What follows belongs to an exercise in optimizing a design on an open flow for small area; a production flow would make more cautious choices.
Where RTL was checked, it was by simulation tests only, not by an equivalence proof against the original.
Some runs may be left out. An edit can pass the tests and still lose a function that they never use.
The RTL of runs 3 to 9 was laid out without a check of its function.
Power is estimated from default activity; no workload was simulated.

<file path="design/flow/run.sh">
#!/bin/bash
# synth_recipe.tcl (not shown) runs the flow's synth.tcl, then flattens the netlist and writes it again
# the make line also repeats each setting of config.mk as NAME=value (left out here)
make -C /OpenROAD-flow-scripts/flow DESIGN_CONFIG=/design/flow/config.mk WORK_HOME=/design/flow/orfs CLKGATE_MAP_FILE= SYNTH_SCRIPT=/design/flow/synth_recipe.tcl finish
</file>
<file path="design/flow/constraint.sdc">
create_clock -name core_clock -period 10.0 [get_ports {clk}]
set_input_delay 2.0000 -clock core_clock [delete_from_list [all_inputs] [get_ports {clk}]]
set_output_delay 2.0000 -clock core_clock [all_outputs]
set_load 0.01 [all_outputs]
</file>
<file path="design/flow/design.v">
`timescale 1ns / 1ps
module prbs_gen
 #(
  parameter BIT_COUNT = 16,
  parameter  REMAINDER_SIZE = 11,
  parameter [REMAINDER_SIZE:0] CRC_POLYNOMIAL = 'b1010_0000_0001  
) (
  input clk,
  input resetb,
  input [REMAINDER_SIZE-1:0] seed_in,     
  output reg [BIT_COUNT-1:0] datout
);
reg [REMAINDER_SIZE:0] nCRC;                        
reg [REMAINDER_SIZE-1:0] poly_ip;
reg load_seed;
reg [(BIT_COUNT-1):0] data;
always_ff @(posedge clk or negedge resetb)
  if (!resetb) begin
    datout <= 'b0;
    poly_ip <= 'b0;
    load_seed <= 'b1;
  end else begin
    load_seed <= 'b0;
    datout <= data; 
    if (load_seed) poly_ip <= seed_in;
    else poly_ip <= nCRC[REMAINDER_SIZE:1];   
  end 
integer i;
always @ * begin
  nCRC = {poly_ip,^(CRC_POLYNOMIAL & {poly_ip,1'b0})};   
  for(i=1;i<BIT_COUNT;i=i+1) begin                      
    data[i-1] = nCRC[0];                                  
    nCRC = {nCRC,^(CRC_POLYNOMIAL & {nCRC[(REMAINDER_SIZE-1):0],1'b0})};   
  end
  data[(BIT_COUNT-1)] = nCRC[0];   
end
endmodule
`timescale 1ns / 1ps
module pulse_synchronizer(
    input clk,
    input in,
    output outb
    );
logic [1:0] ff_delay;
    always_ff @(posedge clk or posedge in)
      if (in) ff_delay <= 2'b00;
      else ff_delay <= {ff_delay[0],1'b1};
assign outb = ff_delay[1];
endmodule
`timescale 1ns / 1ps
module timer (
    input  wire  clk,
    input  wire  resetb,
    input  wire  enable,
    input  wire  reset_timer,
    output reg  timer_expires,
    output reg [31:0] display_digit    
    );
  localparam SEC_DIV100_CNT = 5;   
  localparam CLOCK_CNT_WIDTH = $clog2(SEC_DIV100_CNT);
  localparam  COUNTTIME = 180;
  localparam TIME_COUNT_WIDTH = $clog2(180);
  integer i;
  logic [CLOCK_CNT_WIDTH-1:0] second_cnt;   
  logic [6:0] loop_cnt;
  logic [TIME_COUNT_WIDTH-1:0] timer_cnt;
  wire  timer_finished = (timer_cnt == 0) && (loop_cnt == 0);
  always_ff @(posedge clk or negedge resetb)
    if (!resetb ) begin
      timer_expires <= 1'b0;
      second_cnt <= {CLOCK_CNT_WIDTH{1'b0}}; 
      loop_cnt <= 7'b0;
      display_digit <= 32'b0;
      timer_cnt <= COUNTTIME;   
    end else if (reset_timer) begin
      timer_expires <= 1'b0;
      second_cnt <= {CLOCK_CNT_WIDTH{1'b0}}; 
      loop_cnt <= 7'b0;
      display_digit <= 32'b0;
      timer_cnt <= COUNTTIME;    
    end else begin
       timer_expires <= timer_finished;
       for (i=0; i <= 5;i++) display_digit[4*(i+2) +: 4] <= (timer_cnt % (10**(i+1))) / (10 ** i);
	   for (i=0; i <= 1;i++) display_digit[4*i +: 4] <= (loop_cnt % (10**(i+1))) / (10 ** i);
       if (enable & ~timer_finished) begin
         if (second_cnt == SEC_DIV100_CNT) begin
             second_cnt <= {CLOCK_CNT_WIDTH{1'b0}};
            if (loop_cnt == 'd0) begin
              loop_cnt <= 'd99;
              if (timer_cnt != 0) timer_cnt <= timer_cnt - 1;
              else timer_cnt <= 0;            
            end else loop_cnt <= loop_cnt - 1;   
          end else second_cnt <= second_cnt + 1;  
        end   
      end
endmodule
`timescale 1ns / 1ps
module gameLogic(
    clk,
    resetb,
    start,              
    confirmSel,         
    switches,     
    timer_enable,
    timer_expires,       
    reset_timer,
    correctCode,   
    correctLoc,    
    gameStart,    
    codeBreak     
    );
    (* mark_debug = "true" *) input   clk;
    (* mark_debug = "true" *) input   resetb;
    (* mark_debug = "true" *) input   start;              
    (* mark_debug = "true" *) input   confirmSel;         
    input [15:0]  switches;     
    (* mark_debug = "true" *) output reg timer_enable;
    input  timer_expires;       
    output reg reset_timer;
    output reg [3:0] correctCode;  
    output reg [3:0] correctLoc;    
 (* mark_debug = "true" *) output reg       gameStart;    
 (* mark_debug = "true" *) output reg       codeBreak;     
 localparam [1:0] PREGAME = 0, GAMERUN = 1, CHECKCODE = 2, DONE =3;
 (* mark_debug = "true" *) logic [1:0] state;
 (* mark_debug = "true" *) logic [15:0] breakcode;   
 integer i,j;
 logic       userSetCode;
 logic [3:0] matchPt[4];
 logic [31:0] rotated_Code;
 logic [15:0] random_code;
 logic [15:0] playercode;
  prbs_gen i_prbs_gen(
    .clk (clk),
    .resetb (resetb),
    .seed_in(11'b111_1111_1110),   
    .datout(random_code)
    );
 assign rotated_Code = {playercode, playercode};
  always_comb begin
    for (i=0;i<4;i++)
      for (j=0;j<4;j++) matchPt[i][j] = ~|(rotated_Code[(i*4+(4*j)) +: 4] ^ breakcode[4*j +:4]);   
 end  
 always_ff @(posedge clk or negedge resetb)
   if (!resetb) begin
     correctCode <= 4'b0000;
     correctLoc <= 4'b0000;
     gameStart <= 1'b0;
     timer_enable <= 1'b0;
     codeBreak <= 1'b0;
     state <= PREGAME;
     breakcode <= 16'h0000;  
     playercode <= 16'h0000;
     reset_timer <= 1'b0;
     userSetCode <= 1'b0;
   end else begin
     case (state)
     PREGAME:
       begin
         if (start) begin
           state <= GAMERUN;
           reset_timer <= 1'b1;
           timer_enable <= 1'b1;
           gameStart <= 1'b0;
           breakcode <= (userSetCode) ? playercode : random_code;
         end else begin
           state <= PREGAME;
           if (confirmSel) begin
             playercode <= switches;
             userSetCode <= 1'b1;
           end
         end
       end
      GAMERUN:
        begin
          reset_timer <= 1'b0;
          userSetCode <= 1'b0;
          if (timer_expires) begin
            state <= DONE;
            timer_enable <= 1'b0;
          end else if (confirmSel) begin 
            playercode <= switches;
            state <= CHECKCODE;
          end
        end
      CHECKCODE:
        begin
          if (timer_expires) begin 
            state <= DONE;
            timer_enable <= 1'b0;
          end
          else begin
            gameStart <= 1'b1;
            correctLoc <= remapLED(matchPt[0]);
            correctCode <= remapLED(matchPt[0] | matchPt[1] | matchPt[2] | matchPt[3]);
            if (playercode == breakcode) begin
              state <= DONE;
              codeBreak <= 1'b1;
              timer_enable <= 1'b0;
            end else begin
              state <= GAMERUN;
              codeBreak <= 1'b0;
            end
          end
        end
       DONE: 
       begin
         if (start) begin
           state <= GAMERUN;
           reset_timer <= 1'b1;
           timer_enable <= 1'b1;
           gameStart <= 1'b0;
         end else state <= DONE;
       end
      endcase;
    end
function [3:0] remapLED;
  input [3:0] in;
  case(in)
    4'b0001, 4'b0010, 4'b0100, 4'b1000: remapLED = 4'b0001;
    4'b0011, 4'b0101, 4'b1001, 4'b0110, 4'b1010, 4'b1100: remapLED = 4'b0011; 
    4'b0111, 4'b1101, 4'b1110, 4'b1011: remapLED = 4'b0111;
    4'b1111: remapLED = 4'b1111;
    default: remapLED = 4'b0000;
  endcase
endfunction
endmodule
`timescale 1ns / 1ps
module colorLEDDriver(
    input  clk,
    input  resetb,
    input  startgame,
    input  breakcode,
    output logic green,
    output logic red,
    output logic blue
    );
    localparam PULSE_COUNT = 6;   
    localparam PULSE_CNT_WIDTH = $clog2(PULSE_COUNT);
    logic [PULSE_CNT_WIDTH-1:0]  pulse_cnt;
    always_ff @(posedge clk or negedge resetb)
      if (!resetb) begin
        pulse_cnt <= {PULSE_CNT_WIDTH{1'b0}};
        green <= 1'b0;
        red   <= 1'b0;
        blue  <= 1'b0;
      end else begin
        if (startgame) begin
          if (pulse_cnt == PULSE_COUNT) begin
            pulse_cnt <= {PULSE_CNT_WIDTH{1'b0}};
            if (breakcode) begin
              green <= ~green;
              red  <= 1'b0;
              blue <= 1'b0;
            end else begin
              green <= 1'b0;
              red <= ~red;
              blue <= 1'b0;
            end
          end else pulse_cnt <= pulse_cnt + 1;
        end
      end
endmodule
module eightSegmentLEDdriver (
  input  wire clk,
  input  wire resetb,
  input wire [31:0] digits,    
  output reg [7:0] AN,
  output [7:0] COUT
);
    localparam POSITION_CHANGE_CYCLE = 11;   
    localparam POSITION_CNT_WIDTH = $clog2(POSITION_CHANGE_CYCLE);
    logic [POSITION_CNT_WIDTH-1:0] change_position_cnt;  
    logic [2:0] digit_cnt;
    always_ff @(posedge clk or negedge resetb)
      if (!resetb) begin
        AN <= 8'b1111_1110;
        change_position_cnt <= {POSITION_CNT_WIDTH{1'b0}};
        digit_cnt <= 3'b000;
      end else begin
        if (change_position_cnt == POSITION_CHANGE_CYCLE) begin
           change_position_cnt <= {POSITION_CNT_WIDTH{1'b0}};
           digit_cnt <= digit_cnt + 1;
           AN <= {AN[6:0],AN[7]};
        end else change_position_cnt <= change_position_cnt + 1;
      end
     assign COUT = digitDisplayConvert(digits[4*digit_cnt +: 4],(digit_cnt == 'd2)); 
   function [7:0] digitDisplayConvert;
     input [3:0] value;
     input withDot;
     case (value)
        0:  digitDisplayConvert = {7'b0000001,~withDot}; 
        1:  digitDisplayConvert = {7'b1001111,~withDot}; 
        2:  digitDisplayConvert = {7'b0010010,~withDot}; 
        3:  digitDisplayConvert = {7'b0000110,~withDot}; 
        4:  digitDisplayConvert = {7'b1001100,~withDot}; 
        5:  digitDisplayConvert = {7'b0100100,~withDot}; 
        6:  digitDisplayConvert = {7'b0100000,~withDot}; 
        7:  digitDisplayConvert = {7'b0001111,~withDot}; 
        8:  digitDisplayConvert = {7'b0000000,~withDot}; 
        9:  digitDisplayConvert = {7'b0001100,~withDot};
        default: digitDisplayConvert = 8'b11111111;
      endcase
   endfunction 
endmodule     
`timescale 1ns / 1ps
module breakthecode(
    input clk,            
    input reset,
    input confirm,
    input start,
    input [15:0] switches,
    output [3:0] A,
    output [3:0] B,
    output [7:0] AN,
    output [7:0] CN,
    output red,
    output blue,
    output green
    );
wire [31:0] display_digit;
wire timer_expires;
wire timer_enable;
wire reset_timer;
wire reset_b;
wire reset_dclk_b;
wire confirm_b;
wire start_b;
wire select_timerDisplay;
wire codeBreak;
wire gameStart;
pulse_synchronizer isync_reset   (.clk(clk), .in(reset), .outb (reset_b));
pulse_synchronizer isync_confirm (.clk(clk), .in(confirm), .outb (confirm_b));
pulse_synchronizer isync_start   (.clk(clk), .in(start), .outb (start_b));
timer i_timer (
    .clk    (clk),
    .resetb (reset_b),
    .enable (timer_enable),           
    .reset_timer (reset_timer),
    .timer_expires (timer_expires),    
    .display_digit (display_digit)     
);
gameLogic i_gameLogic (
     .clk    (clk),
     .resetb (reset_b),
     .start  (~start_b),
     .confirmSel (~confirm_b),
     .switches (switches),
     .timer_enable (timer_enable),  
     .timer_expires (timer_expires),
     .reset_timer  (reset_timer),
     .correctCode (A),
     .correctLoc  (B),
     .gameStart   (gameStart),
     .codeBreak   (codeBreak)
);
eightSegmentLEDdriver i_LEDDriver (
    .clk    (clk),
    .resetb (reset_b),
    .digits(display_digit),
    .AN (AN),
    .COUT (CN)
);
colorLEDDriver i_colorLEDDriver (
    .clk  (clk),
    .resetb (reset_b),
    .startgame (gameStart),    
    .breakcode (codeBreak),    
    .green (green),   
    .red (red),     
    .blue (blue)     
 );
endmodule
</file>
<file path="design/flow/config.mk">
export PLATFORM = sky130hd
export DESIGN_NAME = breakthecode
export DESIGN_NICKNAME = breakthecode
export VERILOG_FILES = /design/flow/design.v
export SDC_FILE = /design/flow/constraint.sdc
export NUM_CORES = 4
export LEC_CHECK = 0
export CAP_MARGIN = 20
export CORE_MARGIN = 2
export CORE_UTILIZATION = 40
export SLEW_MARGIN = 20
</file>
**Run 1: signal wires on met1**

Scale bar: 50 microns.
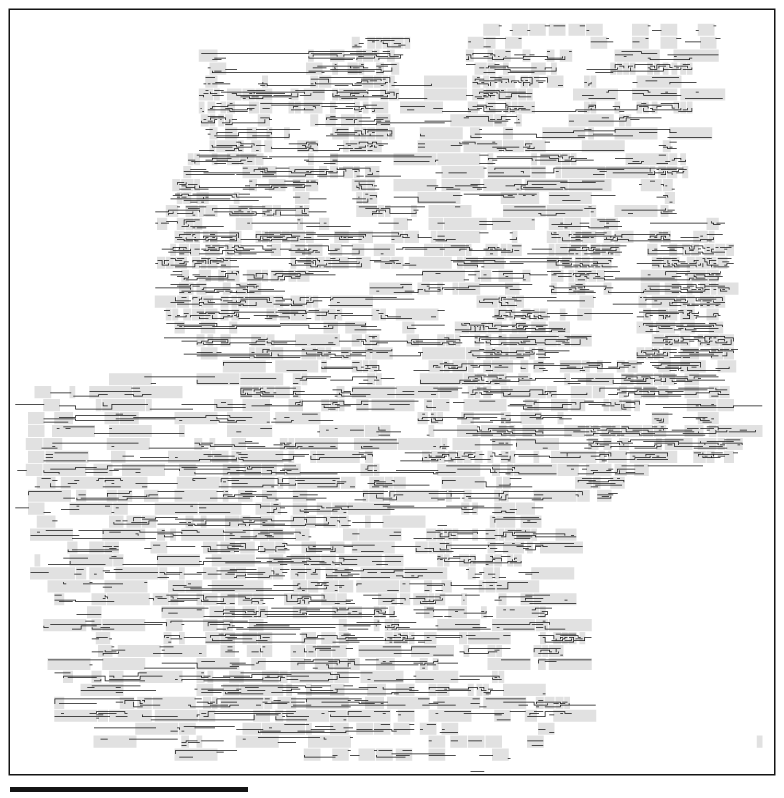
The wires run mostly horizontal. The layer holds 50% of the routed length. The layer carries 11000 microns of wire. The longest straight run is 40.0 microns. 1074 nets have wire on it.

**Run 1: M2 wires**

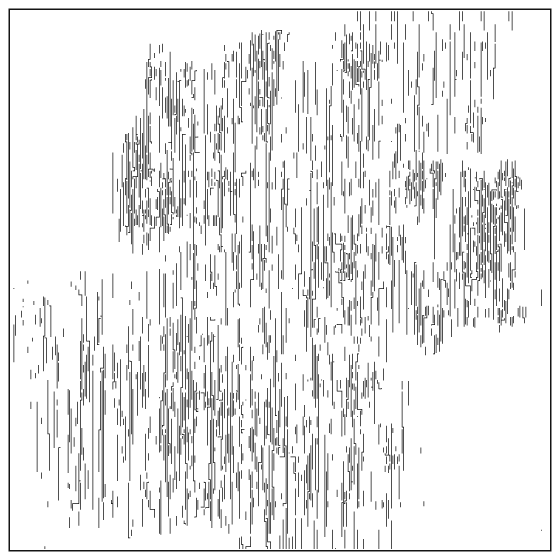
The layer carries 10300 microns of wire. 906 nets have wire on it. The wires run mostly vertical. The layer holds 47% of the routed length.

==> summary.txt, run 1 <==
Status
  • Outcome: timing/DRC/antenna clean

Synthesis
  • Top post-synthesis cells by count: dfrtp_1, nand2_1, nor2_1, o21ai_0, xnor2_1
  • Xor/xnor share of the synthesized area: 0.0965
  • Count of cell types in the netlist: 100
  • Async S/R FF share, synth: 1.00
  • Cell Area, Synth: 9800 sq um
  • Compound-cell area share of the yosys netlist: 0.216
  • Avg Cell Area, Syn: 8.84 sq um
  • Top-count cell post-synth: dfrtp_1

Critical path
  • Crit path largest cell delay: 0.68 ns
  • Critical path launch point type: flip-flop
  • Crit path arrival time: 3.84 ns
  • Reg2Reg Setup Slack: 5.02 ns
  • RR Startpoint: i_timer.loop_cnt[3]
  • Worst-path fanout max: 12
  • Buf/Inv on CP: 2
  • Critical-path top delay cell: a31oi_1

STA
  • Pins Over Slew Limit: 0
  • Min Hold Slack: 0.343 ns
  • Post-layout min period: 5.84 ns
  • Final setup violation count: 0
  • Least-Margin Pin Slew: 1.03 ns

Detailed routing
  • WL per Instance: 15.4 microns
  • Residual DRC count: 0

Global route
  • Met1 Resource Use GR: 0.247
  • Grt met2 use: 0.285
  • Gr busiest metal: met2

Final layout
  • Clk tree area frac: 0.0545
  • Most common cell after layout, fill and taps aside: dfrtp_1
  • Seq area share: 0.316
  • Layout cells sized above 1: 0.122
  • Clkbuf count: 17
  • Area of the multi-input gates: 5840 sq um
  • Multi-In Gates: 848

Clock network
  • CTS root buf: clkbuf_16
  • CTS max path bufs: 2

Placement
  • Placed cells: 1401
  • DP HPWL: 15400 microns
  • Gpl congestion: 0.872
  • Setup WS pre-CTS: 4.65 ns

Job
  • Max-Cap Viols: 0

Power
  • Sequential power: 0.00106 W
  • Switching power: 0.00138 W
  • Reg power frac: 0.333
  • Switching portion of total power: 0.434

Hold path
  • Worst min-delay path category: reg -> async
**Run 1: metal 3**

Scale bar: 50 microns.
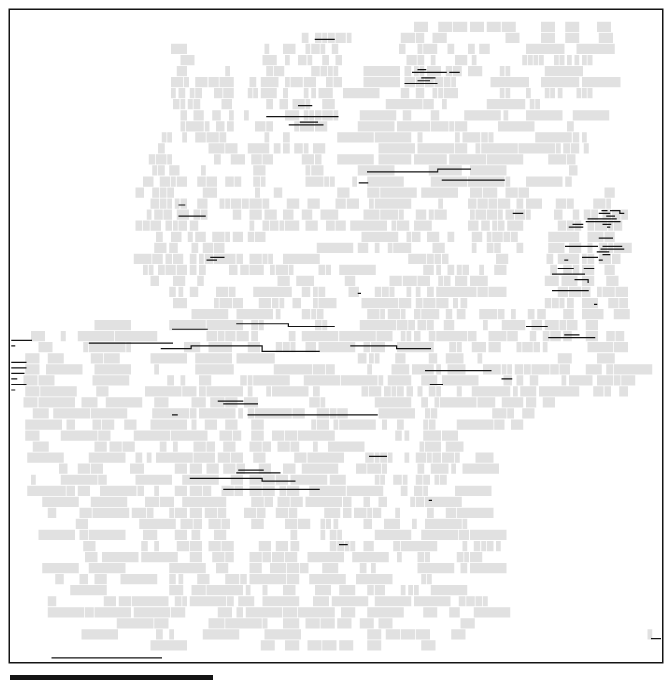
The longest straight run is 31.7 microns. The wires run mostly horizontal. The layer holds 2.4% of the routed length. The layer carries 538 microns of wire. 57 nets have wire on it.
final WL: 22100 microns
Via Count: 7849
GR Layer Usage met3: 0.0279

**Run 1: critical path on the layout**

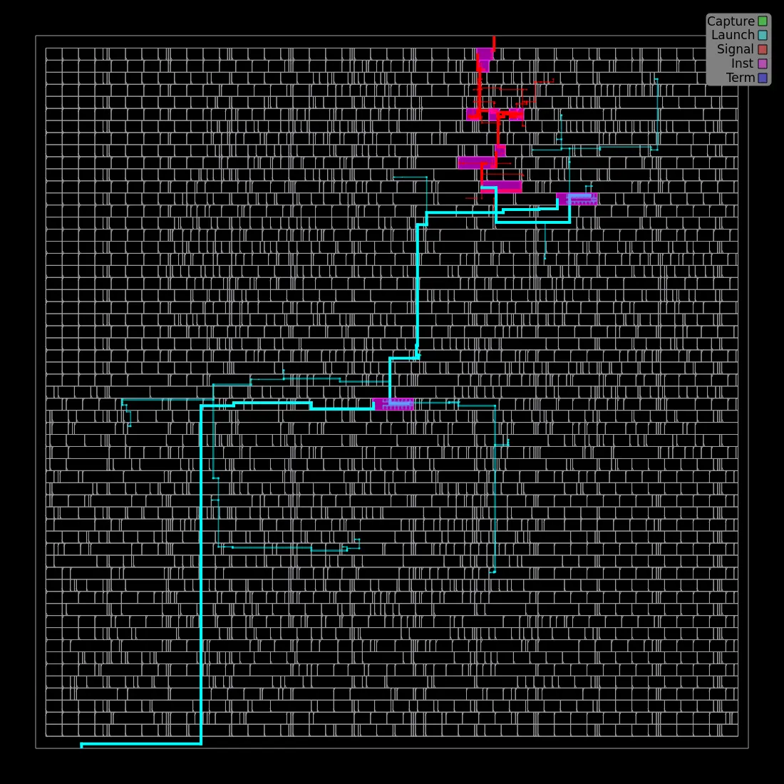

--- run 2 (changed files replaced; the others as in run 1) ---
==> design/flow/design.v <==
module prbs_gen (
  input         clk,
  input         resetb,
  input         first,
  output [15:0] code
);
  function [10:0] adv;
    input [10:0] w;
    reg [11:0] n;
    integer i;
    begin
      n = {w, w[10] ^ w[8]};
      for (i = 1; i < 15; i = i + 1) n = {n[10:0], n[10] ^ n[8]};
      adv = n[10:0];
    end
  endfunction
  localparam [10:0] SEED_NEXT = adv(11'b111_1111_1110);
  reg  [10:0] q;
  wire        load = ~|q & ~first;
  always @(posedge clk or negedge resetb)
    if (!resetb) q <= 11'b0;
    else q <= load ? SEED_NEXT : adv(q);
  wire s4 = q[0] ^ q[9];
  wire s3 = q[1] ^ q[10];
  assign code = {q[10] ^ q[8], q[0], q[1], q[2], q[3], q[4], q[5], q[6], q[7], q[8], q[9], q[10],
                 s4, s3, q[2] ^ s4, q[3] ^ s3};
endmodule
`timescale 1ns / 1ps
module pulse_synchronizer(
    input clk,
    input in,
    output outb
    );
logic [1:0] ff_delay;
    always_ff @(posedge clk or posedge in)
      if (in) ff_delay <= 2'b00;
      else ff_delay <= {ff_delay[0],1'b1};
assign outb = ff_delay[1];
endmodule
module timer (
    input  wire        clk,
    input  wire        resetb,
    input  wire        enable,
    input  wire        reset_timer,
    output wire        timer_expires,
    output wire        zero,           
    output wire [16:0] digits          
    );
  localparam [2:0] PH_LAST = 5;
  localparam [2:0] PH_DEC  = 3'd6;
  localparam [2:0] PH_ZERO = 3'd7;
  reg [2:0]  ph;
  reg        h;
  reg [3:0]  t, u, d1, d0;
  wire dec  = (ph == PH_DEC);
  assign zero = (ph == PH_ZERO);
  wire hi_zero = ~h & (t == 4'd0) & (u == 4'd0) & (d1 == 4'd0);
  wire finished = ~zero & hi_zero & (d0 == {3'b000, dec});
  assign timer_expires = ~zero & hi_zero & (d0 == 4'd0);
  wire run = enable & ~finished;
  always @(posedge clk or negedge resetb)
    if (!resetb) ph <= PH_ZERO;
    else if (reset_timer) ph <= PH_ZERO;
    else if (run) ph <= (ph[2] & ph[1]) ? 3'd1 : ph + 3'd1;
    else if (ph[2] & ph[1]) ph <= 3'd0;
  wire b0 = (d0 == 4'd0);
  wire b1 = b0 & (d1 == 4'd0);
  wire b2 = b1 & (u == 4'd0);
  wire b3 = b2 & (t == 4'd0);
  always @(posedge clk)
    if (zero) begin
      h  <= 1'b1;
      t  <= 4'd8;
      u  <= 4'd0;
      d1 <= 4'd0;
      d0 <= 4'd0;
    end else if (dec) begin
      d0 <= b0 ? 4'd9 : d0 - 4'd1;
      if (b0) d1 <= (d1 == 4'd0) ? 4'd9 : d1 - 4'd1;
      if (b1) u  <= (u  == 4'd0) ? 4'd9 : u  - 4'd1;
      if (b2) t  <= (t  == 4'd0) ? 4'd9 : t  - 4'd1;
      if (b3) h  <= 1'b0;
    end
  assign digits = {h, t, u, d1, d0};
endmodule
module gameLogic(
    input             clk,
    input             resetb,
    input             start,
    input             confirmSel,
    input      [15:0] switches,
    input      [15:0] random_code,
    output            timer_enable,
    input             timer_expires,
    output            reset_timer,
    output reg [3:0]  correctCode,
    output reg [3:0]  correctLoc,
    output reg        gameStart
    );
 localparam [2:0] PRE0 = 3'd0, PRE1 = 3'd1, RUN1 = 3'd4, RUN = 3'd5, CHK = 3'd6, DONE = 3'd2;
 reg [2:0]  state;
 reg [15:0] breakcode;
 reg [3:0]  pend_code, pend_loc;
 assign reset_timer  = (state == RUN1);
 assign timer_enable = state[2];
 wire pregame = (state == PRE0) | (state == PRE1);
 wire running = (state == RUN1) | (state == RUN);
 reg [3:0] loc, found;
 integer i, j;
 always @* begin
   for (j = 0; j < 4; j = j + 1) begin
     loc[j] = (switches[4*j +: 4] == breakcode[4*j +: 4]);
     found[j] = 1'b0;
     for (i = 0; i < 4; i = i + 1)
       found[j] = found[j] | (switches[4*i +: 4] == breakcode[4*j +: 4]);
   end
 end
 always @(posedge clk) begin
   pend_loc  <= thermo(loc);
   pend_code <= thermo(found);
 end
 always @(posedge clk)
   if (pregame & start) begin
     if (state == PRE0) breakcode <= random_code;
   end else if (pregame & confirmSel) breakcode <= switches;
 wire check = (state == CHK) & ~timer_expires;
 always @(posedge clk or negedge resetb)
   if (!resetb) begin
     correctCode <= 4'b0000;
     correctLoc  <= 4'b0000;
     gameStart   <= 1'b0;
     state       <= PRE0;
   end else begin
     if (check) begin
       correctCode <= pend_code;
       correctLoc  <= pend_loc;
     end
     if (check) gameStart <= 1'b1;
     else if (start & (pregame | (state == DONE))) gameStart <= 1'b0;
     case (state)
       PRE0, PRE1:
         if (start) state <= RUN1;
         else if (confirmSel) state <= PRE1;
       RUN1, RUN:
         if (timer_expires) state <= DONE;
         else if (confirmSel) state <= CHK;
         else state <= RUN;
       CHK:
         if (timer_expires | pend_loc[3]) state <= DONE;
         else state <= RUN;
       DONE:
         if (start) state <= RUN1;
       default: state <= PRE0;
     endcase
   end
 function [3:0] thermo;
   input [3:0] v;
   thermo = {&v,
             (v[0] & v[1] & (v[2] | v[3])) | (v[2] & v[3] & (v[0] | v[1])),
             (v[0] & v[1]) | (v[2] & v[3]) | ((v[0] | v[1]) & (v[2] | v[3])),
             |v};
 endfunction
endmodule
module colorLEDDriver(
    input  clk,
    input  resetb,
    input  startgame,
    input  breakcode,
    output reg green,
    output reg red,
    output     blue
    );
    localparam PULSE_COUNT = 6;
    localparam PULSE_CNT_WIDTH = $clog2(PULSE_COUNT);
    reg [PULSE_CNT_WIDTH-1:0] pulse_cnt;
    assign blue = 1'b0;
    always @(posedge clk or negedge resetb)
      if (!resetb) begin
        pulse_cnt <= {PULSE_CNT_WIDTH{1'b0}};
        green <= 1'b0;
        red   <= 1'b0;
      end else if (startgame) begin
        if (pulse_cnt == PULSE_COUNT) begin
          pulse_cnt <= {PULSE_CNT_WIDTH{1'b0}};
          green <= breakcode & ~green;
          red   <= ~breakcode & ~red;
        end else pulse_cnt <= pulse_cnt + 1'b1;
      end
endmodule
module eightSegmentLEDdriver (
  input  wire        clk,
  input  wire        resetb,
  input  wire        zero,
  input  wire [16:0] digits,    
  output wire [7:0]  AN,
  output wire [7:0]  COUT
);
    localparam POSITION_CHANGE_CYCLE = 11;
    localparam POSITION_CNT_WIDTH = $clog2(POSITION_CHANGE_CYCLE);
    reg [POSITION_CNT_WIDTH-1:0] change_position_cnt;
    reg [2:0] digit_cnt;
    always @(posedge clk or negedge resetb)
      if (!resetb) begin
        change_position_cnt <= {POSITION_CNT_WIDTH{1'b0}};
        digit_cnt <= 3'b000;
      end else if (change_position_cnt == POSITION_CHANGE_CYCLE) begin
        change_position_cnt <= {POSITION_CNT_WIDTH{1'b0}};
        digit_cnt <= digit_cnt + 3'd1;
      end else change_position_cnt <= change_position_cnt + 1'b1;
    assign AN = ~(8'b1 << digit_cnt);
    reg [3:0] value;
    always @* begin
      case (digit_cnt)
        3'd0: value = digits[3:0];
        3'd1: value = digits[7:4];
        3'd2: value = digits[11:8];
        3'd3: value = digits[15:12];
        3'd4: value = {3'b000, digits[16]};
        default: value = 4'd0;
      endcase
      if (zero) value = 4'd0;
    end
    assign COUT = {seg(value), digit_cnt != 3'd2};
   function [6:0] seg;
     input [3:0] v;
     case (v)
        0: seg = 7'b0000001;
        1: seg = 7'b1001111;
        2: seg = 7'b0010010;
        3: seg = 7'b0000110;
        4: seg = 7'b1001100;
        5: seg = 7'b0100100;
        6: seg = 7'b0100000;
        7: seg = 7'b0001111;
        8: seg = 7'b0000000;
        9: seg = 7'b0001100;
        default: seg = 7'b1111111;
     endcase
   endfunction
endmodule
`timescale 1ns / 1ps
module breakthecode(
    input clk,
    input reset,
    input confirm,
    input start,
    input [15:0] switches,
    output [3:0] A,
    output [3:0] B,
    output [7:0] AN,
    output [7:0] CN,
    output red,
    output blue,
    output green
    );
wire [16:0] digits;
wire [15:0] random_code;
wire timer_expires;
wire timer_enable;
wire reset_timer;
wire zero;
wire reset_b;
wire confirm_b;
wire start_b;
wire gameStart;
pulse_synchronizer isync_reset   (.clk(clk), .in(reset), .outb (reset_b));
pulse_synchronizer isync_confirm (.clk(clk), .in(confirm), .outb (confirm_b));
pulse_synchronizer isync_start   (.clk(clk), .in(start), .outb (start_b));
timer i_timer (
    .clk           (clk),
    .resetb        (reset_b),
    .enable        (timer_enable),
    .reset_timer   (reset_timer),
    .timer_expires (timer_expires),
    .zero          (zero),
    .digits        (digits)
);
prbs_gen i_prbs_gen (
    .clk    (clk),
    .resetb (reset_b),
    .first  (zero),
    .code   (random_code)
);
gameLogic i_gameLogic (
     .clk           (clk),
     .resetb        (reset_b),
     .start         (~start_b),
     .confirmSel    (~confirm_b),
     .switches      (switches),
     .random_code   (random_code),
     .timer_enable  (timer_enable),
     .timer_expires (timer_expires),
     .reset_timer   (reset_timer),
     .correctCode   (A),
     .correctLoc    (B),
     .gameStart     (gameStart)
);
eightSegmentLEDdriver i_LEDDriver (
    .clk    (clk),
    .resetb (reset_b),
    .zero   (zero),
    .digits (digits),
    .AN     (AN),
    .COUT   (CN)
);
colorLEDDriver i_colorLEDDriver (
    .clk       (clk),
    .resetb    (reset_b),
    .startgame (gameStart),
    .breakcode (B[3]),
    .green     (green),
    .red       (red),
    .blue      (blue)
);
endmodule
**Run 2: critical path on the layout**

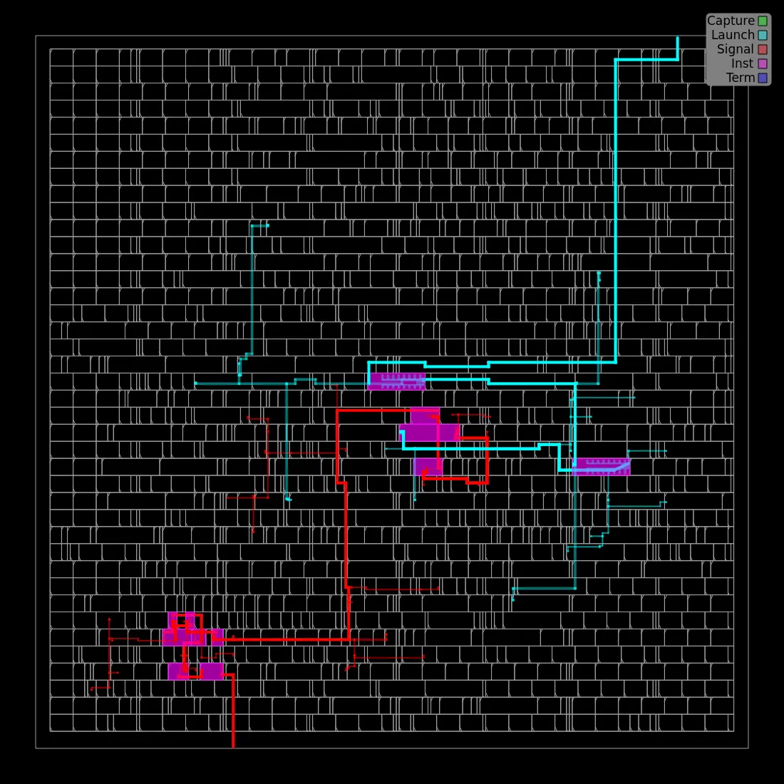
non-filler cells, final: 661
final core occ: 0.474

**Run 2: signal wires on met1**

Scale bar: 20 microns.
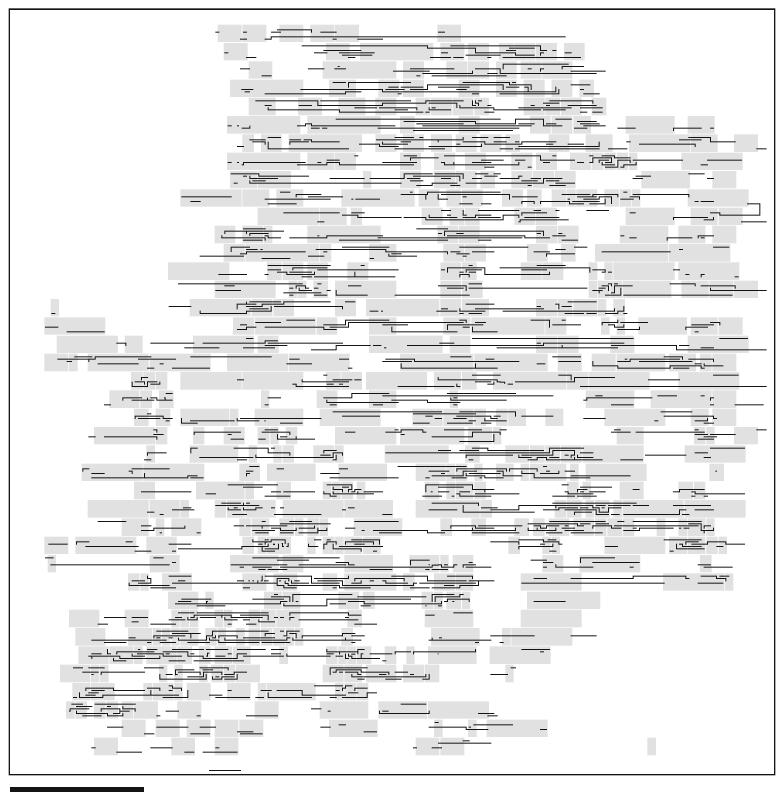
The wires run mostly horizontal. 496 nets have wire on it. The layer carries 4690 microns of wire.

==> summary.txt, run 2 <==
Synthesis
  • Avg Cell Area, Syn: 9.87 sq um (+12%)
  • Cell Area, Synth: 4810 sq um (-51%)
  • Compound-cell area share of the yosys netlist: 0.103 (-0.112)
  • Xor/xnor share of the synthesized area: 0.157 (+0.0602)
  • Top post-synthesis cells by count: xnor2_1, dfrtp_1, nand2_1, xor2_1, a21oi_1
  • Count of cell types in the netlist: 58 (-42%)

Global route
  • Met1 Resource Use GR: 0.224 (-0.0229)
  • GR Layer Usage met3: 0.0287 (+0.000800)
  • Global-route usage over all layers: 0.160
  • Gr busiest metal: met2

Final layout
  • Top Registers: i_gameLogic.breakcode x16, i_prbs_gen.q x11
  • Layout cells sized above 1: 0.105 (-0.0166)
  • Seq area share: 0.371 (+0.0550)
  • Most common cell after layout, fill and taps aside: xnor2_1
  • Final instance area: 5620 sq um
  • Area of the multi-input gates: 2470 sq um (-58%)
  • Multi-In Gates: 345 (-59%)

Placement
  • DP HPWL: 7350 microns (-52%)
  • Gpl congestion: 0.868 (-0.40%)
  • Setup WS pre-CTS: 5.04 ns (+0.392 ns)
  • Placed cells: 645 (-54%)

Power
  • Logic pwr share: 0.306
  • Sequential power: 0.000533 W (-50%)
  • Switching portion of total power: 0.328 (-0.106)
  • Switching power: 0.000420 W (-70%)

Status
  • Outcome: timing/DRC/antenna clean

STA
  • Least-Margin Pin Slew: 0.761 ns (-0.267 ns)
  • Sum Neg Setup Slack: 0 ns
  • Post-layout min period: 5.35 ns (-0.491 ns)
  • Pins Over Slew Limit: 0 (unchanged)
  • Final setup violation count: 0 (unchanged)
  • Worst slew margin: 0.493
  • Min Hold Slack: 0.287 ns (-0.0564 ns)

Critical path
  • Critical-path top delay cell: ha_1
  • RR Startpoint: i_timer.ph[1]
  • Crit path arrival time: 3.35 ns (-0.49 ns)
  • Buf/Inv on CP: 1 (-1)
  • Critical path launch point type: flip-flop
  • Worst-path fanout max: 21 (+9)
  • Reg2Reg Setup Slack: 7.34 ns (+2.32 ns)

Hold path
  • Worst min-delay path category: reg -> async

Clock network
  • CTS max path bufs: 2 (unchanged)
  • CTS root buf: clkbuf_16
  • Clock latency on the worst-skew pair: 0.33 ns

Detailed routing
  • WL per Instance: 14.9 microns (-3.2%)
  • Final WL: 9850 microns (-55%)

Job
  • Max-Cap Viols: 0 (unchanged)
**Run 2: M2 wires**

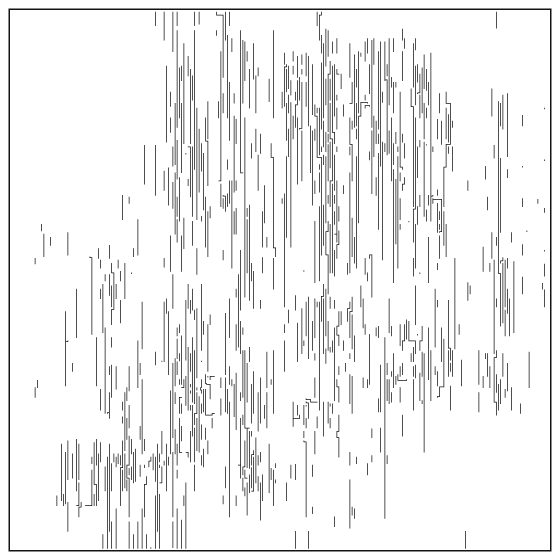

==> run 3: a larger rewrite; changed files in full <==
removed: design/flow/run.sh
==> design/flow/design.v <==
module prbs_gen (
  input  [15:0] word,
  output [15:0] next_word,
  output        state_zero,
  output [15:0] seed_word
);
  localparam REMAINDER_SIZE = 11;
  localparam [REMAINDER_SIZE:0] CRC_POLYNOMIAL = 'b1010_0000_0001;
  function [15:0] data_of;
    input [REMAINDER_SIZE-1:0] poly_ip;
    reg [REMAINDER_SIZE:0] nCRC;
    integer i;
    begin
      nCRC = {poly_ip, ^(CRC_POLYNOMIAL & {poly_ip, 1'b0})};
      for (i = 1; i < 16; i = i + 1) begin
        data_of[i-1] = nCRC[0];
        nCRC = {nCRC, ^(CRC_POLYNOMIAL & {nCRC[REMAINDER_SIZE-1:0], 1'b0})};
      end
      data_of[15] = nCRC[0];
    end
  endfunction
  wire [31:0] s;
  assign s[4:0]  = 5'b0;
  assign s[16:5] = word[15:4];
  genvar n;
  generate
    for (n = 17; n < 32; n = n + 1) begin : g_seq
      assign s[n] = s[n-11] ^ s[n-9];
    end
  endgenerate
  assign next_word = s[31:16];
  assign state_zero = ~|word[14:4];
  assign seed_word  = data_of(11'b111_1111_1110);
endmodule
`timescale 1ns / 1ps
module pulse_synchronizer(
    input clk,
    input in,
    output outb
    );
logic [1:0] ff_delay;
    always_ff @(posedge clk or posedge in)
      if (in) ff_delay <= 2'b00;
      else ff_delay <= {ff_delay[0],1'b1};
assign outb = ff_delay[1];
endmodule
module timer (
    input  wire        clk,
    input  wire        resetb,
    input  wire        enable,
    input  wire        reset_timer,
    output wire        timer_expires,
    output wire        zero,           
    output wire [16:0] digits          
    );
  localparam [2:0] PH_LAST = 5;
  localparam [2:0] PH_DEC  = 3'd6;
  localparam [2:0] PH_ZERO = 3'd7;
  reg [2:0]  ph;
  reg        h;
  reg [3:0]  t, u, d1, d0;
  wire dec  = (ph == PH_DEC);
  assign zero = (ph == PH_ZERO);
  wire z0 = (d0 == 4'd0);
  wire z1 = (d1 == 4'd0);
  wire z2 = (u == 4'd0);
  wire z3 = (t == 4'd0);
  wire hi_zero = ~h & z3 & z2 & z1;
  wire finished = ~zero & hi_zero & (d0 == {3'b000, dec});
  assign timer_expires = ~zero & hi_zero & z0;
  wire run = enable & ~finished;
  reg [2:0] ph_next;
  always @* begin
    case (ph)
      3'd0: ph_next = 3'd1;
      3'd1: ph_next = 3'd2;
      3'd2: ph_next = 3'd3;
      3'd3: ph_next = 3'd4;
      3'd4: ph_next = 3'd5;
      3'd5: ph_next = PH_DEC;
      default: ph_next = 3'd1;
    endcase
    if (!run) ph_next = (ph[2] & ph[1]) ? 3'd0 : ph;
    if (reset_timer) ph_next = PH_ZERO;
  end
  always @(posedge clk or negedge resetb)
    if (!resetb) ph <= PH_ZERO;
    else ph <= ph_next;
  always @(posedge clk)
    if (zero) begin
      h  <= 1'b1;
      t  <= 4'd8;
      u  <= 4'd0;
      d1 <= 4'd0;
      d0 <= 4'd0;
    end else if (dec) begin
      d0 <= bcd_dec(d0);
      if (z0) d1 <= bcd_dec(d1);
      if (z0 & z1) u <= bcd_dec(u);
      if (z0 & z1 & z2) t <= bcd_dec(t);
      if (z0 & z1 & z2 & z3) h <= 1'b0;
    end
  assign digits = {h, t, u, d1, d0};
  function [3:0] bcd_dec;
    input [3:0] b;
    bcd_dec = {b[3] ? b[0] : ~(b[2] | b[1] | b[0]),
               (b[2] & (b[1] | b[0])) | (b[3] & ~b[0]),
               b[0] ? b[1] : (~b[1] & (b[2] | b[3])),
               ~b[0]};
  endfunction
endmodule
module gameLogic(
    input             clk,
    input             resetb,
    input             first,         
    input             start,
    input             confirmSel,
    input      [15:0] switches,
    output            timer_enable,
    input             timer_expires,
    output            reset_timer,
    output reg [3:0]  correctCode,
    output reg [3:0]  correctLoc,
    output reg        gameStart
    );
 localparam [2:0] PRE0 = 3'd0, PRE1 = 3'd1, RUN1 = 3'd4, RUN = 3'd5, CHK = 3'd6, DONE = 3'd2;
 reg [2:0]  state;
 reg [15:0] breakcode;
 reg [3:0]  pend_code, pend_loc;
 assign reset_timer  = (state == RUN1);
 assign timer_enable = state[2];
 wire pregame = (state == PRE0) | (state == PRE1);
 wire [15:0] next_word;
 wire [15:0] seed_word;
 wire        state_zero;
 prbs_gen i_prbs_gen (.word(breakcode), .next_word(next_word), .state_zero(state_zero),
                      .seed_word(seed_word));
 reg [3:0] loc, found;
 integer i, j;
 always @* begin
   for (j = 0; j < 4; j = j + 1) begin
     loc[j] = (switches[4*j +: 4] == breakcode[4*j +: 4]);
     found[j] = 1'b0;
     for (i = 0; i < 4; i = i + 1)
       found[j] = found[j] | (switches[4*i +: 4] == breakcode[4*j +: 4]);
   end
 end
 always @(posedge clk) begin
   pend_loc  <= thermo(loc);
   pend_code <= thermo(found);
 end
 wire check = (state == CHK) & ~timer_expires;
 always @(posedge clk or negedge resetb)
   if (!resetb) begin
     correctCode <= 4'b0000;
     correctLoc  <= 4'b0000;
     gameStart   <= 1'b0;
     state       <= PRE0;
     breakcode   <= 16'h0000;
   end else begin
     if (pregame & ~start & confirmSel) breakcode <= switches;
     else if ((state == PRE0) & ~start)
       breakcode <= (state_zero & ~first) ? seed_word : next_word;
     if (check) begin
       correctCode <= pend_code;
       correctLoc  <= pend_loc;
     end
     if (check) gameStart <= 1'b1;
     else if (start & (pregame | (state == DONE))) gameStart <= 1'b0;
     case (state)
       PRE0, PRE1:
         if (start) state <= RUN1;
         else if (confirmSel) state <= PRE1;
       RUN1, RUN:
         if (timer_expires) state <= DONE;
         else if (confirmSel) state <= CHK;
         else state <= RUN;
       CHK:
         if (timer_expires | pend_loc[3]) state <= DONE;
         else state <= RUN;
       DONE:
         if (start) state <= RUN1;
       default: state <= PRE0;
     endcase
   end
 function [3:0] thermo;
   input [3:0] v;
   thermo = {&v,
             (v[0] & v[1] & (v[2] | v[3])) | (v[2] & v[3] & (v[0] | v[1])),
             (v[0] & v[1]) | (v[2] & v[3]) | ((v[0] | v[1]) & (v[2] | v[3])),
             |v};
 endfunction
endmodule
module colorLEDDriver(
    input  clk,
    input  resetb,
    input  startgame,
    input  breakcode,
    output reg green,
    output reg red,
    output     blue
    );
    localparam PULSE_COUNT = 6;
    localparam PULSE_CNT_WIDTH = $clog2(PULSE_COUNT);
    reg [PULSE_CNT_WIDTH-1:0] pulse_cnt;
    assign blue = 1'b0;
    always @(posedge clk or negedge resetb)
      if (!resetb) begin
        pulse_cnt <= {PULSE_CNT_WIDTH{1'b0}};
        green <= 1'b0;
        red   <= 1'b0;
      end else if (startgame) begin
        if (pulse_cnt == PULSE_COUNT) begin
          pulse_cnt <= {PULSE_CNT_WIDTH{1'b0}};
          green <= breakcode & ~green;
          red   <= ~breakcode & ~red;
        end else pulse_cnt <= {pulse_cnt[2] ^ (pulse_cnt[1] & pulse_cnt[0]), pulse_cnt[1] ^ pulse_cnt[0], ~pulse_cnt[0]};
      end
endmodule
module eightSegmentLEDdriver (
  input  wire        clk,
  input  wire        resetb,
  input  wire        zero,
  input  wire [16:0] digits,    
  output wire [7:0]  AN,
  output wire [7:0]  COUT
);
    localparam POSITION_CHANGE_CYCLE = 11;
    localparam POSITION_CNT_WIDTH = $clog2(POSITION_CHANGE_CYCLE);
    reg [POSITION_CNT_WIDTH-1:0] change_position_cnt;
    reg [2:0] digit_cnt;
    wire last = (change_position_cnt == POSITION_CHANGE_CYCLE);
    always @(posedge clk or negedge resetb)
      if (!resetb) begin
        change_position_cnt <= {POSITION_CNT_WIDTH{1'b0}};
        digit_cnt <= 3'b000;
      end else begin
        change_position_cnt <= last ? {POSITION_CNT_WIDTH{1'b0}} : inc4(change_position_cnt);
        digit_cnt <= digit_cnt ^ {last & digit_cnt[1] & digit_cnt[0], last & digit_cnt[0], last};
      end
    function [3:0] inc4;
      input [3:0] c;
      inc4 = {c[3] ^ (c[2] & c[1] & c[0]), c[2] ^ (c[1] & c[0]), c[1] ^ c[0], ~c[0]};
    endfunction
    wire [7:0] sel;
    genvar k;
    generate
      for (k = 0; k < 8; k = k + 1) begin : g_sel
        assign sel[k] = (digit_cnt == k);
      end
    endgenerate
    assign AN = ~sel;
    wire [3:0] s = sel[3:0] & {4{~zero}};
    wire [3:0] v;
    assign v[3:1] = ({3{s[0]}} & digits[3:1])  | ({3{s[1]}} & digits[7:5]) |
                    ({3{s[2]}} & digits[11:9]) | ({3{s[3]}} & digits[15:13]);
    assign v[0]   = (s[0] & digits[0])  | (s[1] & digits[4]) | (s[2] & digits[8]) |
                    (s[3] & digits[12]) | (sel[4] & ~zero & digits[16]);
    wire sa = ~v[1] & (v[2] ? ~v[0] : (v[0] & ~v[3]));
    wire sb = v[2] & (v[1] ^ v[0]);
    wire sc = ~v[2] & v[1] & ~v[0];
    wire sd = v[2] ? ~(v[1] ^ v[0]) : (~v[1] & v[0]);
    wire se = v[0] | (v[2] & ~v[1]);
    wire sf = (~v[2] & ~v[3] & (v[1] | v[0])) | (v[1] & v[0]);
    wire sg = (~v[3] & ~v[2] & ~v[1]) | (v[2] & v[1] & v[0]);
    assign COUT = {sa, sb, sc, sd, se, sf, sg, ~sel[2]};
endmodule
`timescale 1ns / 1ps
module breakthecode(
    input clk,
    input reset,
    input confirm,
    input start,
    input [15:0] switches,
    output [3:0] A,
    output [3:0] B,
    output [7:0] AN,
    output [7:0] CN,
    output red,
    output blue,
    output green
    );
wire [16:0] digits;
wire timer_expires;
wire timer_enable;
wire reset_timer;
wire zero;
wire reset_b;
wire confirm_b;
wire start_b;
wire gameStart;
pulse_synchronizer isync_reset   (.clk(clk), .in(reset), .outb (reset_b));
pulse_synchronizer isync_confirm (.clk(clk), .in(confirm), .outb (confirm_b));
pulse_synchronizer isync_start   (.clk(clk), .in(start), .outb (start_b));
timer i_timer (
    .clk           (clk),
    .resetb        (reset_b),
    .enable        (timer_enable),
    .reset_timer   (reset_timer),
    .timer_expires (timer_expires),
    .zero          (zero),
    .digits        (digits)
);
gameLogic i_gameLogic (
     .clk           (clk),
     .resetb        (reset_b),
     .first         (zero),
     .start         (~start_b),
     .confirmSel    (~confirm_b),
     .switches      (switches),
     .timer_enable  (timer_enable),
     .timer_expires (timer_expires),
     .reset_timer   (reset_timer),
     .correctCode   (A),
     .correctLoc    (B),
     .gameStart     (gameStart)
);
eightSegmentLEDdriver i_LEDDriver (
    .clk    (clk),
    .resetb (reset_b),
    .zero   (zero),
    .digits (digits),
    .AN     (AN),
    .COUT   (CN)
);
colorLEDDriver i_colorLEDDriver (
    .clk       (clk),
    .resetb    (reset_b),
    .startgame (gameStart),
    .breakcode (B[3]),
    .green     (green),
    .red       (red),
    .blue      (blue)
);
endmodule
==> design/flow/flow/run.sh <==
#!/bin/bash
# The standard layout (standard.sh), with small port buffers and a clock tree
# of small buffers without dummy loads.
set -euo pipefail
export BUFFER_PORTS_ARGS="-buffer_cell sky130_fd_sc_hd__buf_1"
export CTS_ARGS="-sink_clustering_enable -repair_clock_nets -buf_list sky130_fd_sc_hd__clkbuf_4 -dont_use_dummy_load"
bash standard.sh > standard.log 2>&1
==> design/flow/standard.sh <==
#!/bin/bash
# synth_recipe.tcl (not shown) runs the flow's synth.tcl, then flattens the netlist and writes it again
# the make line also repeats each setting of config.mk as NAME=value (left out here)
make -C /OpenROAD-flow-scripts/flow DESIGN_CONFIG=/design/flow/config.mk WORK_HOME=/design/flow/orfs CLKGATE_MAP_FILE= SYNTH_SCRIPT=/design/flow/synth_recipe.tcl "${@:-finish}"
**Run 3: M2 wires**

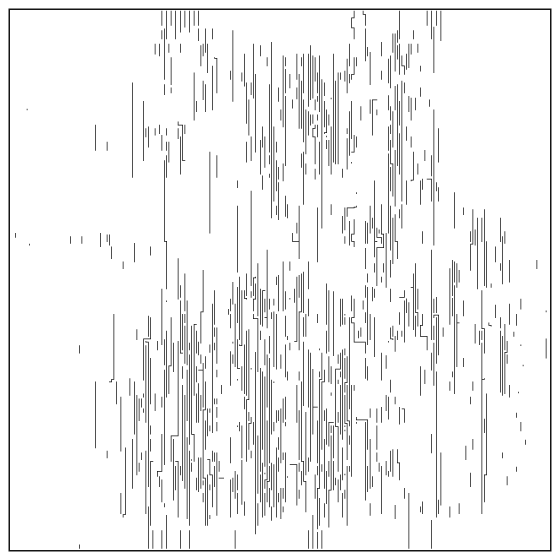
The layer holds 45% of the routed length. 428 nets have wire on it. The layer carries 4130 microns of wire. The longest straight run is 36.5 microns. The wires run mostly vertical.

**Run 3: signal wires on met1**

Scale bar: 20 microns.
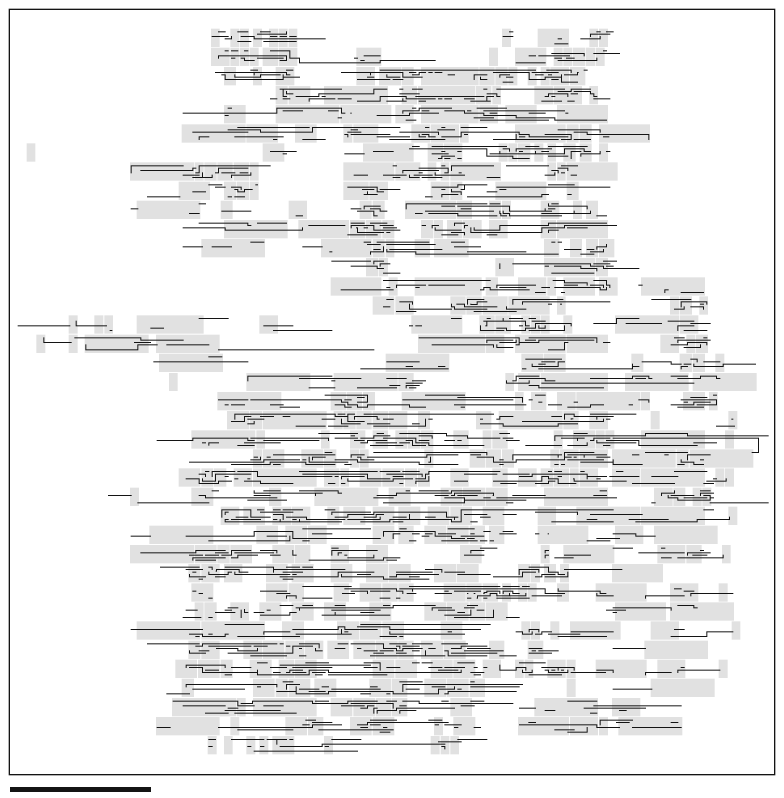
457 nets have wire on it. The wires run mostly horizontal. The layer carries 4480 microns of wire. The layer holds 48% of the routed length.
Via Count: 3305
met1 Resource Use GR: 0.226

==> summary.txt, run 3 <==
Placement
  • Gpl congestion: 0.889 (+2.4%)
  • # port buffers: 45
  • Placed cells: 608 (-5.7%)
  • DP HPWL: 6700 microns (-8.9%)
  • Setup WS pre-CTS: 5.78 ns (+0.741 ns)

STA
  • Period utilization: 0.465
  • Sum Neg Setup Slack: 0 ns (unchanged)
  • Least-Margin Pin Slew: 0.934 ns (+0.173 ns)
  • Min Hold Slack: 0.355 ns (+0.0681 ns)
  • Pins Over Slew Limit: 0 (unchanged)
  • Final setup violation count: 0 (unchanged)
  • Post-layout min period: 4.65 ns (-0.691 ns)
  • Worst slew margin: 0.377 (-0.115)

Global route
  • Global-route usage over all layers: 0.167 (+0.00716)
  • GR Layer Usage met3: 0.0377 (+0.00896)
  • Largest net degree at the start of global routing: 44
  • Vias in the first global route: 3124
  • Gr busiest metal: met2

Power
  • Switching power: 0.000526 W (+25%)
  • Logic pwr share: 0.426 (+0.120)
  • VDD IR-drop max: 0.0000928 V
  • Clock-net power: 0.000132 W
  • Sequential power: 0.000576 W (+8.1%)
  • PwrDens: 272 nW/um^2
  • Switching portion of total power: 0.427 (+0.0987)

Clock network
  • CTS root buf: clkbuf_4
  • Clock latency on the worst-skew pair: 0.41 ns (+0.08 ns)
  • CTS max path bufs: 2 (unchanged)
  • Number of H-tree levels: 3

Final layout
  • Layout cells sized above 1: 0.0734 (-0.0317)
  • Multi-In Gates: 337 (-2.3%)
  • Final core occ: 0.422 (-0.0518)
  • Most common cell after layout, fill and taps aside: xnor2_1
  • ANT cells: 0
  • Seq area share: 0.382 (+0.0107)
  • Area of the multi-input gates: 2340 sq um (-5.3%)
  • Final instance area: 4530 sq um (-19%)
  • Non-filler cells, final: 617 (-6.7%)

Critical path
  • Crit path arrival time: 2.65 ns (-0.70 ns)
  • Critical path launch point type: flip-flop
  • Critical-path top delay cell: dfstp_2
  • RR Startpoint: i_timer.u[0]
  • Buf/Inv on CP: 1 (unchanged)
  • CP endpoint kind: output port
  • WP depth: 6
  • Reg2Reg Setup Slack: 7.29 ns (-0.05 ns)
  • Critical Path Start: i_timer.ph[0]
  • Worst-path fanout max: 14 (-33%)

Detailed routing
  • Met3 wire length: 488 microns
  • Final WL: 9240 microns (-6.2%)
  • First drt pass iteration count: 4
  • Routed Antenna Nets: 0
  • WL per Instance: 15.0 microns (+0.50%)

Synthesis
  • Compound-cell area share of the yosys netlist: 0.122 (+0.0192)
  • Count of cell types in the netlist: 53 (-8.6%)
  • Xor/xnor share of the synthesized area: 0.164 (+0.00721)
  • Avg Cell Area, Syn: 9.11 sq um (-7.7%)
  • Cell Area, Synth: 4380 sq um (-8.8%)
  • Top post-synthesis cells by count: xnor2_1, dfrtp_1, clkbuf_1, o21ai_0, nand2_1
  • Post-synth top flop: dfrtp_1

Hold path
  • Worst Hold Launch: isync_reset.ff_delay[0]
  • Worst min-delay path category: reg -> reg

Status
  • Outcome: timing/DRC/antenna clean

Job
  • Max-Cap Viols: 0 (unchanged)
**Run 3: critical path on the layout**

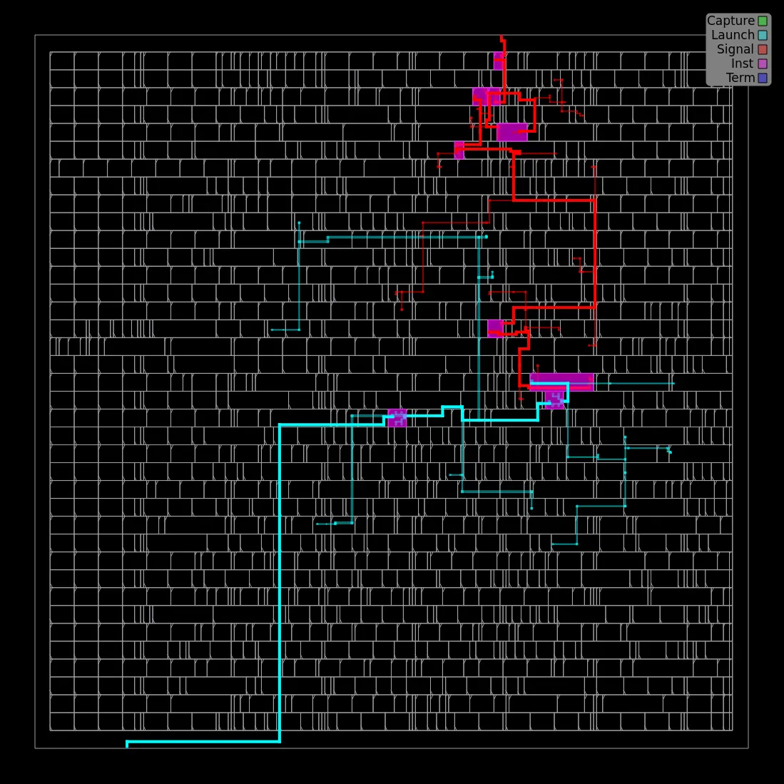

==> run 3 -> run 4 <==
--- a/design/flow/config.mk
+++ b/design/flow/config.mk
@@ -7,5 +7,5 @@
 export LEC_CHECK = 0
 export CAP_MARGIN = 20
 export CORE_MARGIN = 2
-export CORE_UTILIZATION = 40
+export CORE_UTILIZATION = 70
 export SLEW_MARGIN = 20
**Run 4: critical path on the layout**

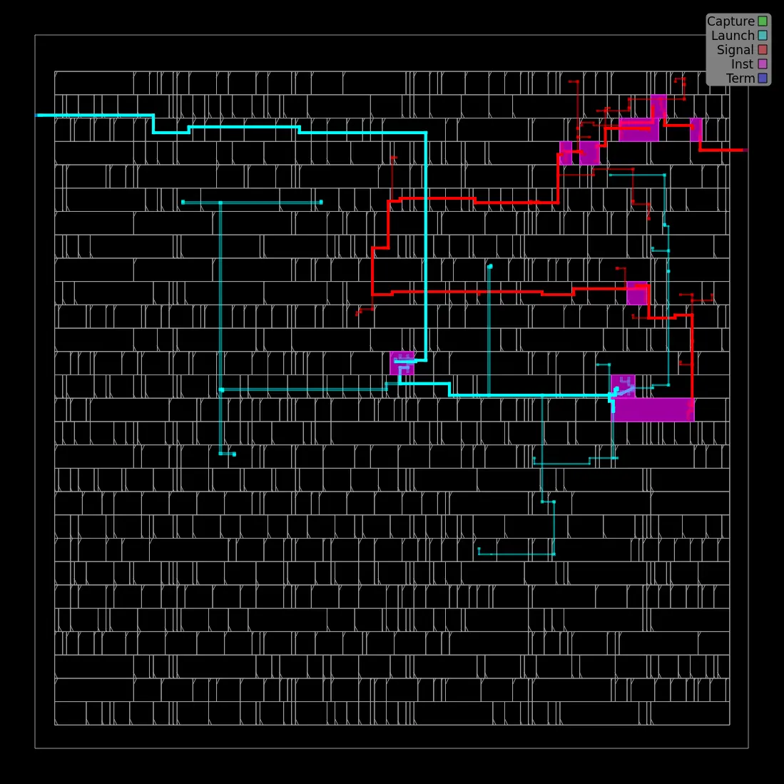
Sum Neg Setup Slack: 0 ns
non-filler cells, final: 552
min setup slack post-route: 5.43 ns
post-layout min period: 4.57 ns
final core occ: 0.743

**Run 4: signal wires on met1**

Scale bar: 20 microns.
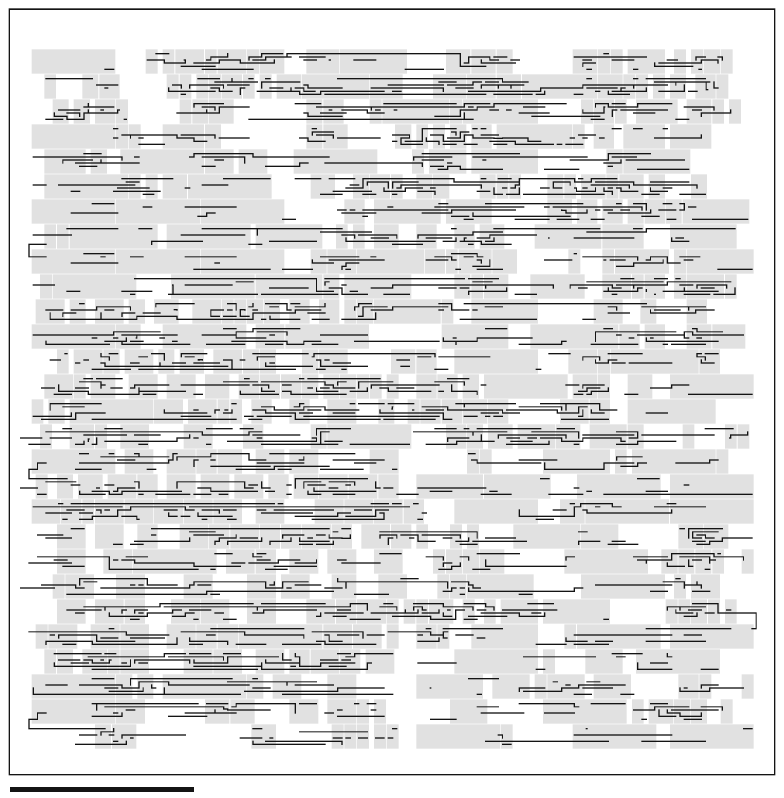
The layer carries 4030 microns of wire. 450 nets have wire on it.

==> summary.txt, run 4 <==
Status
  • Outcome: timing/DRC/antenna clean

Final layout
  • Area of the multi-input gates: 2340 sq um (unchanged)
  • Clkbuf count: 9
  • Seq area share: 0.389 (+0.00698)
  • Multi-In Gates: 337 (unchanged)
  • ANT cells: 0 (unchanged)
  • Most common cell after layout, fill and taps aside: xnor2_1
  • Final instance area: 4450 sq um (-1.8%)
  • Area grow syn2layout: 1.57%

Critical path
  • RR Startpoint: i_timer.u[0]
  • Crit path arrival time: 2.57 ns (-0.08 ns)
  • WP depth: 6 (unchanged)
  • Buf/Inv on CP: 1 (unchanged)
  • Reg2Reg Setup Slack: 7.34 ns (+0.05 ns)
  • Critical Path Start: i_timer.ph[1]
  • Worst R2R End: i_gameLogic.correctLoc[1]
  • Worst-path fanout max: 14 (unchanged)
  • Critical path launch point type: flip-flop
  • Critical-path top delay cell: dfstp_2

Placement
  • Placed cells: 543 (-11%)
  • DP HPWL: 6440 microns (-3.9%)
  • # port buffers: 45 (unchanged)
  • Setup WS pre-CTS: 5.82 ns (+0.0419 ns)
  • Gpl congestion: 0.950 (+6.8%)

Power
  • Switching power: 0.000523 W (-0.61%)
  • PwrDens: 276 nW/um^2 (+1.6%)
  • VDD IR-drop max: 0.000181 V (+95%)
  • Sequential power: 0.000576 W (about the same)
  • Clock-net power: 0.000127 W (-4%)
  • Logic pwr share: 0.428 (+0.002)
  • P_comb: 0.000526 W
  • Switching portion of total power: 0.426 (-0.00145)
  • Pwr Total: 0.00123 W
  • Int Pwr: 0.000706 W
  • Top power group: registers

Detailed routing
  • First drt pass iteration count: 5 (+1)
  • WL per Instance: 16.1 microns (+7.4%)
  • Via Count: 3369 (+1.9%)
  • Top sig layer: met4
  • Final WL: 8880 microns (-3.9%)
  • Routed Antenna Nets: 0 (unchanged)
  • Met3 wire length: 536 microns (+9.8%)

Synthesis
  • Xor/xnor share of the synthesized area: 0.164 (unchanged)
  • Top post-synthesis cells by count: xnor2_1, dfrtp_1, clkbuf_1, o21ai_0, nand2_1
  • Post-Synth Adder-Cell Area: 0.0171
  • FF+latch count, synth: 74
  • Post-synth top flop: dfrtp_1
  • Count of cell types in the netlist: 53 (unchanged)
  • Cell Area, Synth: 4380 sq um (unchanged)
  • Compound-cell area share of the yosys netlist: 0.122 (unchanged)
  • Avg Cell Area, Syn: 9.11 sq um (unchanged)
  • Synth Warn #: 5

Clock network
  • Number of H-tree levels: 3 (unchanged)
  • Clock latency on the worst-skew pair: 0.40 ns (about the same)
  • CTS root buf: clkbuf_4
  • CTS tree: built
  • CTS max path bufs: 2 (unchanged)

STA
  • Worst slew margin: 0.360 (-0.0173)
  • Min Hold Slack: 0.350 ns (-0.00488 ns)
  • Final setup violation count: 0 (unchanged)
  • Period utilization: 0.457 (-0.00813)

Global route
  • Global-route usage over all layers: 0.275 (+0.108)
  • Gr busiest metal: met2
  • Met1 Resource Use GR: 0.385 (+0.158)
  • Vias in the first global route: 3201 (+2.5%)
  • GR Layer Usage met3: 0.0497 (+0.0120)
  • Largest net degree at the start of global routing: 44 (unchanged)

Hold path
  • Worst min-delay path category: reg -> reg
  • Worst Hold Launch: isync_start.ff_delay[0]

Job
  • Max-Cap Viols: 0 (unchanged)
**Run 4: M2 wires**

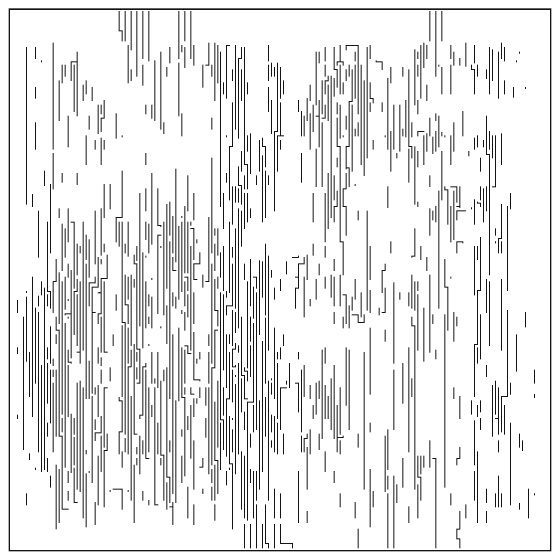

==> run 4 -> run 5 <==
==> design/flow/flow/run.sh (replaced) <==
#!/bin/bash
# The standard layout (standard.sh), with small port buffers and a clock tree
# of small buffers without dummy loads.
set -euo pipefail
export BUFFER_PORTS_ARGS="-buffer_cell sky130_fd_sc_hd__buf_1"
export CTS_ARGS="-sink_clustering_enable -repair_clock_nets -buf_list sky130_fd_sc_hd__clkbuf_8 -dont_use_dummy_load"
bash standard.sh > standard.log 2>&1
--- a/design/flow/config.mk
+++ b/design/flow/config.mk
@@ -7,5 +7,5 @@
 export LEC_CHECK = 0
 export CAP_MARGIN = 20
 export CORE_MARGIN = 2
-export CORE_UTILIZATION = 70
+export CORE_UTILIZATION = 40
 export SLEW_MARGIN = 20
**Run 5: M2 wires**

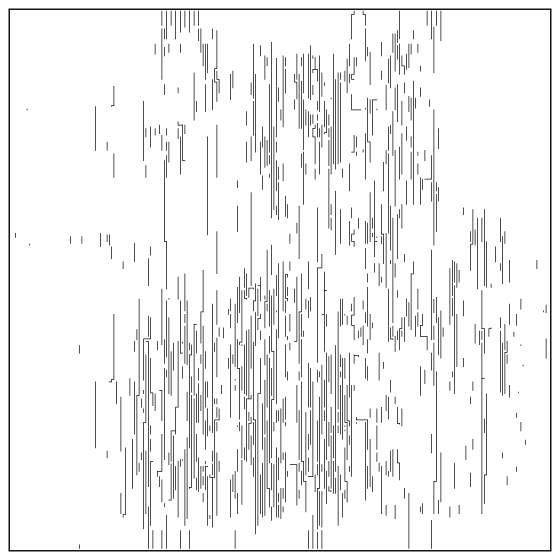
The wires run mostly vertical. The longest straight run is 35.4 microns. 426 nets have wire on it. The layer holds 46% of the routed length. The layer carries 4230 microns of wire.

==> summary.txt, run 5 <==
Placement
  • Gpl congestion: 0.889 (-6.4%)
  • Setup WS pre-CTS: 5.78 ns (-0.0419 ns)
  • DP HPWL: 6700 microns (+4.1%)
  • # port buffers: 45 (unchanged)
  • Placed cells: 608 (+12%)

Synthesis
  • FF+latch count, synth: 74 (unchanged)
  • Compound-cell area share of the yosys netlist: 0.122 (unchanged)
  • Post-synth top flop: dfrtp_1
  • Avg Cell Area, Syn: 9.11 sq um (unchanged)
  • Synth Warn #: 5 (unchanged)
  • Post-Synth Adder-Cell Area: 0.0171 (unchanged)
  • Synth area leaders: dfrtp_1, xnor2_1, dfxtp_1
  • Top post-synthesis cells by count: xnor2_1, dfrtp_1, clkbuf_1, o21ai_0, nand2_1
  • Syn Inst Count: 481
  • Cell Area, Synth: 4380 sq um (unchanged)
  • Xor/xnor share of the synthesized area: 0.164 (unchanged)
  • Async S/R FF share, synth: 0.662
  • Combinational family with the most area after synthesis: simple AND/OR/NAND/NOR gates
  • Count of cell types in the netlist: 53 (unchanged)

Global route
  • Met1 Resource Use GR: 0.227 (-0.158)
  • Antenna violations before repair: 0
  • Vias in the first global route: 3133 (-2.1%)
  • GR Layer Usage met3: 0.0353 (-0.0144)
  • Largest net degree at the start of global routing: 44 (unchanged)
  • Gr busiest metal: met2
  • Global-route usage over all layers: 0.167 (-0.107)
  • Grt met2 use: 0.266

STA
  • Final setup violation count: 0 (unchanged)
  • Min Hold Slack: 0.347 ns (-0.00333 ns)
  • Fmax: 0.218 GHz
  • Period utilization: 0.459 (+0.00145)
  • Min setup slack post-route: 5.41 ns (-0.0145 ns)
  • Sum Neg Setup Slack: 0 ns (unchanged)
  • Worst slew margin: 0.373 (+0.0127)

Job
  • Max-Cap Viols: 0 (unchanged)

Final layout
  • Area of the multi-input gates: 2340 sq um (unchanged)
  • Multi-In Gates: 337 (unchanged)
  • Signal buf overhead: 0.0368
  • Area grow syn2layout: 4.71%
  • Seq area share: 0.377 (-0.0117)
  • ANT cells: 0 (unchanged)
  • Most common cell after layout, fill and taps aside: xnor2_1
  • Clkbuf count: 9 (unchanged)
  • Final instance area: 4590 sq um (+3.1%)

Critical path
  • WP depth: 6 (unchanged)
  • Critical Path Start: i_timer.ph[0]
  • Worst-path fanout max: 14 (unchanged)
  • Critical-path top delay cell: dfstp_2
  • Worst R2R End: i_gameLogic.correctLoc[2]
  • Buf/Inv on CP: 1 (unchanged)
  • RR Startpoint: i_timer.u[0]
  • Critical path launch point type: flip-flop
  • Crit path arrival time: 2.59 ns (+0.02 ns)
  • Reg2Reg Setup Slack: 7.32 ns (-0.02 ns)
  • R2R cell count: 5

Power
  • P_comb: 0.000524 W (about the same)
  • PwrDens: 277 nW/um^2 (+0.49%)
  • Pleak: 1.78 nW
  • VDD IR-drop max: 0.0000828 V (-54%)
  • Top power group: registers
  • Sequential power: 0.000577 W (about the same)
  • Clock-net power: 0.000172 W (+35%)
  • Int Pwr: 0.000745 W (+5.5%)
  • Pwr Total: 0.00127 W (+3.6%)
  • Switching portion of total power: 0.415 (-0.0108)
  • Switching power: 0.000528 W (+0.97%)
  • Logic pwr share: 0.412 (-0.016)

Detailed routing
  • Met3 wire length: 483 microns (-9.9%)
  • Via Count: 3299 (-2.1%)
  • DRT iter0 DRCs: 186
  • Final WL: 9250 microns (+4.1%)
  • Top sig layer: met4
  • First drt pass iteration count: 4 (-1)
  • Routed Antenna Nets: 0 (unchanged)
  • WL per Instance: 15.0 microns (-6.8%)
  • Via density: 5.35
  • Residual DRC count: 0

Clock network
  • Clock latency on the worst-skew pair: 0.33 ns (-0.07 ns)
  • CTS tree: built
  • CTS max path bufs: 2 (unchanged)
  • CTS root buf: clkbuf_8
  • Number of H-tree levels: 3 (unchanged)

Status
  • Outcome: timing/DRC/antenna clean

Die
  • # Taps: 140
  • Ports: 47

Hold path
  • Worst min-delay path category: reg -> reg
  • Worst Hold Launch: isync_reset.ff_delay[0]
**Run 5: critical path on the layout**

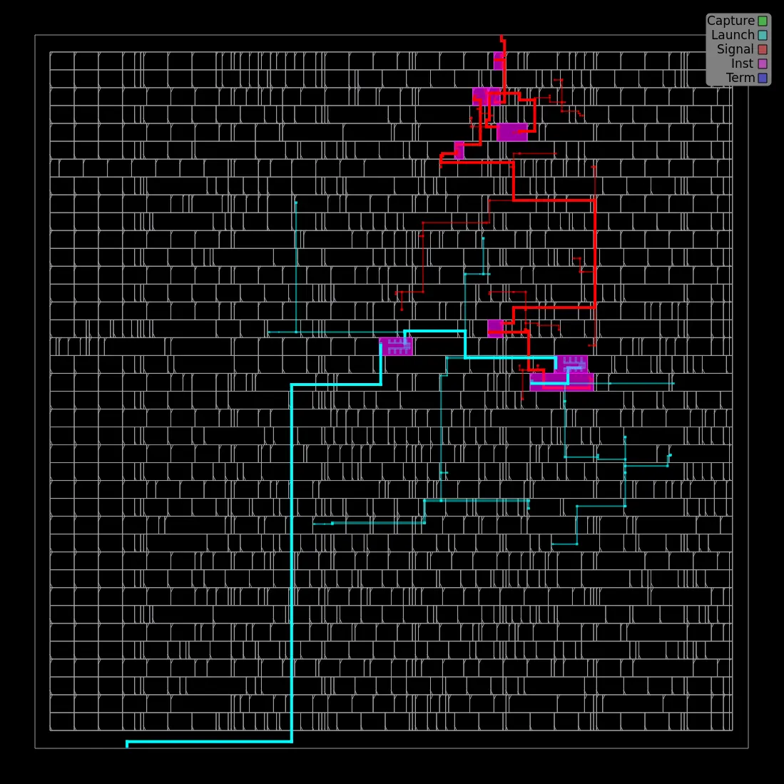
final core occ: 0.427
non-filler cells, final: 617
post-layout min period: 4.59 ns

**Run 5: wiring by layer**

Scale bar: 20 microns.
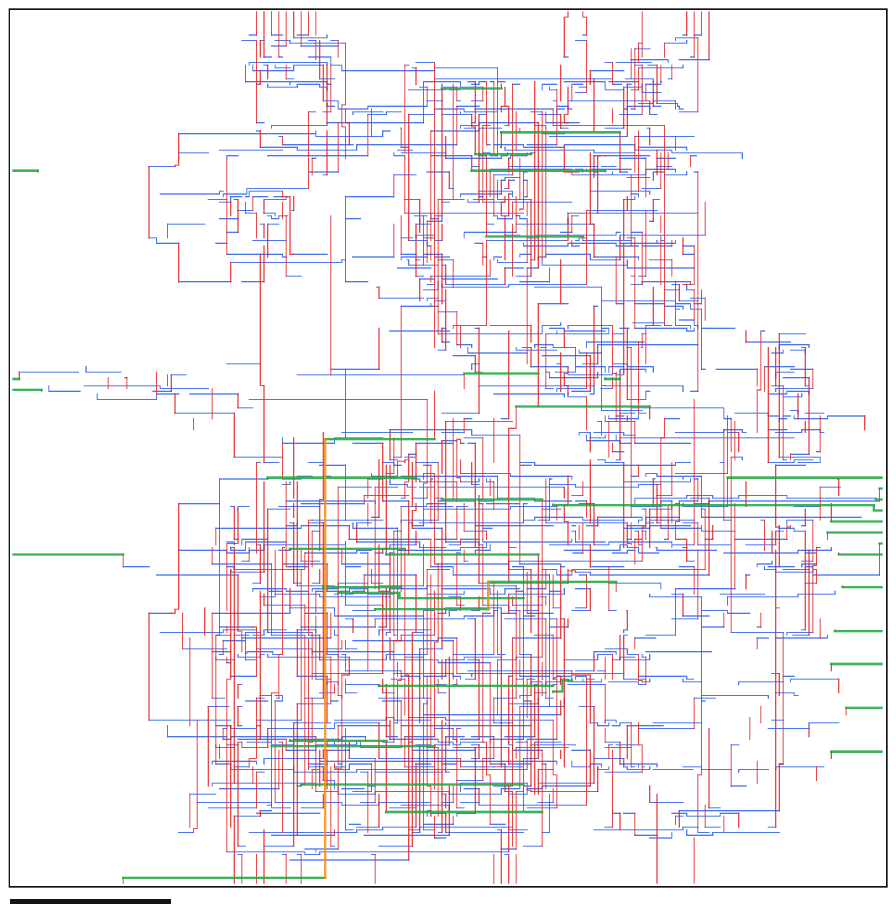

==> run 5 -> run 6 <==
==> design/flow/flow/run.sh (replaced) <==
#!/bin/bash
# The standard layout (standard.sh), with small port buffers, a clock tree of
# small buffers without dummy loads, and non-critical cells downsized after
# global routing.
set -euo pipefail
export BUFFER_PORTS_ARGS="-buffer_cell sky130_fd_sc_hd__buf_1"
export CTS_ARGS="-sink_clustering_enable -repair_clock_nets -buf_list sky130_fd_sc_hd__clkbuf_4 -dont_use_dummy_load"
export RECOVER_POWER=100
bash standard.sh > standard.log 2>&1
**Run 6: wiring by layer**

Scale bar: 20 microns.
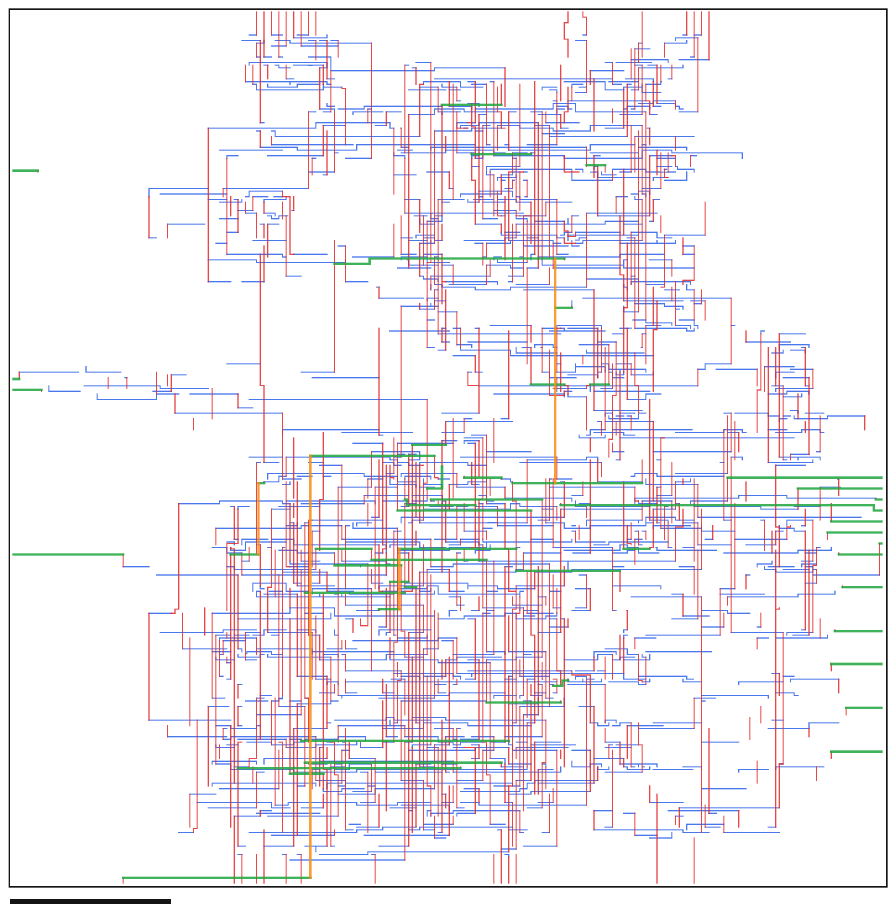
metal 1: in blue, wire length 4520 microns. metal 4: in orange, wire length 96.6 microns. metal 3: in green, wire length 476 microns. metal 2: in red, wire length 4160 microns.
final WL: 9250 microns
WL per Instance: 15.0 microns
global-route usage over all layers: 0.167
Via Count: 3302

**Run 6: metal 3**

Scale bar: 20 microns.
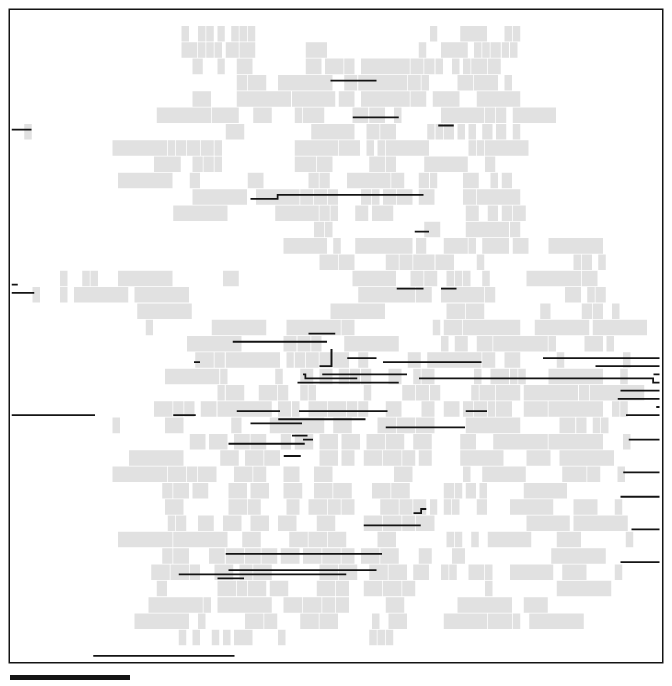
The layer carries 476 microns of wire. 40 nets have wire on it. The longest straight run is 38.9 microns. The wires run mostly horizontal. The layer holds 5.1% of the routed length.
GR Layer Usage met3: 0.0377

==> summary.txt, run 6 <==
Power
  • Clock share of power: 0.108
  • Switching portion of total power: 0.427 (+0.0123)
  • Logic pwr share: 0.424 (+0.012)
  • P_comb: 0.000519 W (-1%)
  • Sequential power: 0.000574 W (about the same)
  • Switching power: 0.000523 W (-1.0%)
  • Pleak: 1.75 nW (-1.6%)
  • Top power group: registers
  • Clock-net power: 0.000132 W (-23%)
  • Int Pwr: 0.000701 W (-5.9%)
  • Pwr Total: 0.00122 W (-3.9%)
  • PwrDens: 272 nW/um^2 (-2.1%)
  • VDD IR-drop max: 0.0000918 V (+11%)

Job
  • Max-Cap Viols: 1 (+1)

STA
  • RSZ-0062 raised after global routing: no
  • Period utilization: 0.472 (+0.0131)
  • Final setup violation count: 0 (unchanged)
  • Post-layout min period: 4.72 ns (+0.131 ns)
  • Sum Neg Setup Slack: 0 ns (unchanged)
  • Least-Margin Pin Slew: 1.72 ns
  • Min Hold Slack: 0.355 ns (+0.00829 ns)
  • Min setup slack post-route: 5.28 ns (-0.131 ns)
  • Pins Over Slew Limit: 44
  • Worst slew margin: -0.149 (-0.522)
  • Fmax: 0.212 GHz (-2.8%)
  • Final hold violations: 0

Placement
  • # port buffers: 45 (unchanged)
  • Gpl congestion: 0.889 (unchanged)
  • Setup WS pre-CTS: 5.78 ns (unchanged)
  • DP HPWL: 6700 microns (unchanged)
  • Placed cells: 608 (unchanged)

Critical path
  • Buf/Inv on CP: 1 (unchanged)
  • R2R cell count: 5 (unchanged)
  • RR Startpoint: i_timer.u[0]
  • Worst R2R End: i_gameLogic.correctLoc[2]
  • Crit path arrival time: 2.72 ns (+0.13 ns)
  • Reg2Reg Setup Slack: 6.96 ns (-0.36 ns)
  • Critical Path Start: i_timer.ph[0]
  • WP depth: 6 (unchanged)
  • Critical path launch point type: flip-flop
  • Worst-path fanout max: 14 (unchanged)
  • Critical-path top delay cell: dfstp_1

Final layout
  • Final instance area: 4510 sq um (-1.8%)
  • Final core occ: 0.419 (-0.00780)
  • Area grow syn2layout: 2.80%
  • Multi-In Gates: 337 (unchanged)
  • Seq Cell Count: 74
  • Non-filler cells, final: 617 (unchanged)
  • Fill cells: 1076
  • Most common cell after layout, fill and taps aside: xnor2_1
  • Area of the multi-input gates: 2320 sq um (-1.1%)
  • Seq area share: 0.384 (+0.00674)
  • Register area: 1730 sq um
  • Signal buf overhead: 0.0375 (+0.000685)
  • Clkbuf count: 9 (unchanged)

Hold path
  • Worst Hold Launch: isync_reset.ff_delay[0]
  • Worst min-delay path category: reg -> reg

Clock network
  • CTS root buf: clkbuf_4
  • CTS tree: built
  • Clock latency on the worst-skew pair: 0.41 ns (+0.08 ns)
  • Post-CTS setup buffers: 0
  • Number of H-tree levels: 3 (unchanged)
  • CTS max path bufs: 2 (unchanged)

Global route
  • Antenna violations before repair: 0 (unchanged)
  • Grt met2 use: 0.265 (-0.000446)
  • First-pass GRT wire length: 15600 microns
  • Gr busiest metal: met2
  • Largest net degree at the start of global routing: 44 (unchanged)
  • Vias in the first global route: 3124 (-0.29%)
  • Met1 Resource Use GR: 0.226 (-0.000376)

Synthesis
  • Xor/xnor share of the synthesized area: 0.164 (unchanged)
  • Synth area leaders: dfrtp_1, xnor2_1, dfxtp_1
  • Count of cell types in the netlist: 53 (unchanged)
  • Avg Cell Area, Syn: 9.11 sq um (unchanged)
  • Post-synth top flop: dfrtp_1
  • Combinational family with the most area after synthesis: simple AND/OR/NAND/NOR gates
  • Async S/R FF share, synth: 0.662 (unchanged)
  • Compound-cell area share of the yosys netlist: 0.122 (unchanged)
  • Syn Inst Count: 481 (unchanged)
  • Post-synthesis sequential area ratio: 0.395
  • Mux cell area share after synthesis: 0.0454
  • Simple-gate share of the synthesized area: 0.183
  • FF+latch count, synth: 74 (unchanged)
  • Top post-synthesis cells by count: xnor2_1, dfrtp_1, clkbuf_1, o21ai_0, nand2_1
  • Post-Synth Adder-Cell Area: 0.0171 (unchanged)
  • Synth Warn #: 5 (unchanged)
  • Cell Area, Synth: 4380 sq um (unchanged)

Status
  • Outcome: failed layout checks
  • SO Viols: capacitance limit, slew limit

Detailed routing
  • Residual DRC count: 0 (unchanged)
  • First drt pass iteration count: 5 (+1)
  • Top sig layer: met4
  • Met3 wire length: 476 microns (-1.4%)
  • DRT iter0 DRCs: 248 (+33%)
  • Routed Antenna Nets: 0 (unchanged)
  • Via density: 5.35 (about the same)

Die
  • Ports: 47 (unchanged)
  • # Taps: 140 (unchanged)
**Run 6: signal wires on met1**

Scale bar: 20 microns.
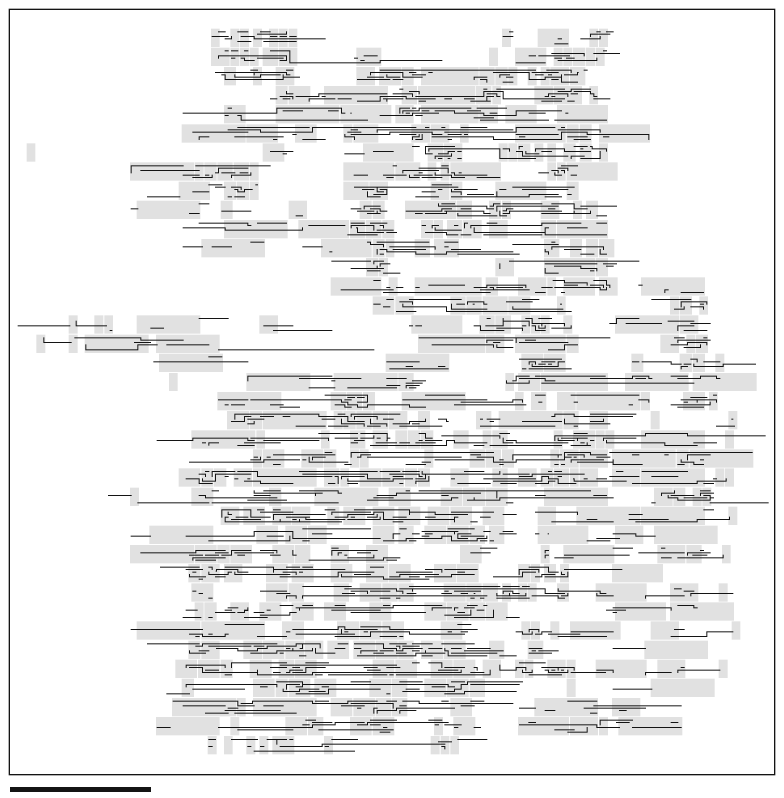

==> run 6 -> run 7 <==
==> design/flow/flow/run.sh (replaced) <==
#!/bin/bash
# The standard layout (standard.sh) with three changes:
# - synthesis maps with flow/abc_speed.script, ORFS's own ABC script with
#   pin permutation and delay relaxation in &nf and without the buffering and
#   upsizing at its end (the design has several ns of slack);
# - ports get the smallest buffer, sky130_fd_sc_hd__buf_1;
# - the clock tree uses clkbuf_8 and no dummy loads.
set -euo pipefail
here=$(pwd)
cp -r "$FLOW_HOME/scripts" "$here/orfs_scripts"
cp "$here/flow/abc_speed.script" "$here/orfs_scripts/abc_speed.script"
SCRIPTS_DIR="$here/orfs_scripts" bash standard.sh synth > synth.log 2>&1
export BUFFER_PORTS_ARGS="-buffer_cell sky130_fd_sc_hd__buf_1"
export CTS_ARGS="-sink_clustering_enable -repair_clock_nets -buf_list sky130_fd_sc_hd__clkbuf_8 -dont_use_dummy_load"
bash standard.sh > layout.log 2>&1
==> design/flow/flow/abc_speed.script (new file) <==
&get -n
&st
&dch
&nf -R 1000 -p
&st
&syn2
&if -g -K 6
&synch2
&nf -R 1000 -p
&st
&syn2
&if -g -K 6
&synch2
&nf -R 1000 -p
&st
&syn2
&if -g -K 6
&synch2
&nf -R 1000 -p
&st
&syn2
&if -g -K 6
&synch2
&nf -R 1000 -p
&st
&syn2
&if -g -K 6
&synch2
&nf -R 1000 -p
&put
**Run 7: signal wires on met1**

Scale bar: 20 microns.
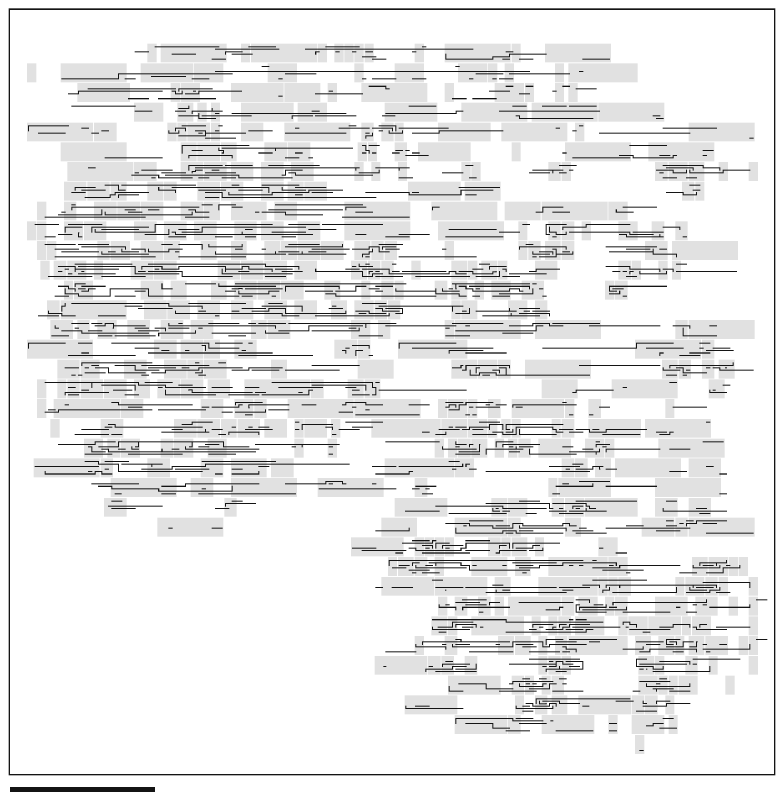
454 nets have wire on it. The wires run mostly horizontal.
Via Count: 3326
final WL: 9260 microns
met1 Resource Use GR: 0.237

==> summary.txt, run 7 <==
Status
  • Outcome: timing/DRC/antenna clean

Final layout
  • Seq Cell Count: 74 (unchanged)
  • Multi-In Gates: 341 (+1.2%)
  • Final core occ: 0.456 (+0.0366)
  • Area of the multi-input gates: 2250 sq um (-3.0%)
  • Signal buf overhead: 0.0392 (+0.00174)
  • Final instance area: 4500 sq um (-0.19%)
  • Non-filler cells, final: 616 (-0.16%)

Synthesis
  • Post-synth top flop: dfrtp_1
  • Cell Area, Synth: 4100 sq um (-6.5%)
  • Simple-gate share of the synthesized area: 0.174 (-0.00830)
  • Xor/xnor share of the synthesized area: 0.173 (+0.00932)
  • Count of cell types in the netlist: 42 (-21%)
  • Async S/R FF share, synth: 0.662 (unchanged)
  • Post-Synth Adder-Cell Area: 0.0183 (+0.00120)
  • Compound-cell area share of the yosys netlist: 0.139 (+0.0162)
  • Avg Cell Area, Syn: 9.40 sq um (+3.1%)
  • Post-synthesis sequential area ratio: 0.422 (+0.0276)

Clock network
  • CTS tree: built
  • CTS root buf: clkbuf_8

Power
  • Int Pwr: 0.000728 W (+3.8%)
  • Pleak: 1.69 nW (-3.3%)
  • P_comb: 0.000503 W (-3%)
  • Pwr Total: 0.00126 W (+2.9%)
  • Sequential power: 0.000575 W (about the same)

Detailed routing
  • Top sig layer: met4
  • DRT iter0 DRCs: 190 (-23%)
  • First drt pass iteration count: 4 (-1)
  • Met3 wire length: 425 microns (-11%)
  • WL per Instance: 15.0 microns (+0.28%)

Global route
  • Gr busiest metal: met2
  • Grt met2 use: 0.289 (+0.0238)
  • Largest net degree at the start of global routing: 44 (unchanged)
  • Antenna violations before repair: 0 (unchanged)
  • Global-route usage over all layers: 0.178 (+0.0114)

Critical path
  • Critical path launch point type: flip-flop
  • Buf/Inv on CP: 2 (+1)
  • Critical Path Start: i_LEDDriver.digit_cnt[0]
  • WP depth: 8 (+2)
  • RR Startpoint: i_timer.d1[0]

Job
  • Max-Cap Viols: 0 (-1)

STA
  • Period utilization: 0.499 (+0.0272)
  • Fmax: 0.200 GHz (-5.4%)
  • Worst slew margin: 0.356 (+0.505)
  • Post-layout min period: 4.99 ns (+0.272 ns)
  • Least-Margin Pin Slew: 0.966 ns (-0.757 ns)
  • Final setup violation count: 0 (unchanged)
  • Final hold violations: 0 (unchanged)

Hold path
  • Worst min-delay path category: reg -> reg

Placement
  • DP HPWL: 6610 microns (-1.4%)
  • Placed cells: 607 (-0.16%)
  • Setup WS pre-CTS: 5.37 ns (-0.405 ns)

Die
  • Ports: 47 (unchanged)
**Run 7: metal 3**

Scale bar: 20 microns.
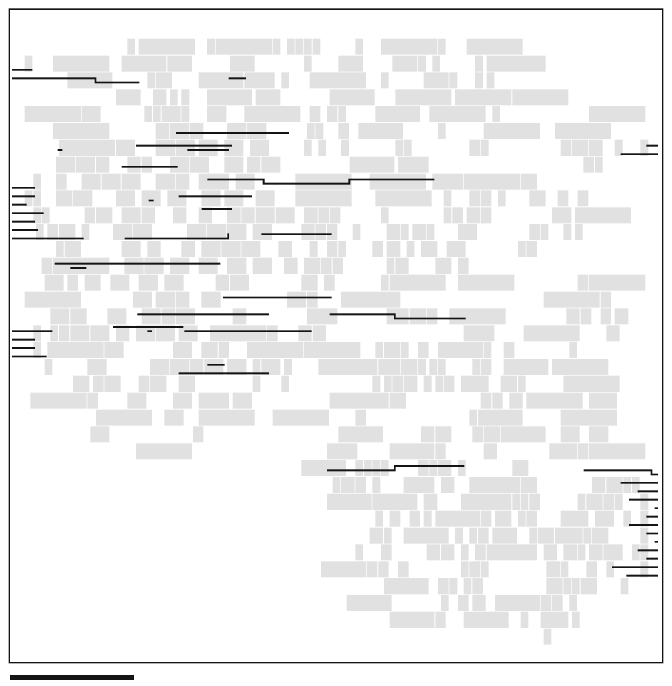
41 nets have wire on it. The longest straight run is 26.4 microns.
GR Layer Usage met3: 0.0405

**Run 7: M2 wires**

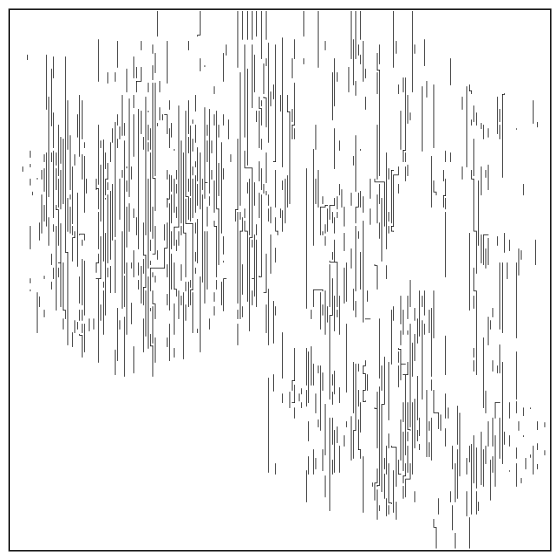

==> run 7 -> run 8 <==
==> design/flow/flow/run.sh (replaced) <==
#!/bin/bash
# The standard layout (standard.sh) with three changes:
# - synthesis maps with flow/abc_speed.script, ORFS's own ABC script with
#   pin permutation and delay relaxation in &nf and without the buffering and
#   upsizing at its end (the design has several ns of slack);
# - ports get the smallest buffer, sky130_fd_sc_hd__buf_1;
# - the clock tree uses clkbuf_16, and no dummy loads.
set -euo pipefail
here=$(pwd)
cp -r "$FLOW_HOME/scripts" "$here/orfs_scripts"
cp "$here/flow/abc_speed.script" "$here/orfs_scripts/abc_speed.script"
SCRIPTS_DIR="$here/orfs_scripts" bash standard.sh synth > synth.log 2>&1
export BUFFER_PORTS_ARGS="-buffer_cell sky130_fd_sc_hd__buf_1"
export CTS_ARGS="-sink_clustering_enable -repair_clock_nets -buf_list sky130_fd_sc_hd__clkbuf_16 -dont_use_dummy_load"
bash standard.sh > layout.log 2>&1
--- a/design/flow/flow/abc_speed.script
+++ b/design/flow/flow/abc_speed.script
@@ -28,3 +28,6 @@
 &synch2
 &nf -R 1000 -p
 &put
+topo
+stime -c
+dnsize -c
**Run 8: M2 wires**

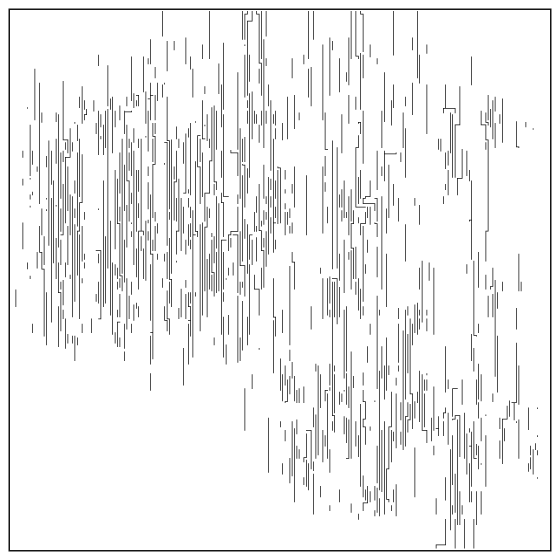
The wires run mostly vertical. The layer carries 4390 microns of wire. 420 nets have wire on it. The longest straight run is 30.9 microns.
Via Count: 3312
grt met2 use: 0.271

**Run 8: metal 3**

Scale bar: 20 microns.
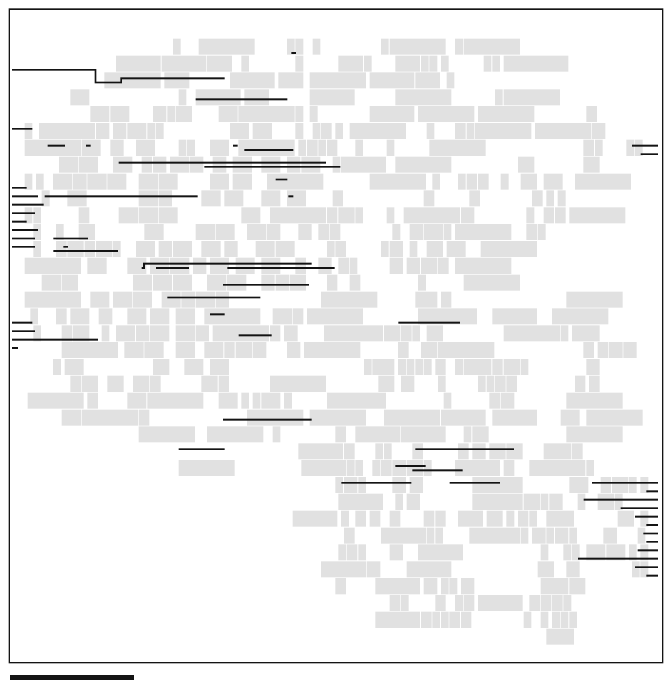
The longest straight run is 33.1 microns. The wires run mostly horizontal. The layer carries 438 microns of wire. The layer holds 4.7% of the routed length.
final WL: 9230 microns
GR Layer Usage met3: 0.0393

==> summary.txt, run 8 <==
Synthesis
  • Combinational family with the most area after synthesis: simple AND/OR/NAND/NOR gates
  • Async S/R FF share, synth: 0.662 (unchanged)
  • Compound-cell area share of the yosys netlist: 0.139 (unchanged)
  • Post-synth top flop: dfrtp_1
  • Top post-synthesis cells by count: xnor2_1, dfrtp_1, nand2_1, o21ai_0, nor2_1
  • Mux cell area share after synthesis: 0.0409
  • Count of cell types in the netlist: 42 (unchanged)
  • Cell Area, Synth: 4100 sq um (unchanged)
  • Post-synthesis sequential area ratio: 0.422 (unchanged)
  • Simple-gate share of the synthesized area: 0.174 (unchanged)
  • Synth area leaders: dfrtp_1, xnor2_1, dfxtp_1
  • Share of the synthesized area in the top cell type: 0.281
  • FF+latch count, synth: 74
  • Top-count cell post-synth: xnor2_1
  • Avg Cell Area, Syn: 9.40 sq um (unchanged)
  • Xor/xnor share of the synthesized area: 0.173 (unchanged)
  • Post-Synth Adder-Cell Area: 0.0183 (unchanged)

Power
  • Switching power: 0.000537 W
  • PwrDens: 292 nW/um^2
  • Switching portion of total power: 0.400
  • Sequential power: 0.000575 W (about the same)
  • Pleak: 1.74 nW (+2.7%)
  • Int Pwr: 0.000806 W (+11%)
  • Logic pwr share: 0.376
  • Clock-net power: 0.000264 W
  • P_comb: 0.000504 W (about the same)
  • Reg power frac: 0.428
  • Pwr Total: 0.00134 W (+6.7%)

Die
  • Ports: 47 (unchanged)
  • Die Span Y: 105 microns
  • Die W: 105 microns
  • Core ar.: 9860 sq um

Critical path
  • Critical path launch point type: flip-flop
  • WP depth: 8 (unchanged)
  • Critical Path Start: i_LEDDriver.digit_cnt[0]
  • Reg2Reg Setup Slack: 7.50 ns
  • R2R cell count: 8
  • Crit path arrival time: 2.99 ns
  • CP endpoint kind: output port
  • RR Startpoint: i_timer.ph[1]
  • Buf/Inv on CP: 2 (unchanged)
  • Crit Path Category: reg -> out

Global route
  • Grt ovf: 0
  • Vias in the first global route: 3117
  • Antenna violations before repair: 0 (unchanged)
  • Met1 Resource Use GR: 0.228 (-0.00892)
  • First-pass GRT wire length: 15400 microns
  • Gr busiest metal: met2
  • Global-route usage over all layers: 0.172 (-0.00591)
  • Largest net degree at the start of global routing: 44 (unchanged)

Clock network
  • Post-CTS setup buffers: 0
  • Clock sink count: 74
  • CTS root buf: clkbuf_16
  • CTS tree: built
  • CTS max path bufs: 2
  • Clock latency on the worst-skew pair: 0.33 ns
  • TritonCTS Buffers: 9
  • Number of H-tree levels: 3

STA
  • Pins Over Slew Limit: 0
  • Fmax: 0.200 GHz (about the same)
  • Min Hold Slack: 0.336 ns
  • Layout Skew: 0.0224 ns
  • Worst slew margin: 0.444 (+0.0878)
  • Final setup violation count: 0 (unchanged)
  • Least-Margin Pin Slew: 0.831 ns (-0.135 ns)
  • Period utilization: 0.499 (about the same)
  • Final hold violations: 0 (unchanged)
  • Post-layout min period: 4.99 ns (+0.00301 ns)
  • Sum Neg Setup Slack: 0 ns
  • Min setup slack post-route: 5.01 ns

Final layout
  • Leading cell kind: multi-input combinational cells
  • Signal buf overhead: 0.0383 (-0.000886)
  • Seq area share: 0.377
  • Most common cell after layout, fill and taps aside: xnor2_1
  • Multi-input combinational area share: 0.489
  • Seq Cell Count: 74 (unchanged)
  • Final instance area: 4600 sq um (+2.3%)
  • Most frequent cells in the layout: xnor2_1, dfrtp_1, buf_1
  • Non-filler cells, final: 616 (unchanged)
  • ANT cells: 0
  • Area of the multi-input gates: 2250 sq um (unchanged)
  • Nets: 511
  • Inverter count: 13
  • Clk tree area frac: 0.0490
  • Flip-flop count of the largest register after layout: 16
  • Multi-In Gates: 341 (unchanged)
  • Final core occ: 0.466 (+0.0105)

Placement
  • Setup WS pre-CTS: 5.37 ns (-0.00638 ns)
  • Placed cells: 607 (unchanged)
  • Gpl congestion: 0.847
  • # port buffers: 45
  • DP HPWL: 6610 microns (+0.10%)

Detailed routing
  • Met3 wire length: 437 microns (+2.8%)
  • First drt pass iteration count: 4 (unchanged)
  • WL per Instance: 15.0 microns (-0.38%)
  • Top sig layer: met4
  • Met2 wire len: 4390 microns
  • Met1 wire length: 4250 microns
  • DRT iter0 DRCs: 217 (+14%)

Job
  • Max-Cap Viols: 0 (unchanged)

Status
  • Outcome: timing/DRC/antenna clean

Hold path
  • Worst min-delay path category: reg -> async
**Run 8: signal wires on met1**

Scale bar: 20 microns.
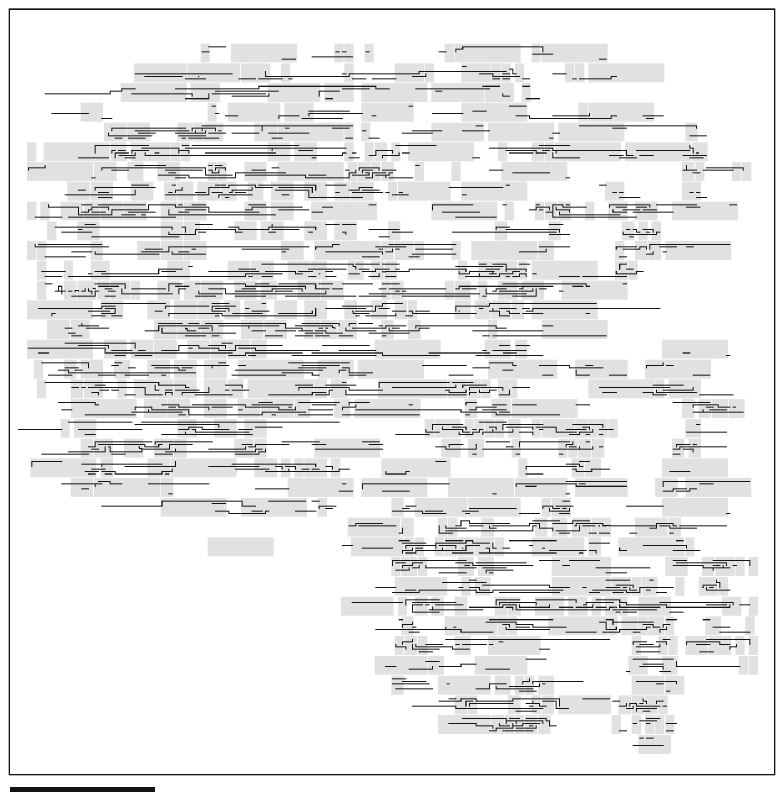

==> run 8 -> run 9 <==
==> design/flow/flow/run.sh (replaced) <==
#!/bin/bash
# The standard layout (standard.sh) with three changes:
# - synthesis maps with flow/abc_speed.script, ORFS's own ABC script with
#   pin permutation and delay relaxation in &nf and without the buffering and
#   upsizing at its end (the design has several ns of slack);
# - ports get the smallest buffer, sky130_fd_sc_hd__buf_1;
# - the clock tree uses clkbuf_4 below a clkbuf_8 root, in clusters of at most 8 sinks, and no dummy loads.
set -euo pipefail
here=$(pwd)
cp -r "$FLOW_HOME/scripts" "$here/orfs_scripts"
cp "$here/flow/abc_speed.script" "$here/orfs_scripts/abc_speed.script"
SCRIPTS_DIR="$here/orfs_scripts" bash standard.sh synth > synth.log 2>&1
export BUFFER_PORTS_ARGS="-buffer_cell sky130_fd_sc_hd__buf_1"
export CTS_ARGS="-sink_clustering_enable -repair_clock_nets -root_buf sky130_fd_sc_hd__clkbuf_8 -buf_list sky130_fd_sc_hd__clkbuf_4 -dont_use_dummy_load -sink_clustering_size 8"
bash standard.sh > layout.log 2>&1
**Run 9: signal wires on met1**

Scale bar: 20 microns.
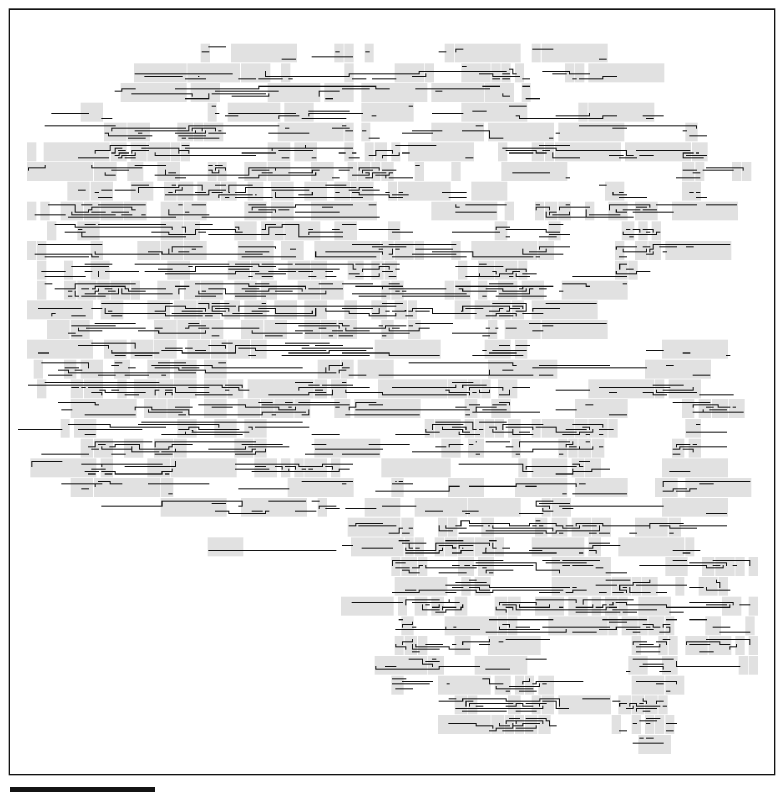
The layer holds 47% of the routed length. The wires run mostly horizontal. The longest straight run is 26.7 microns. 444 nets have wire on it. The layer carries 4310 microns of wire.
met1 Resource Use GR: 0.229
final WL: 9200 microns

**Run 9: critical path on the layout**

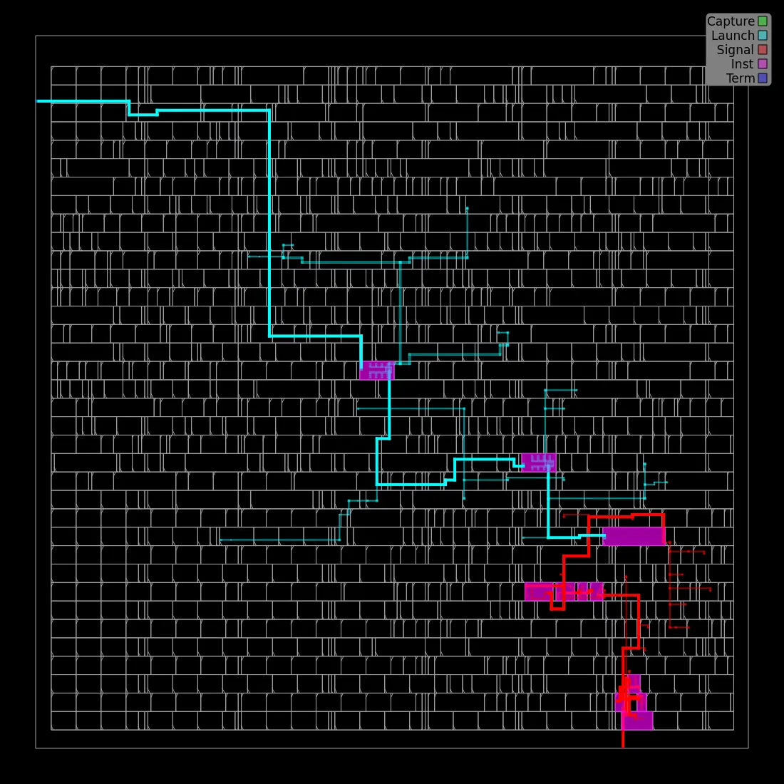
post-layout min period: 5.00 ns
min setup slack post-route: 5.00 ns
final core occ: 0.456

==> summary.txt, run 9 <==
Detailed routing
  • Top sig layer: met4
  • Met3 wire length: 409 microns (-6.4%)
  • Met1 wire length: 4310 microns (+1.5%)
  • Met2 wire len: 4350 microns (-0.89%)
  • Via Count: 3295 (-0.51%)
  • First drt pass iteration count: 5 (+1)

STA
  • Worst slew margin: 0.411 (-0.0328)
  • Fmax: 0.200 GHz (about the same)
  • Min Hold Slack: 0.337 ns (+0.000634 ns)
  • Final hold violations: 0 (unchanged)
  • Layout Skew: 0.0341 ns (+0.0117 ns)
  • Least-Margin Pin Slew: 0.880 ns (+0.0491 ns)
  • Period utilization: 0.500 (about the same)

Synthesis
  • Synth area leaders: dfrtp_1, xnor2_1, dfxtp_1
  • Share of the synthesized area in the top cell type: 0.281 (unchanged)
  • Count of cell types in the netlist: 42 (unchanged)
  • Top post-synthesis cells by count: xnor2_1, dfrtp_1, nand2_1, o21ai_0, nor2_1
  • Cell Area, Synth: 4100 sq um (unchanged)
  • Avg Cell Area, Syn: 9.40 sq um (unchanged)
  • Top-count cell post-synth: xnor2_1
  • Post-Synth Adder-Cell Area: 0.0183 (unchanged)
  • Async S/R FF share, synth: 0.662 (unchanged)
  • Simple-gate share of the synthesized area: 0.174 (unchanged)
  • FF+latch count, synth: 74 (unchanged)

Power
  • PwrDens: 279 nW/um^2 (-4.5%)
  • Switching power: 0.000527 W (-1.9%)
  • Logic pwr share: 0.402 (+0.026)
  • P_comb: 0.000504 W (about the same)
  • Switching portion of total power: 0.420 (+0.0198)
  • Clock-net power: 0.000178 W (-33%)
  • Pleak: 1.69 nW (-2.7%)
  • Reg power frac: 0.457 (+0.029)
  • Int Pwr: 0.000728 W (-9.6%)

Global route
  • Global-route usage over all layers: 0.172 (-0.000900)
  • Grt met2 use: 0.271 (+0.000461)
  • GR Layer Usage met3: 0.0449 (+0.00561)
  • Antenna violations before repair: 0 (unchanged)
  • Vias in the first global route: 3122 (+0.16%)
  • Largest net degree at the start of global routing: 44 (unchanged)

Placement
  • Placed cells: 607 (unchanged)
  • Gpl congestion: 0.847 (unchanged)
  • Setup WS pre-CTS: 5.37 ns (unchanged)
  • # port buffers: 45 (unchanged)

Final layout
  • Seq area share: 0.385 (+0.00849)
  • Area of the multi-input gates: 2250 sq um (unchanged)
  • Clk tree area frac: 0.0275 (-0.0214)
  • Seq Cell Count: 74 (unchanged)
  • Final instance area: 4500 sq um (-2.2%)
  • Non-filler cells, final: 616 (unchanged)
  • Nets: 511 (unchanged)
  • ANT cells: 0 (unchanged)
  • Signal buf overhead: 0.0392 (+0.000864)

Critical path
  • Critical path launch point type: flip-flop
  • Buf/Inv on CP: 2 (unchanged)
  • CP endpoint kind: output port
  • RR Startpoint: i_timer.ph[1]
  • Crit path arrival time: 3.00 ns (about the same)

Clock network
  • CTS tree: built
  • TritonCTS Buffers: 9 (unchanged)
  • CTS root buf: clkbuf_8
  • Clock sink count: 74 (unchanged)
  • Post-CTS setup buffers: 0 (unchanged)
  • Clock latency on the worst-skew pair: 0.34 ns (about the same)

Die
  • Die Span Y: 105 microns (unchanged)
  • Die W: 105 microns (unchanged)

Status
  • Outcome: timing/DRC/antenna clean
**Run 9: metal 3**

Scale bar: 20 microns.
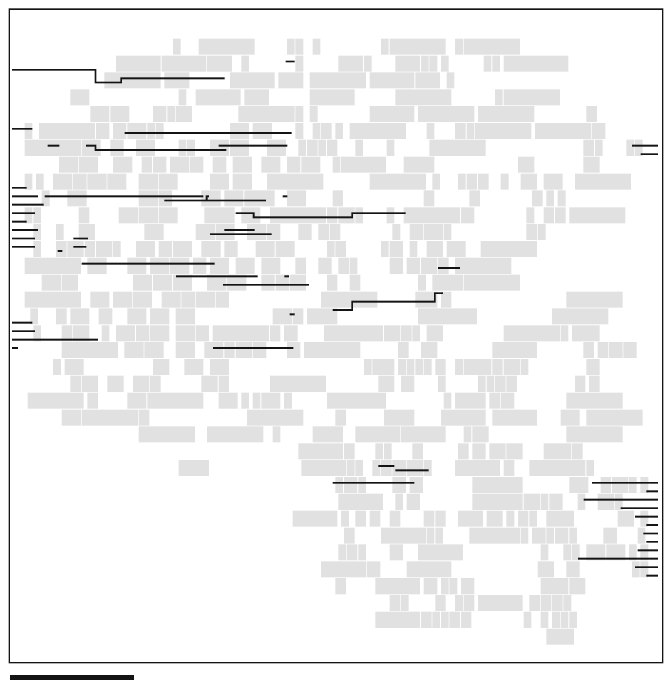

==> run 9 -> run 10 <==
--- a/design/flow/design.v
+++ b/design/flow/design.v
@@ -53,9 +53,8 @@
     output wire        zero,           
     output wire [16:0] digits          
     );
-  localparam [2:0] PH_LAST = 5;
-  localparam [2:0] PH_DEC  = 3'd6;
-  localparam [2:0] PH_ZERO = 3'd7;
+  localparam [2:0] PH_ZERO = 3'd0;
+  localparam [2:0] PH_DEC  = 3'd7;
   reg [2:0]  ph;
   reg        h;
   reg [3:0]  t, u, d1, d0;
@@ -72,34 +71,32 @@
   reg [2:0] ph_next;
   always @* begin
     case (ph)
-      3'd0: ph_next = 3'd1;
       3'd1: ph_next = 3'd2;
       3'd2: ph_next = 3'd3;
       3'd3: ph_next = 3'd4;
       3'd4: ph_next = 3'd5;
-      3'd5: ph_next = PH_DEC;
-      default: ph_next = 3'd1;
+      3'd5: ph_next = 3'd6;
+      3'd6: ph_next = PH_DEC;    
+      default: ph_next = 3'd2;
     endcase
-    if (!run) ph_next = (ph[2] & ph[1]) ? 3'd0 : ph;
+    if (!run) ph_next = (zero | dec) ? 3'd1 : ph;
     if (reset_timer) ph_next = PH_ZERO;
   end
   always @(posedge clk or negedge resetb)
     if (!resetb) ph <= PH_ZERO;
     else ph <= ph_next;
-  always @(posedge clk)
-    if (zero) begin
-      h  <= 1'b1;
-      t  <= 4'd8;
-      u  <= 4'd0;
-      d1 <= 4'd0;
-      d0 <= 4'd0;
-    end else if (dec) begin
-      d0 <= bcd_dec(d0);
-      if (z0) d1 <= bcd_dec(d1);
-      if (z0 & z1) u <= bcd_dec(u);
-      if (z0 & z1 & z2) t <= bcd_dec(t);
-      if (z0 & z1 & z2 & z3) h <= 1'b0;
-    end
+  wire e0 = dec;
+  wire e1 = e0 & z0;
+  wire e2 = e1 & z1;
+  wire e3 = e2 & z2;
+  wire e4 = e3 & z3;
+  always @(posedge clk) begin
+    d0 <= zero ? 4'd0 : e0 ? bcd_dec(d0) : d0;
+    d1 <= zero ? 4'd0 : e1 ? bcd_dec(d1) : d1;
+    u  <= zero ? 4'd0 : e2 ? bcd_dec(u)  : u;
+    t  <= zero ? 4'd8 : e3 ? bcd_dec(t)  : t;
+    h  <= zero | (h & ~e4);
+  end
   assign digits = {h, t, u, d1, d0};
   function [3:0] bcd_dec;
     input [3:0] b;
@@ -200,21 +197,20 @@
     output reg red,
     output     blue
     );
-    localparam PULSE_COUNT = 6;
-    localparam PULSE_CNT_WIDTH = $clog2(PULSE_COUNT);
-    reg [PULSE_CNT_WIDTH-1:0] pulse_cnt;
+    reg [2:0] pulse_cnt;
+    wire last = pulse_cnt[2] & ~pulse_cnt[1] & ~pulse_cnt[0];
     assign blue = 1'b0;
     always @(posedge clk or negedge resetb)
       if (!resetb) begin
-        pulse_cnt <= {PULSE_CNT_WIDTH{1'b0}};
+        pulse_cnt <= 3'b000;
         green <= 1'b0;
         red   <= 1'b0;
       end else if (startgame) begin
-        if (pulse_cnt == PULSE_COUNT) begin
-          pulse_cnt <= {PULSE_CNT_WIDTH{1'b0}};
+        pulse_cnt <= {pulse_cnt[1:0], ~(pulse_cnt[2] ^ pulse_cnt[1])};
+        if (last) begin
           green <= breakcode & ~green;
           red   <= ~breakcode & ~red;
-        end else pulse_cnt <= {pulse_cnt[2] ^ (pulse_cnt[1] & pulse_cnt[0]), pulse_cnt[1] ^ pulse_cnt[0], ~pulse_cnt[0]};
+        end
       end
 endmodule
 module eightSegmentLEDdriver (
@@ -225,23 +221,18 @@
   output wire [7:0]  AN,
   output wire [7:0]  COUT
 );
-    localparam POSITION_CHANGE_CYCLE = 11;
-    localparam POSITION_CNT_WIDTH = $clog2(POSITION_CHANGE_CYCLE);
-    reg [POSITION_CNT_WIDTH-1:0] change_position_cnt;
+    reg [3:0] change_position_cnt;
     reg [2:0] digit_cnt;
-    wire last = (change_position_cnt == POSITION_CHANGE_CYCLE);
+    wire last = change_position_cnt[3] & ~change_position_cnt[1] & ~change_position_cnt[0];
     always @(posedge clk or negedge resetb)
       if (!resetb) begin
-        change_position_cnt <= {POSITION_CNT_WIDTH{1'b0}};
+        change_position_cnt <= 4'b0000;
         digit_cnt <= 3'b000;
       end else begin
-        change_position_cnt <= last ? {POSITION_CNT_WIDTH{1'b0}} : inc4(change_position_cnt);
+        change_position_cnt <= {change_position_cnt[2:0],
+                                ~(change_position_cnt[3] ^ change_position_cnt[2] ^ change_position_cnt[0])};
         digit_cnt <= digit_cnt ^ {last & digit_cnt[1] & digit_cnt[0], last & digit_cnt[0], last};
       end
-    function [3:0] inc4;
-      input [3:0] c;
-      inc4 = {c[3] ^ (c[2] & c[1] & c[0]), c[2] ^ (c[1] & c[0]), c[1] ^ c[0], ~c[0]};
-    endfunction
     wire [7:0] sel;
     genvar k;
     generate
==> design/flow/flow/run.sh (replaced) <==
#!/bin/bash
# The standard layout (standard.sh) with three changes:
# - synthesis maps with flow/abc_speed.script, ORFS's own ABC script with
#   pin permutation and delay relaxation in &nf and without the buffering and
#   upsizing at its end (the design has several ns of slack);
# - ports get the smallest buffer, sky130_fd_sc_hd__buf_1;
# - the clock tree uses clkbuf_8 and no dummy loads.
set -euo pipefail
here=$(pwd)
cp -r "$FLOW_HOME/scripts" "$here/orfs_scripts"
cp "$here/flow/abc_speed.script" "$here/orfs_scripts/abc_speed.script"
SCRIPTS_DIR="$here/orfs_scripts" bash standard.sh synth > synth.log 2>&1
export BUFFER_PORTS_ARGS="-buffer_cell sky130_fd_sc_hd__buf_1"
export CTS_ARGS="-sink_clustering_enable -repair_clock_nets -buf_list sky130_fd_sc_hd__clkbuf_8 -dont_use_dummy_load"
bash standard.sh > layout.log 2>&1
--- a/design/flow/flow/abc_speed.script
+++ b/design/flow/flow/abc_speed.script
@@ -28,6 +28,3 @@
 &synch2
 &nf -R 1000 -p
 &put
-topo
-stime -c
-dnsize -c
**Run 10: metal 3**

Scale bar: 20 microns.
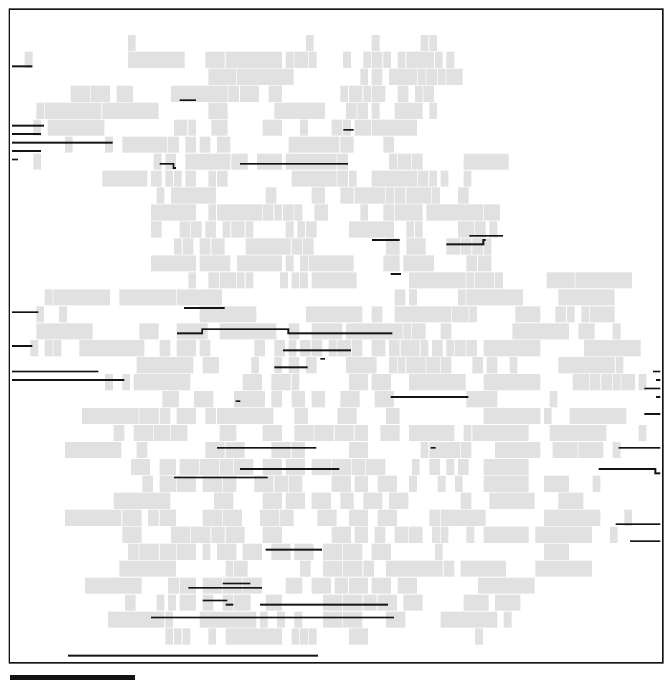
38 nets have wire on it. The layer holds 4.5% of the routed length. The longest straight run is 39.8 microns. The wires run mostly horizontal.

**Run 10: signal wires on met1**

Scale bar: 20 microns.
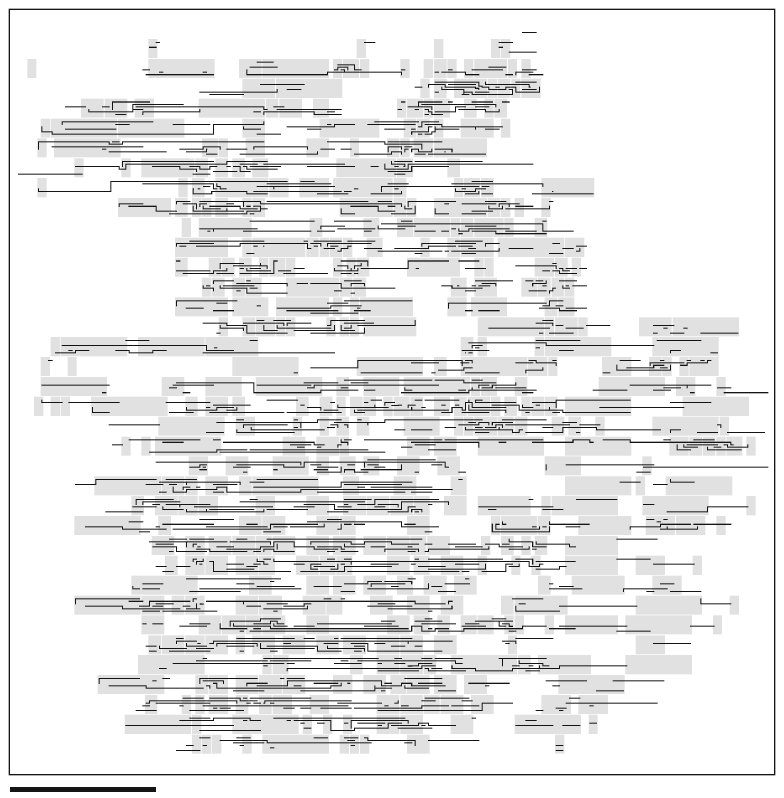
443 nets have wire on it. The wires run mostly horizontal. The layer carries 4570 microns of wire. The longest straight run is 35.0 microns. The layer holds 52% of the routed length.

==> summary.txt, run 10 <==
Global route
  • Grt met2 use: 0.247 (-0.0245)
  • Antenna violations before repair: 0 (unchanged)
  • Met1 Resource Use GR: 0.249 (+0.0198)
  • Global-route usage over all layers: 0.168 (-0.00346)
  • GR Layer Usage met3: 0.0349 (-0.00998)

Final layout
  • Final core occ: 0.455 (-0.00105)
  • Final instance area: 4450 sq um (-1.1%)
  • Signal buf overhead: 0.0397 (+0.000452)
  • Non-filler cells, final: 608 (-1.3%)
  • ANT cells: 0 (unchanged)
  • Area of the multi-input gates: 2190 sq um (-2.6%)
  • Nets: 503 (-1.6%)

Detailed routing
  • Met1 wire length: 4570 microns (+6.1%)
  • Met3 wire length: 390 microns (-4.6%)
  • Via Count: 3116 (-5.4%)
  • First drt pass iteration count: 4 (-1)
  • Met2 wire len: 3690 microns (-15%)
  • Top sig layer: met4

Synthesis
  • Async S/R FF share, synth: 0.662 (unchanged)
  • Synth area leaders: dfrtp_1, xnor2_1, dfxtp_1
  • FF+latch count, synth: 74 (unchanged)
  • Share of the synthesized area in the top cell type: 0.303 (+0.0221)
  • Post-Synth Adder-Cell Area: 0.0186 (+0.000232)
  • Simple-gate share of the synthesized area: 0.170 (-0.00490)
  • Count of cell types in the netlist: 36 (-14%)
  • Top-count cell post-synth: xnor2_1

Power
  • Pleak: 1.72 nW (+1.4%)
  • Reg power frac: 0.454 (-0.003)
  • Int Pwr: 0.000719 W (-1.3%)
  • PwrDens: 277 nW/um^2 (-0.85%)
  • Clock-net power: 0.000174 W (-2%)
  • Switching power: 0.000511 W (-3.0%)
  • Logic pwr share: 0.405 (+0.003)
  • P_comb: 0.000498 W (-1%)

Status
  • Outcome: timing/DRC/antenna clean

Placement
  • # port buffers: 45 (unchanged)
  • Gpl congestion: 0.875 (+3.3%)
  • Placed cells: 599 (-1.3%)

Critical path
  • Buf/Inv on CP: 1 (-1)
  • CP endpoint kind: output port
  • RR Startpoint: i_timer.d0[2]

STA
  • Final hold violations: 0 (unchanged)
  • Period utilization: 0.444 (-0.0559)
  • Least-Margin Pin Slew: 0.870 ns (-0.0104 ns)
  • Fmax: 0.225 GHz (+13%)
  • Post-layout min period: 4.44 ns (-0.559 ns)

Die
  • Die Span Y: 105 microns (-0.61%)
  • Die W: 105 microns (-0.61%)

Clock network
  • Clock sink count: 74 (unchanged)
  • Clock latency on the worst-skew pair: 0.34 ns (about the same)

==> screenshots <==
Metal 3.
Scale bar: 20 microns.
Plate I
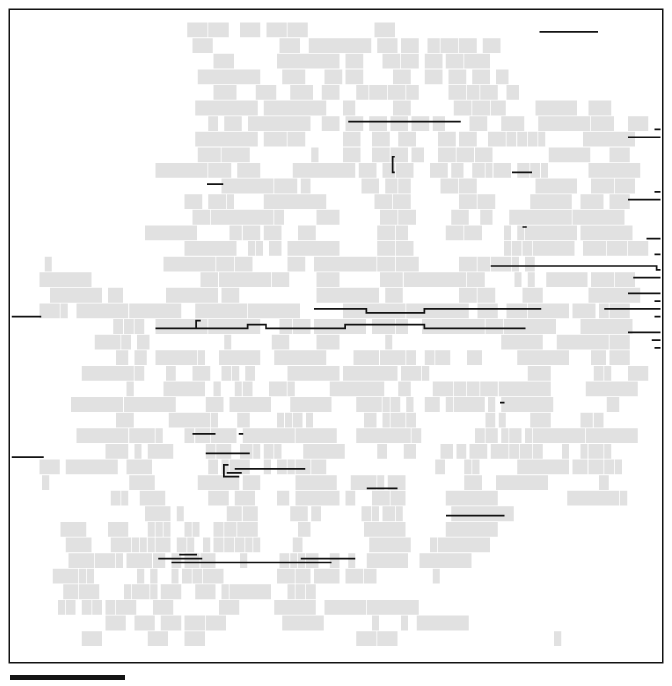
Plate II
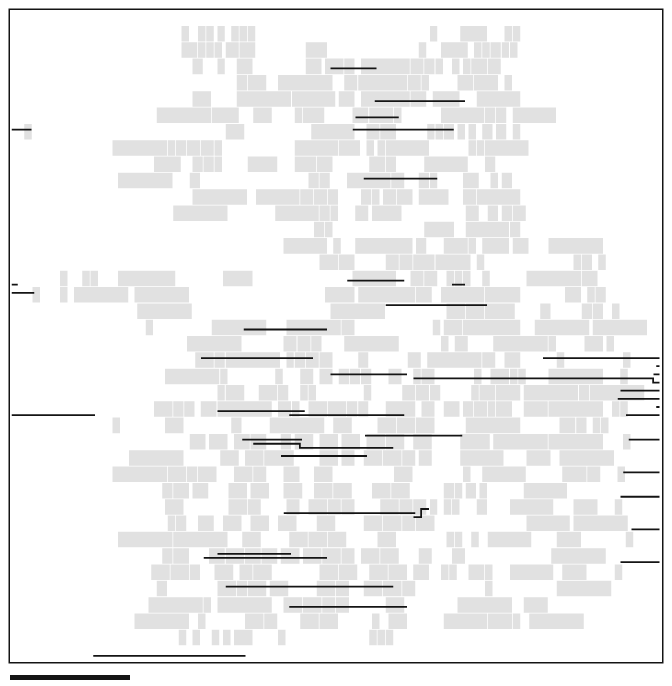
Plate III
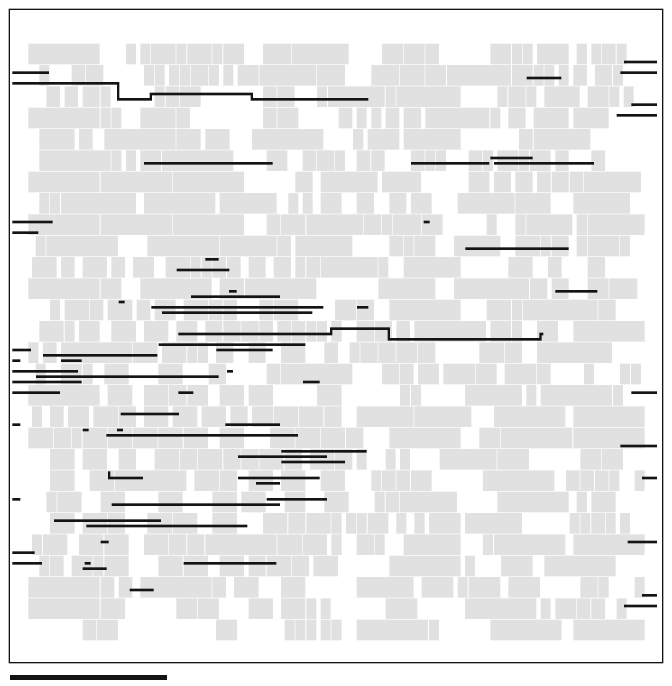
The one with the smallest die is Plate III.
| from | picture |
|---|---|
| run 4 | Plate III |
| run 2 | Plate I |
| run 5 | Plate II |

## port drivers added, routing unchanged
The flow's constraints put no driver on any port. The routed layouts listed below were extracted and timed again, unchanged, in two steps.
Step 1: set_driving_cell puts a clkbuf_16 on clk and a buf_2 on each other input, an assumption about the parent block.
Step 2 moves the port delays by t, midway between the first and last clock arrival at a register: inputs arrive t later, outputs are due t later. That takes back most of the time a late clock gives input paths.
a / b / c = no drivers / after step 1 / after step 2; a / b = the first two.
run | t, ns | setup WS [ns] | worst setup path at the end | worst register clock-pin slew, ns
run 1 | 0.464 | 4.163 / 4.117 / 4.581 | register to output | 0.07 / 0.07
run 2 | 0.368 | 4.654 / 4.616 / 4.984 | register to output | 0.06 / 0.06
run 3 | 0.421 | 5.345 / 5.313 / 5.734 | register to output | 0.12 / 0.12
run 4 | 0.414 | 5.426 / 5.397 / 5.811 | register to output | 0.12 / 0.12
run 5 | 0.355 | 5.412 / 5.378 / 5.733 | register to output | 0.08 / 0.08
run 6 | 0.418 | 5.281 / 5.249 / 5.667 | register to output | 0.12 / 0.12
run 7 | 0.382 | 5.009 / 4.976 / 5.358 | register to output | 0.09 / 0.09
run 8 | 0.355 | 5.006 / 4.969 / 5.324 | register to output | 0.06 / 0.06
run 9 | 0.360 | 5.003 / 4.970 / 5.330 | register to output | 0.09 / 0.09
run 10 | 0.357 | 5.562 / 5.529 / 5.886 | register to output | 0.08 / 0.08
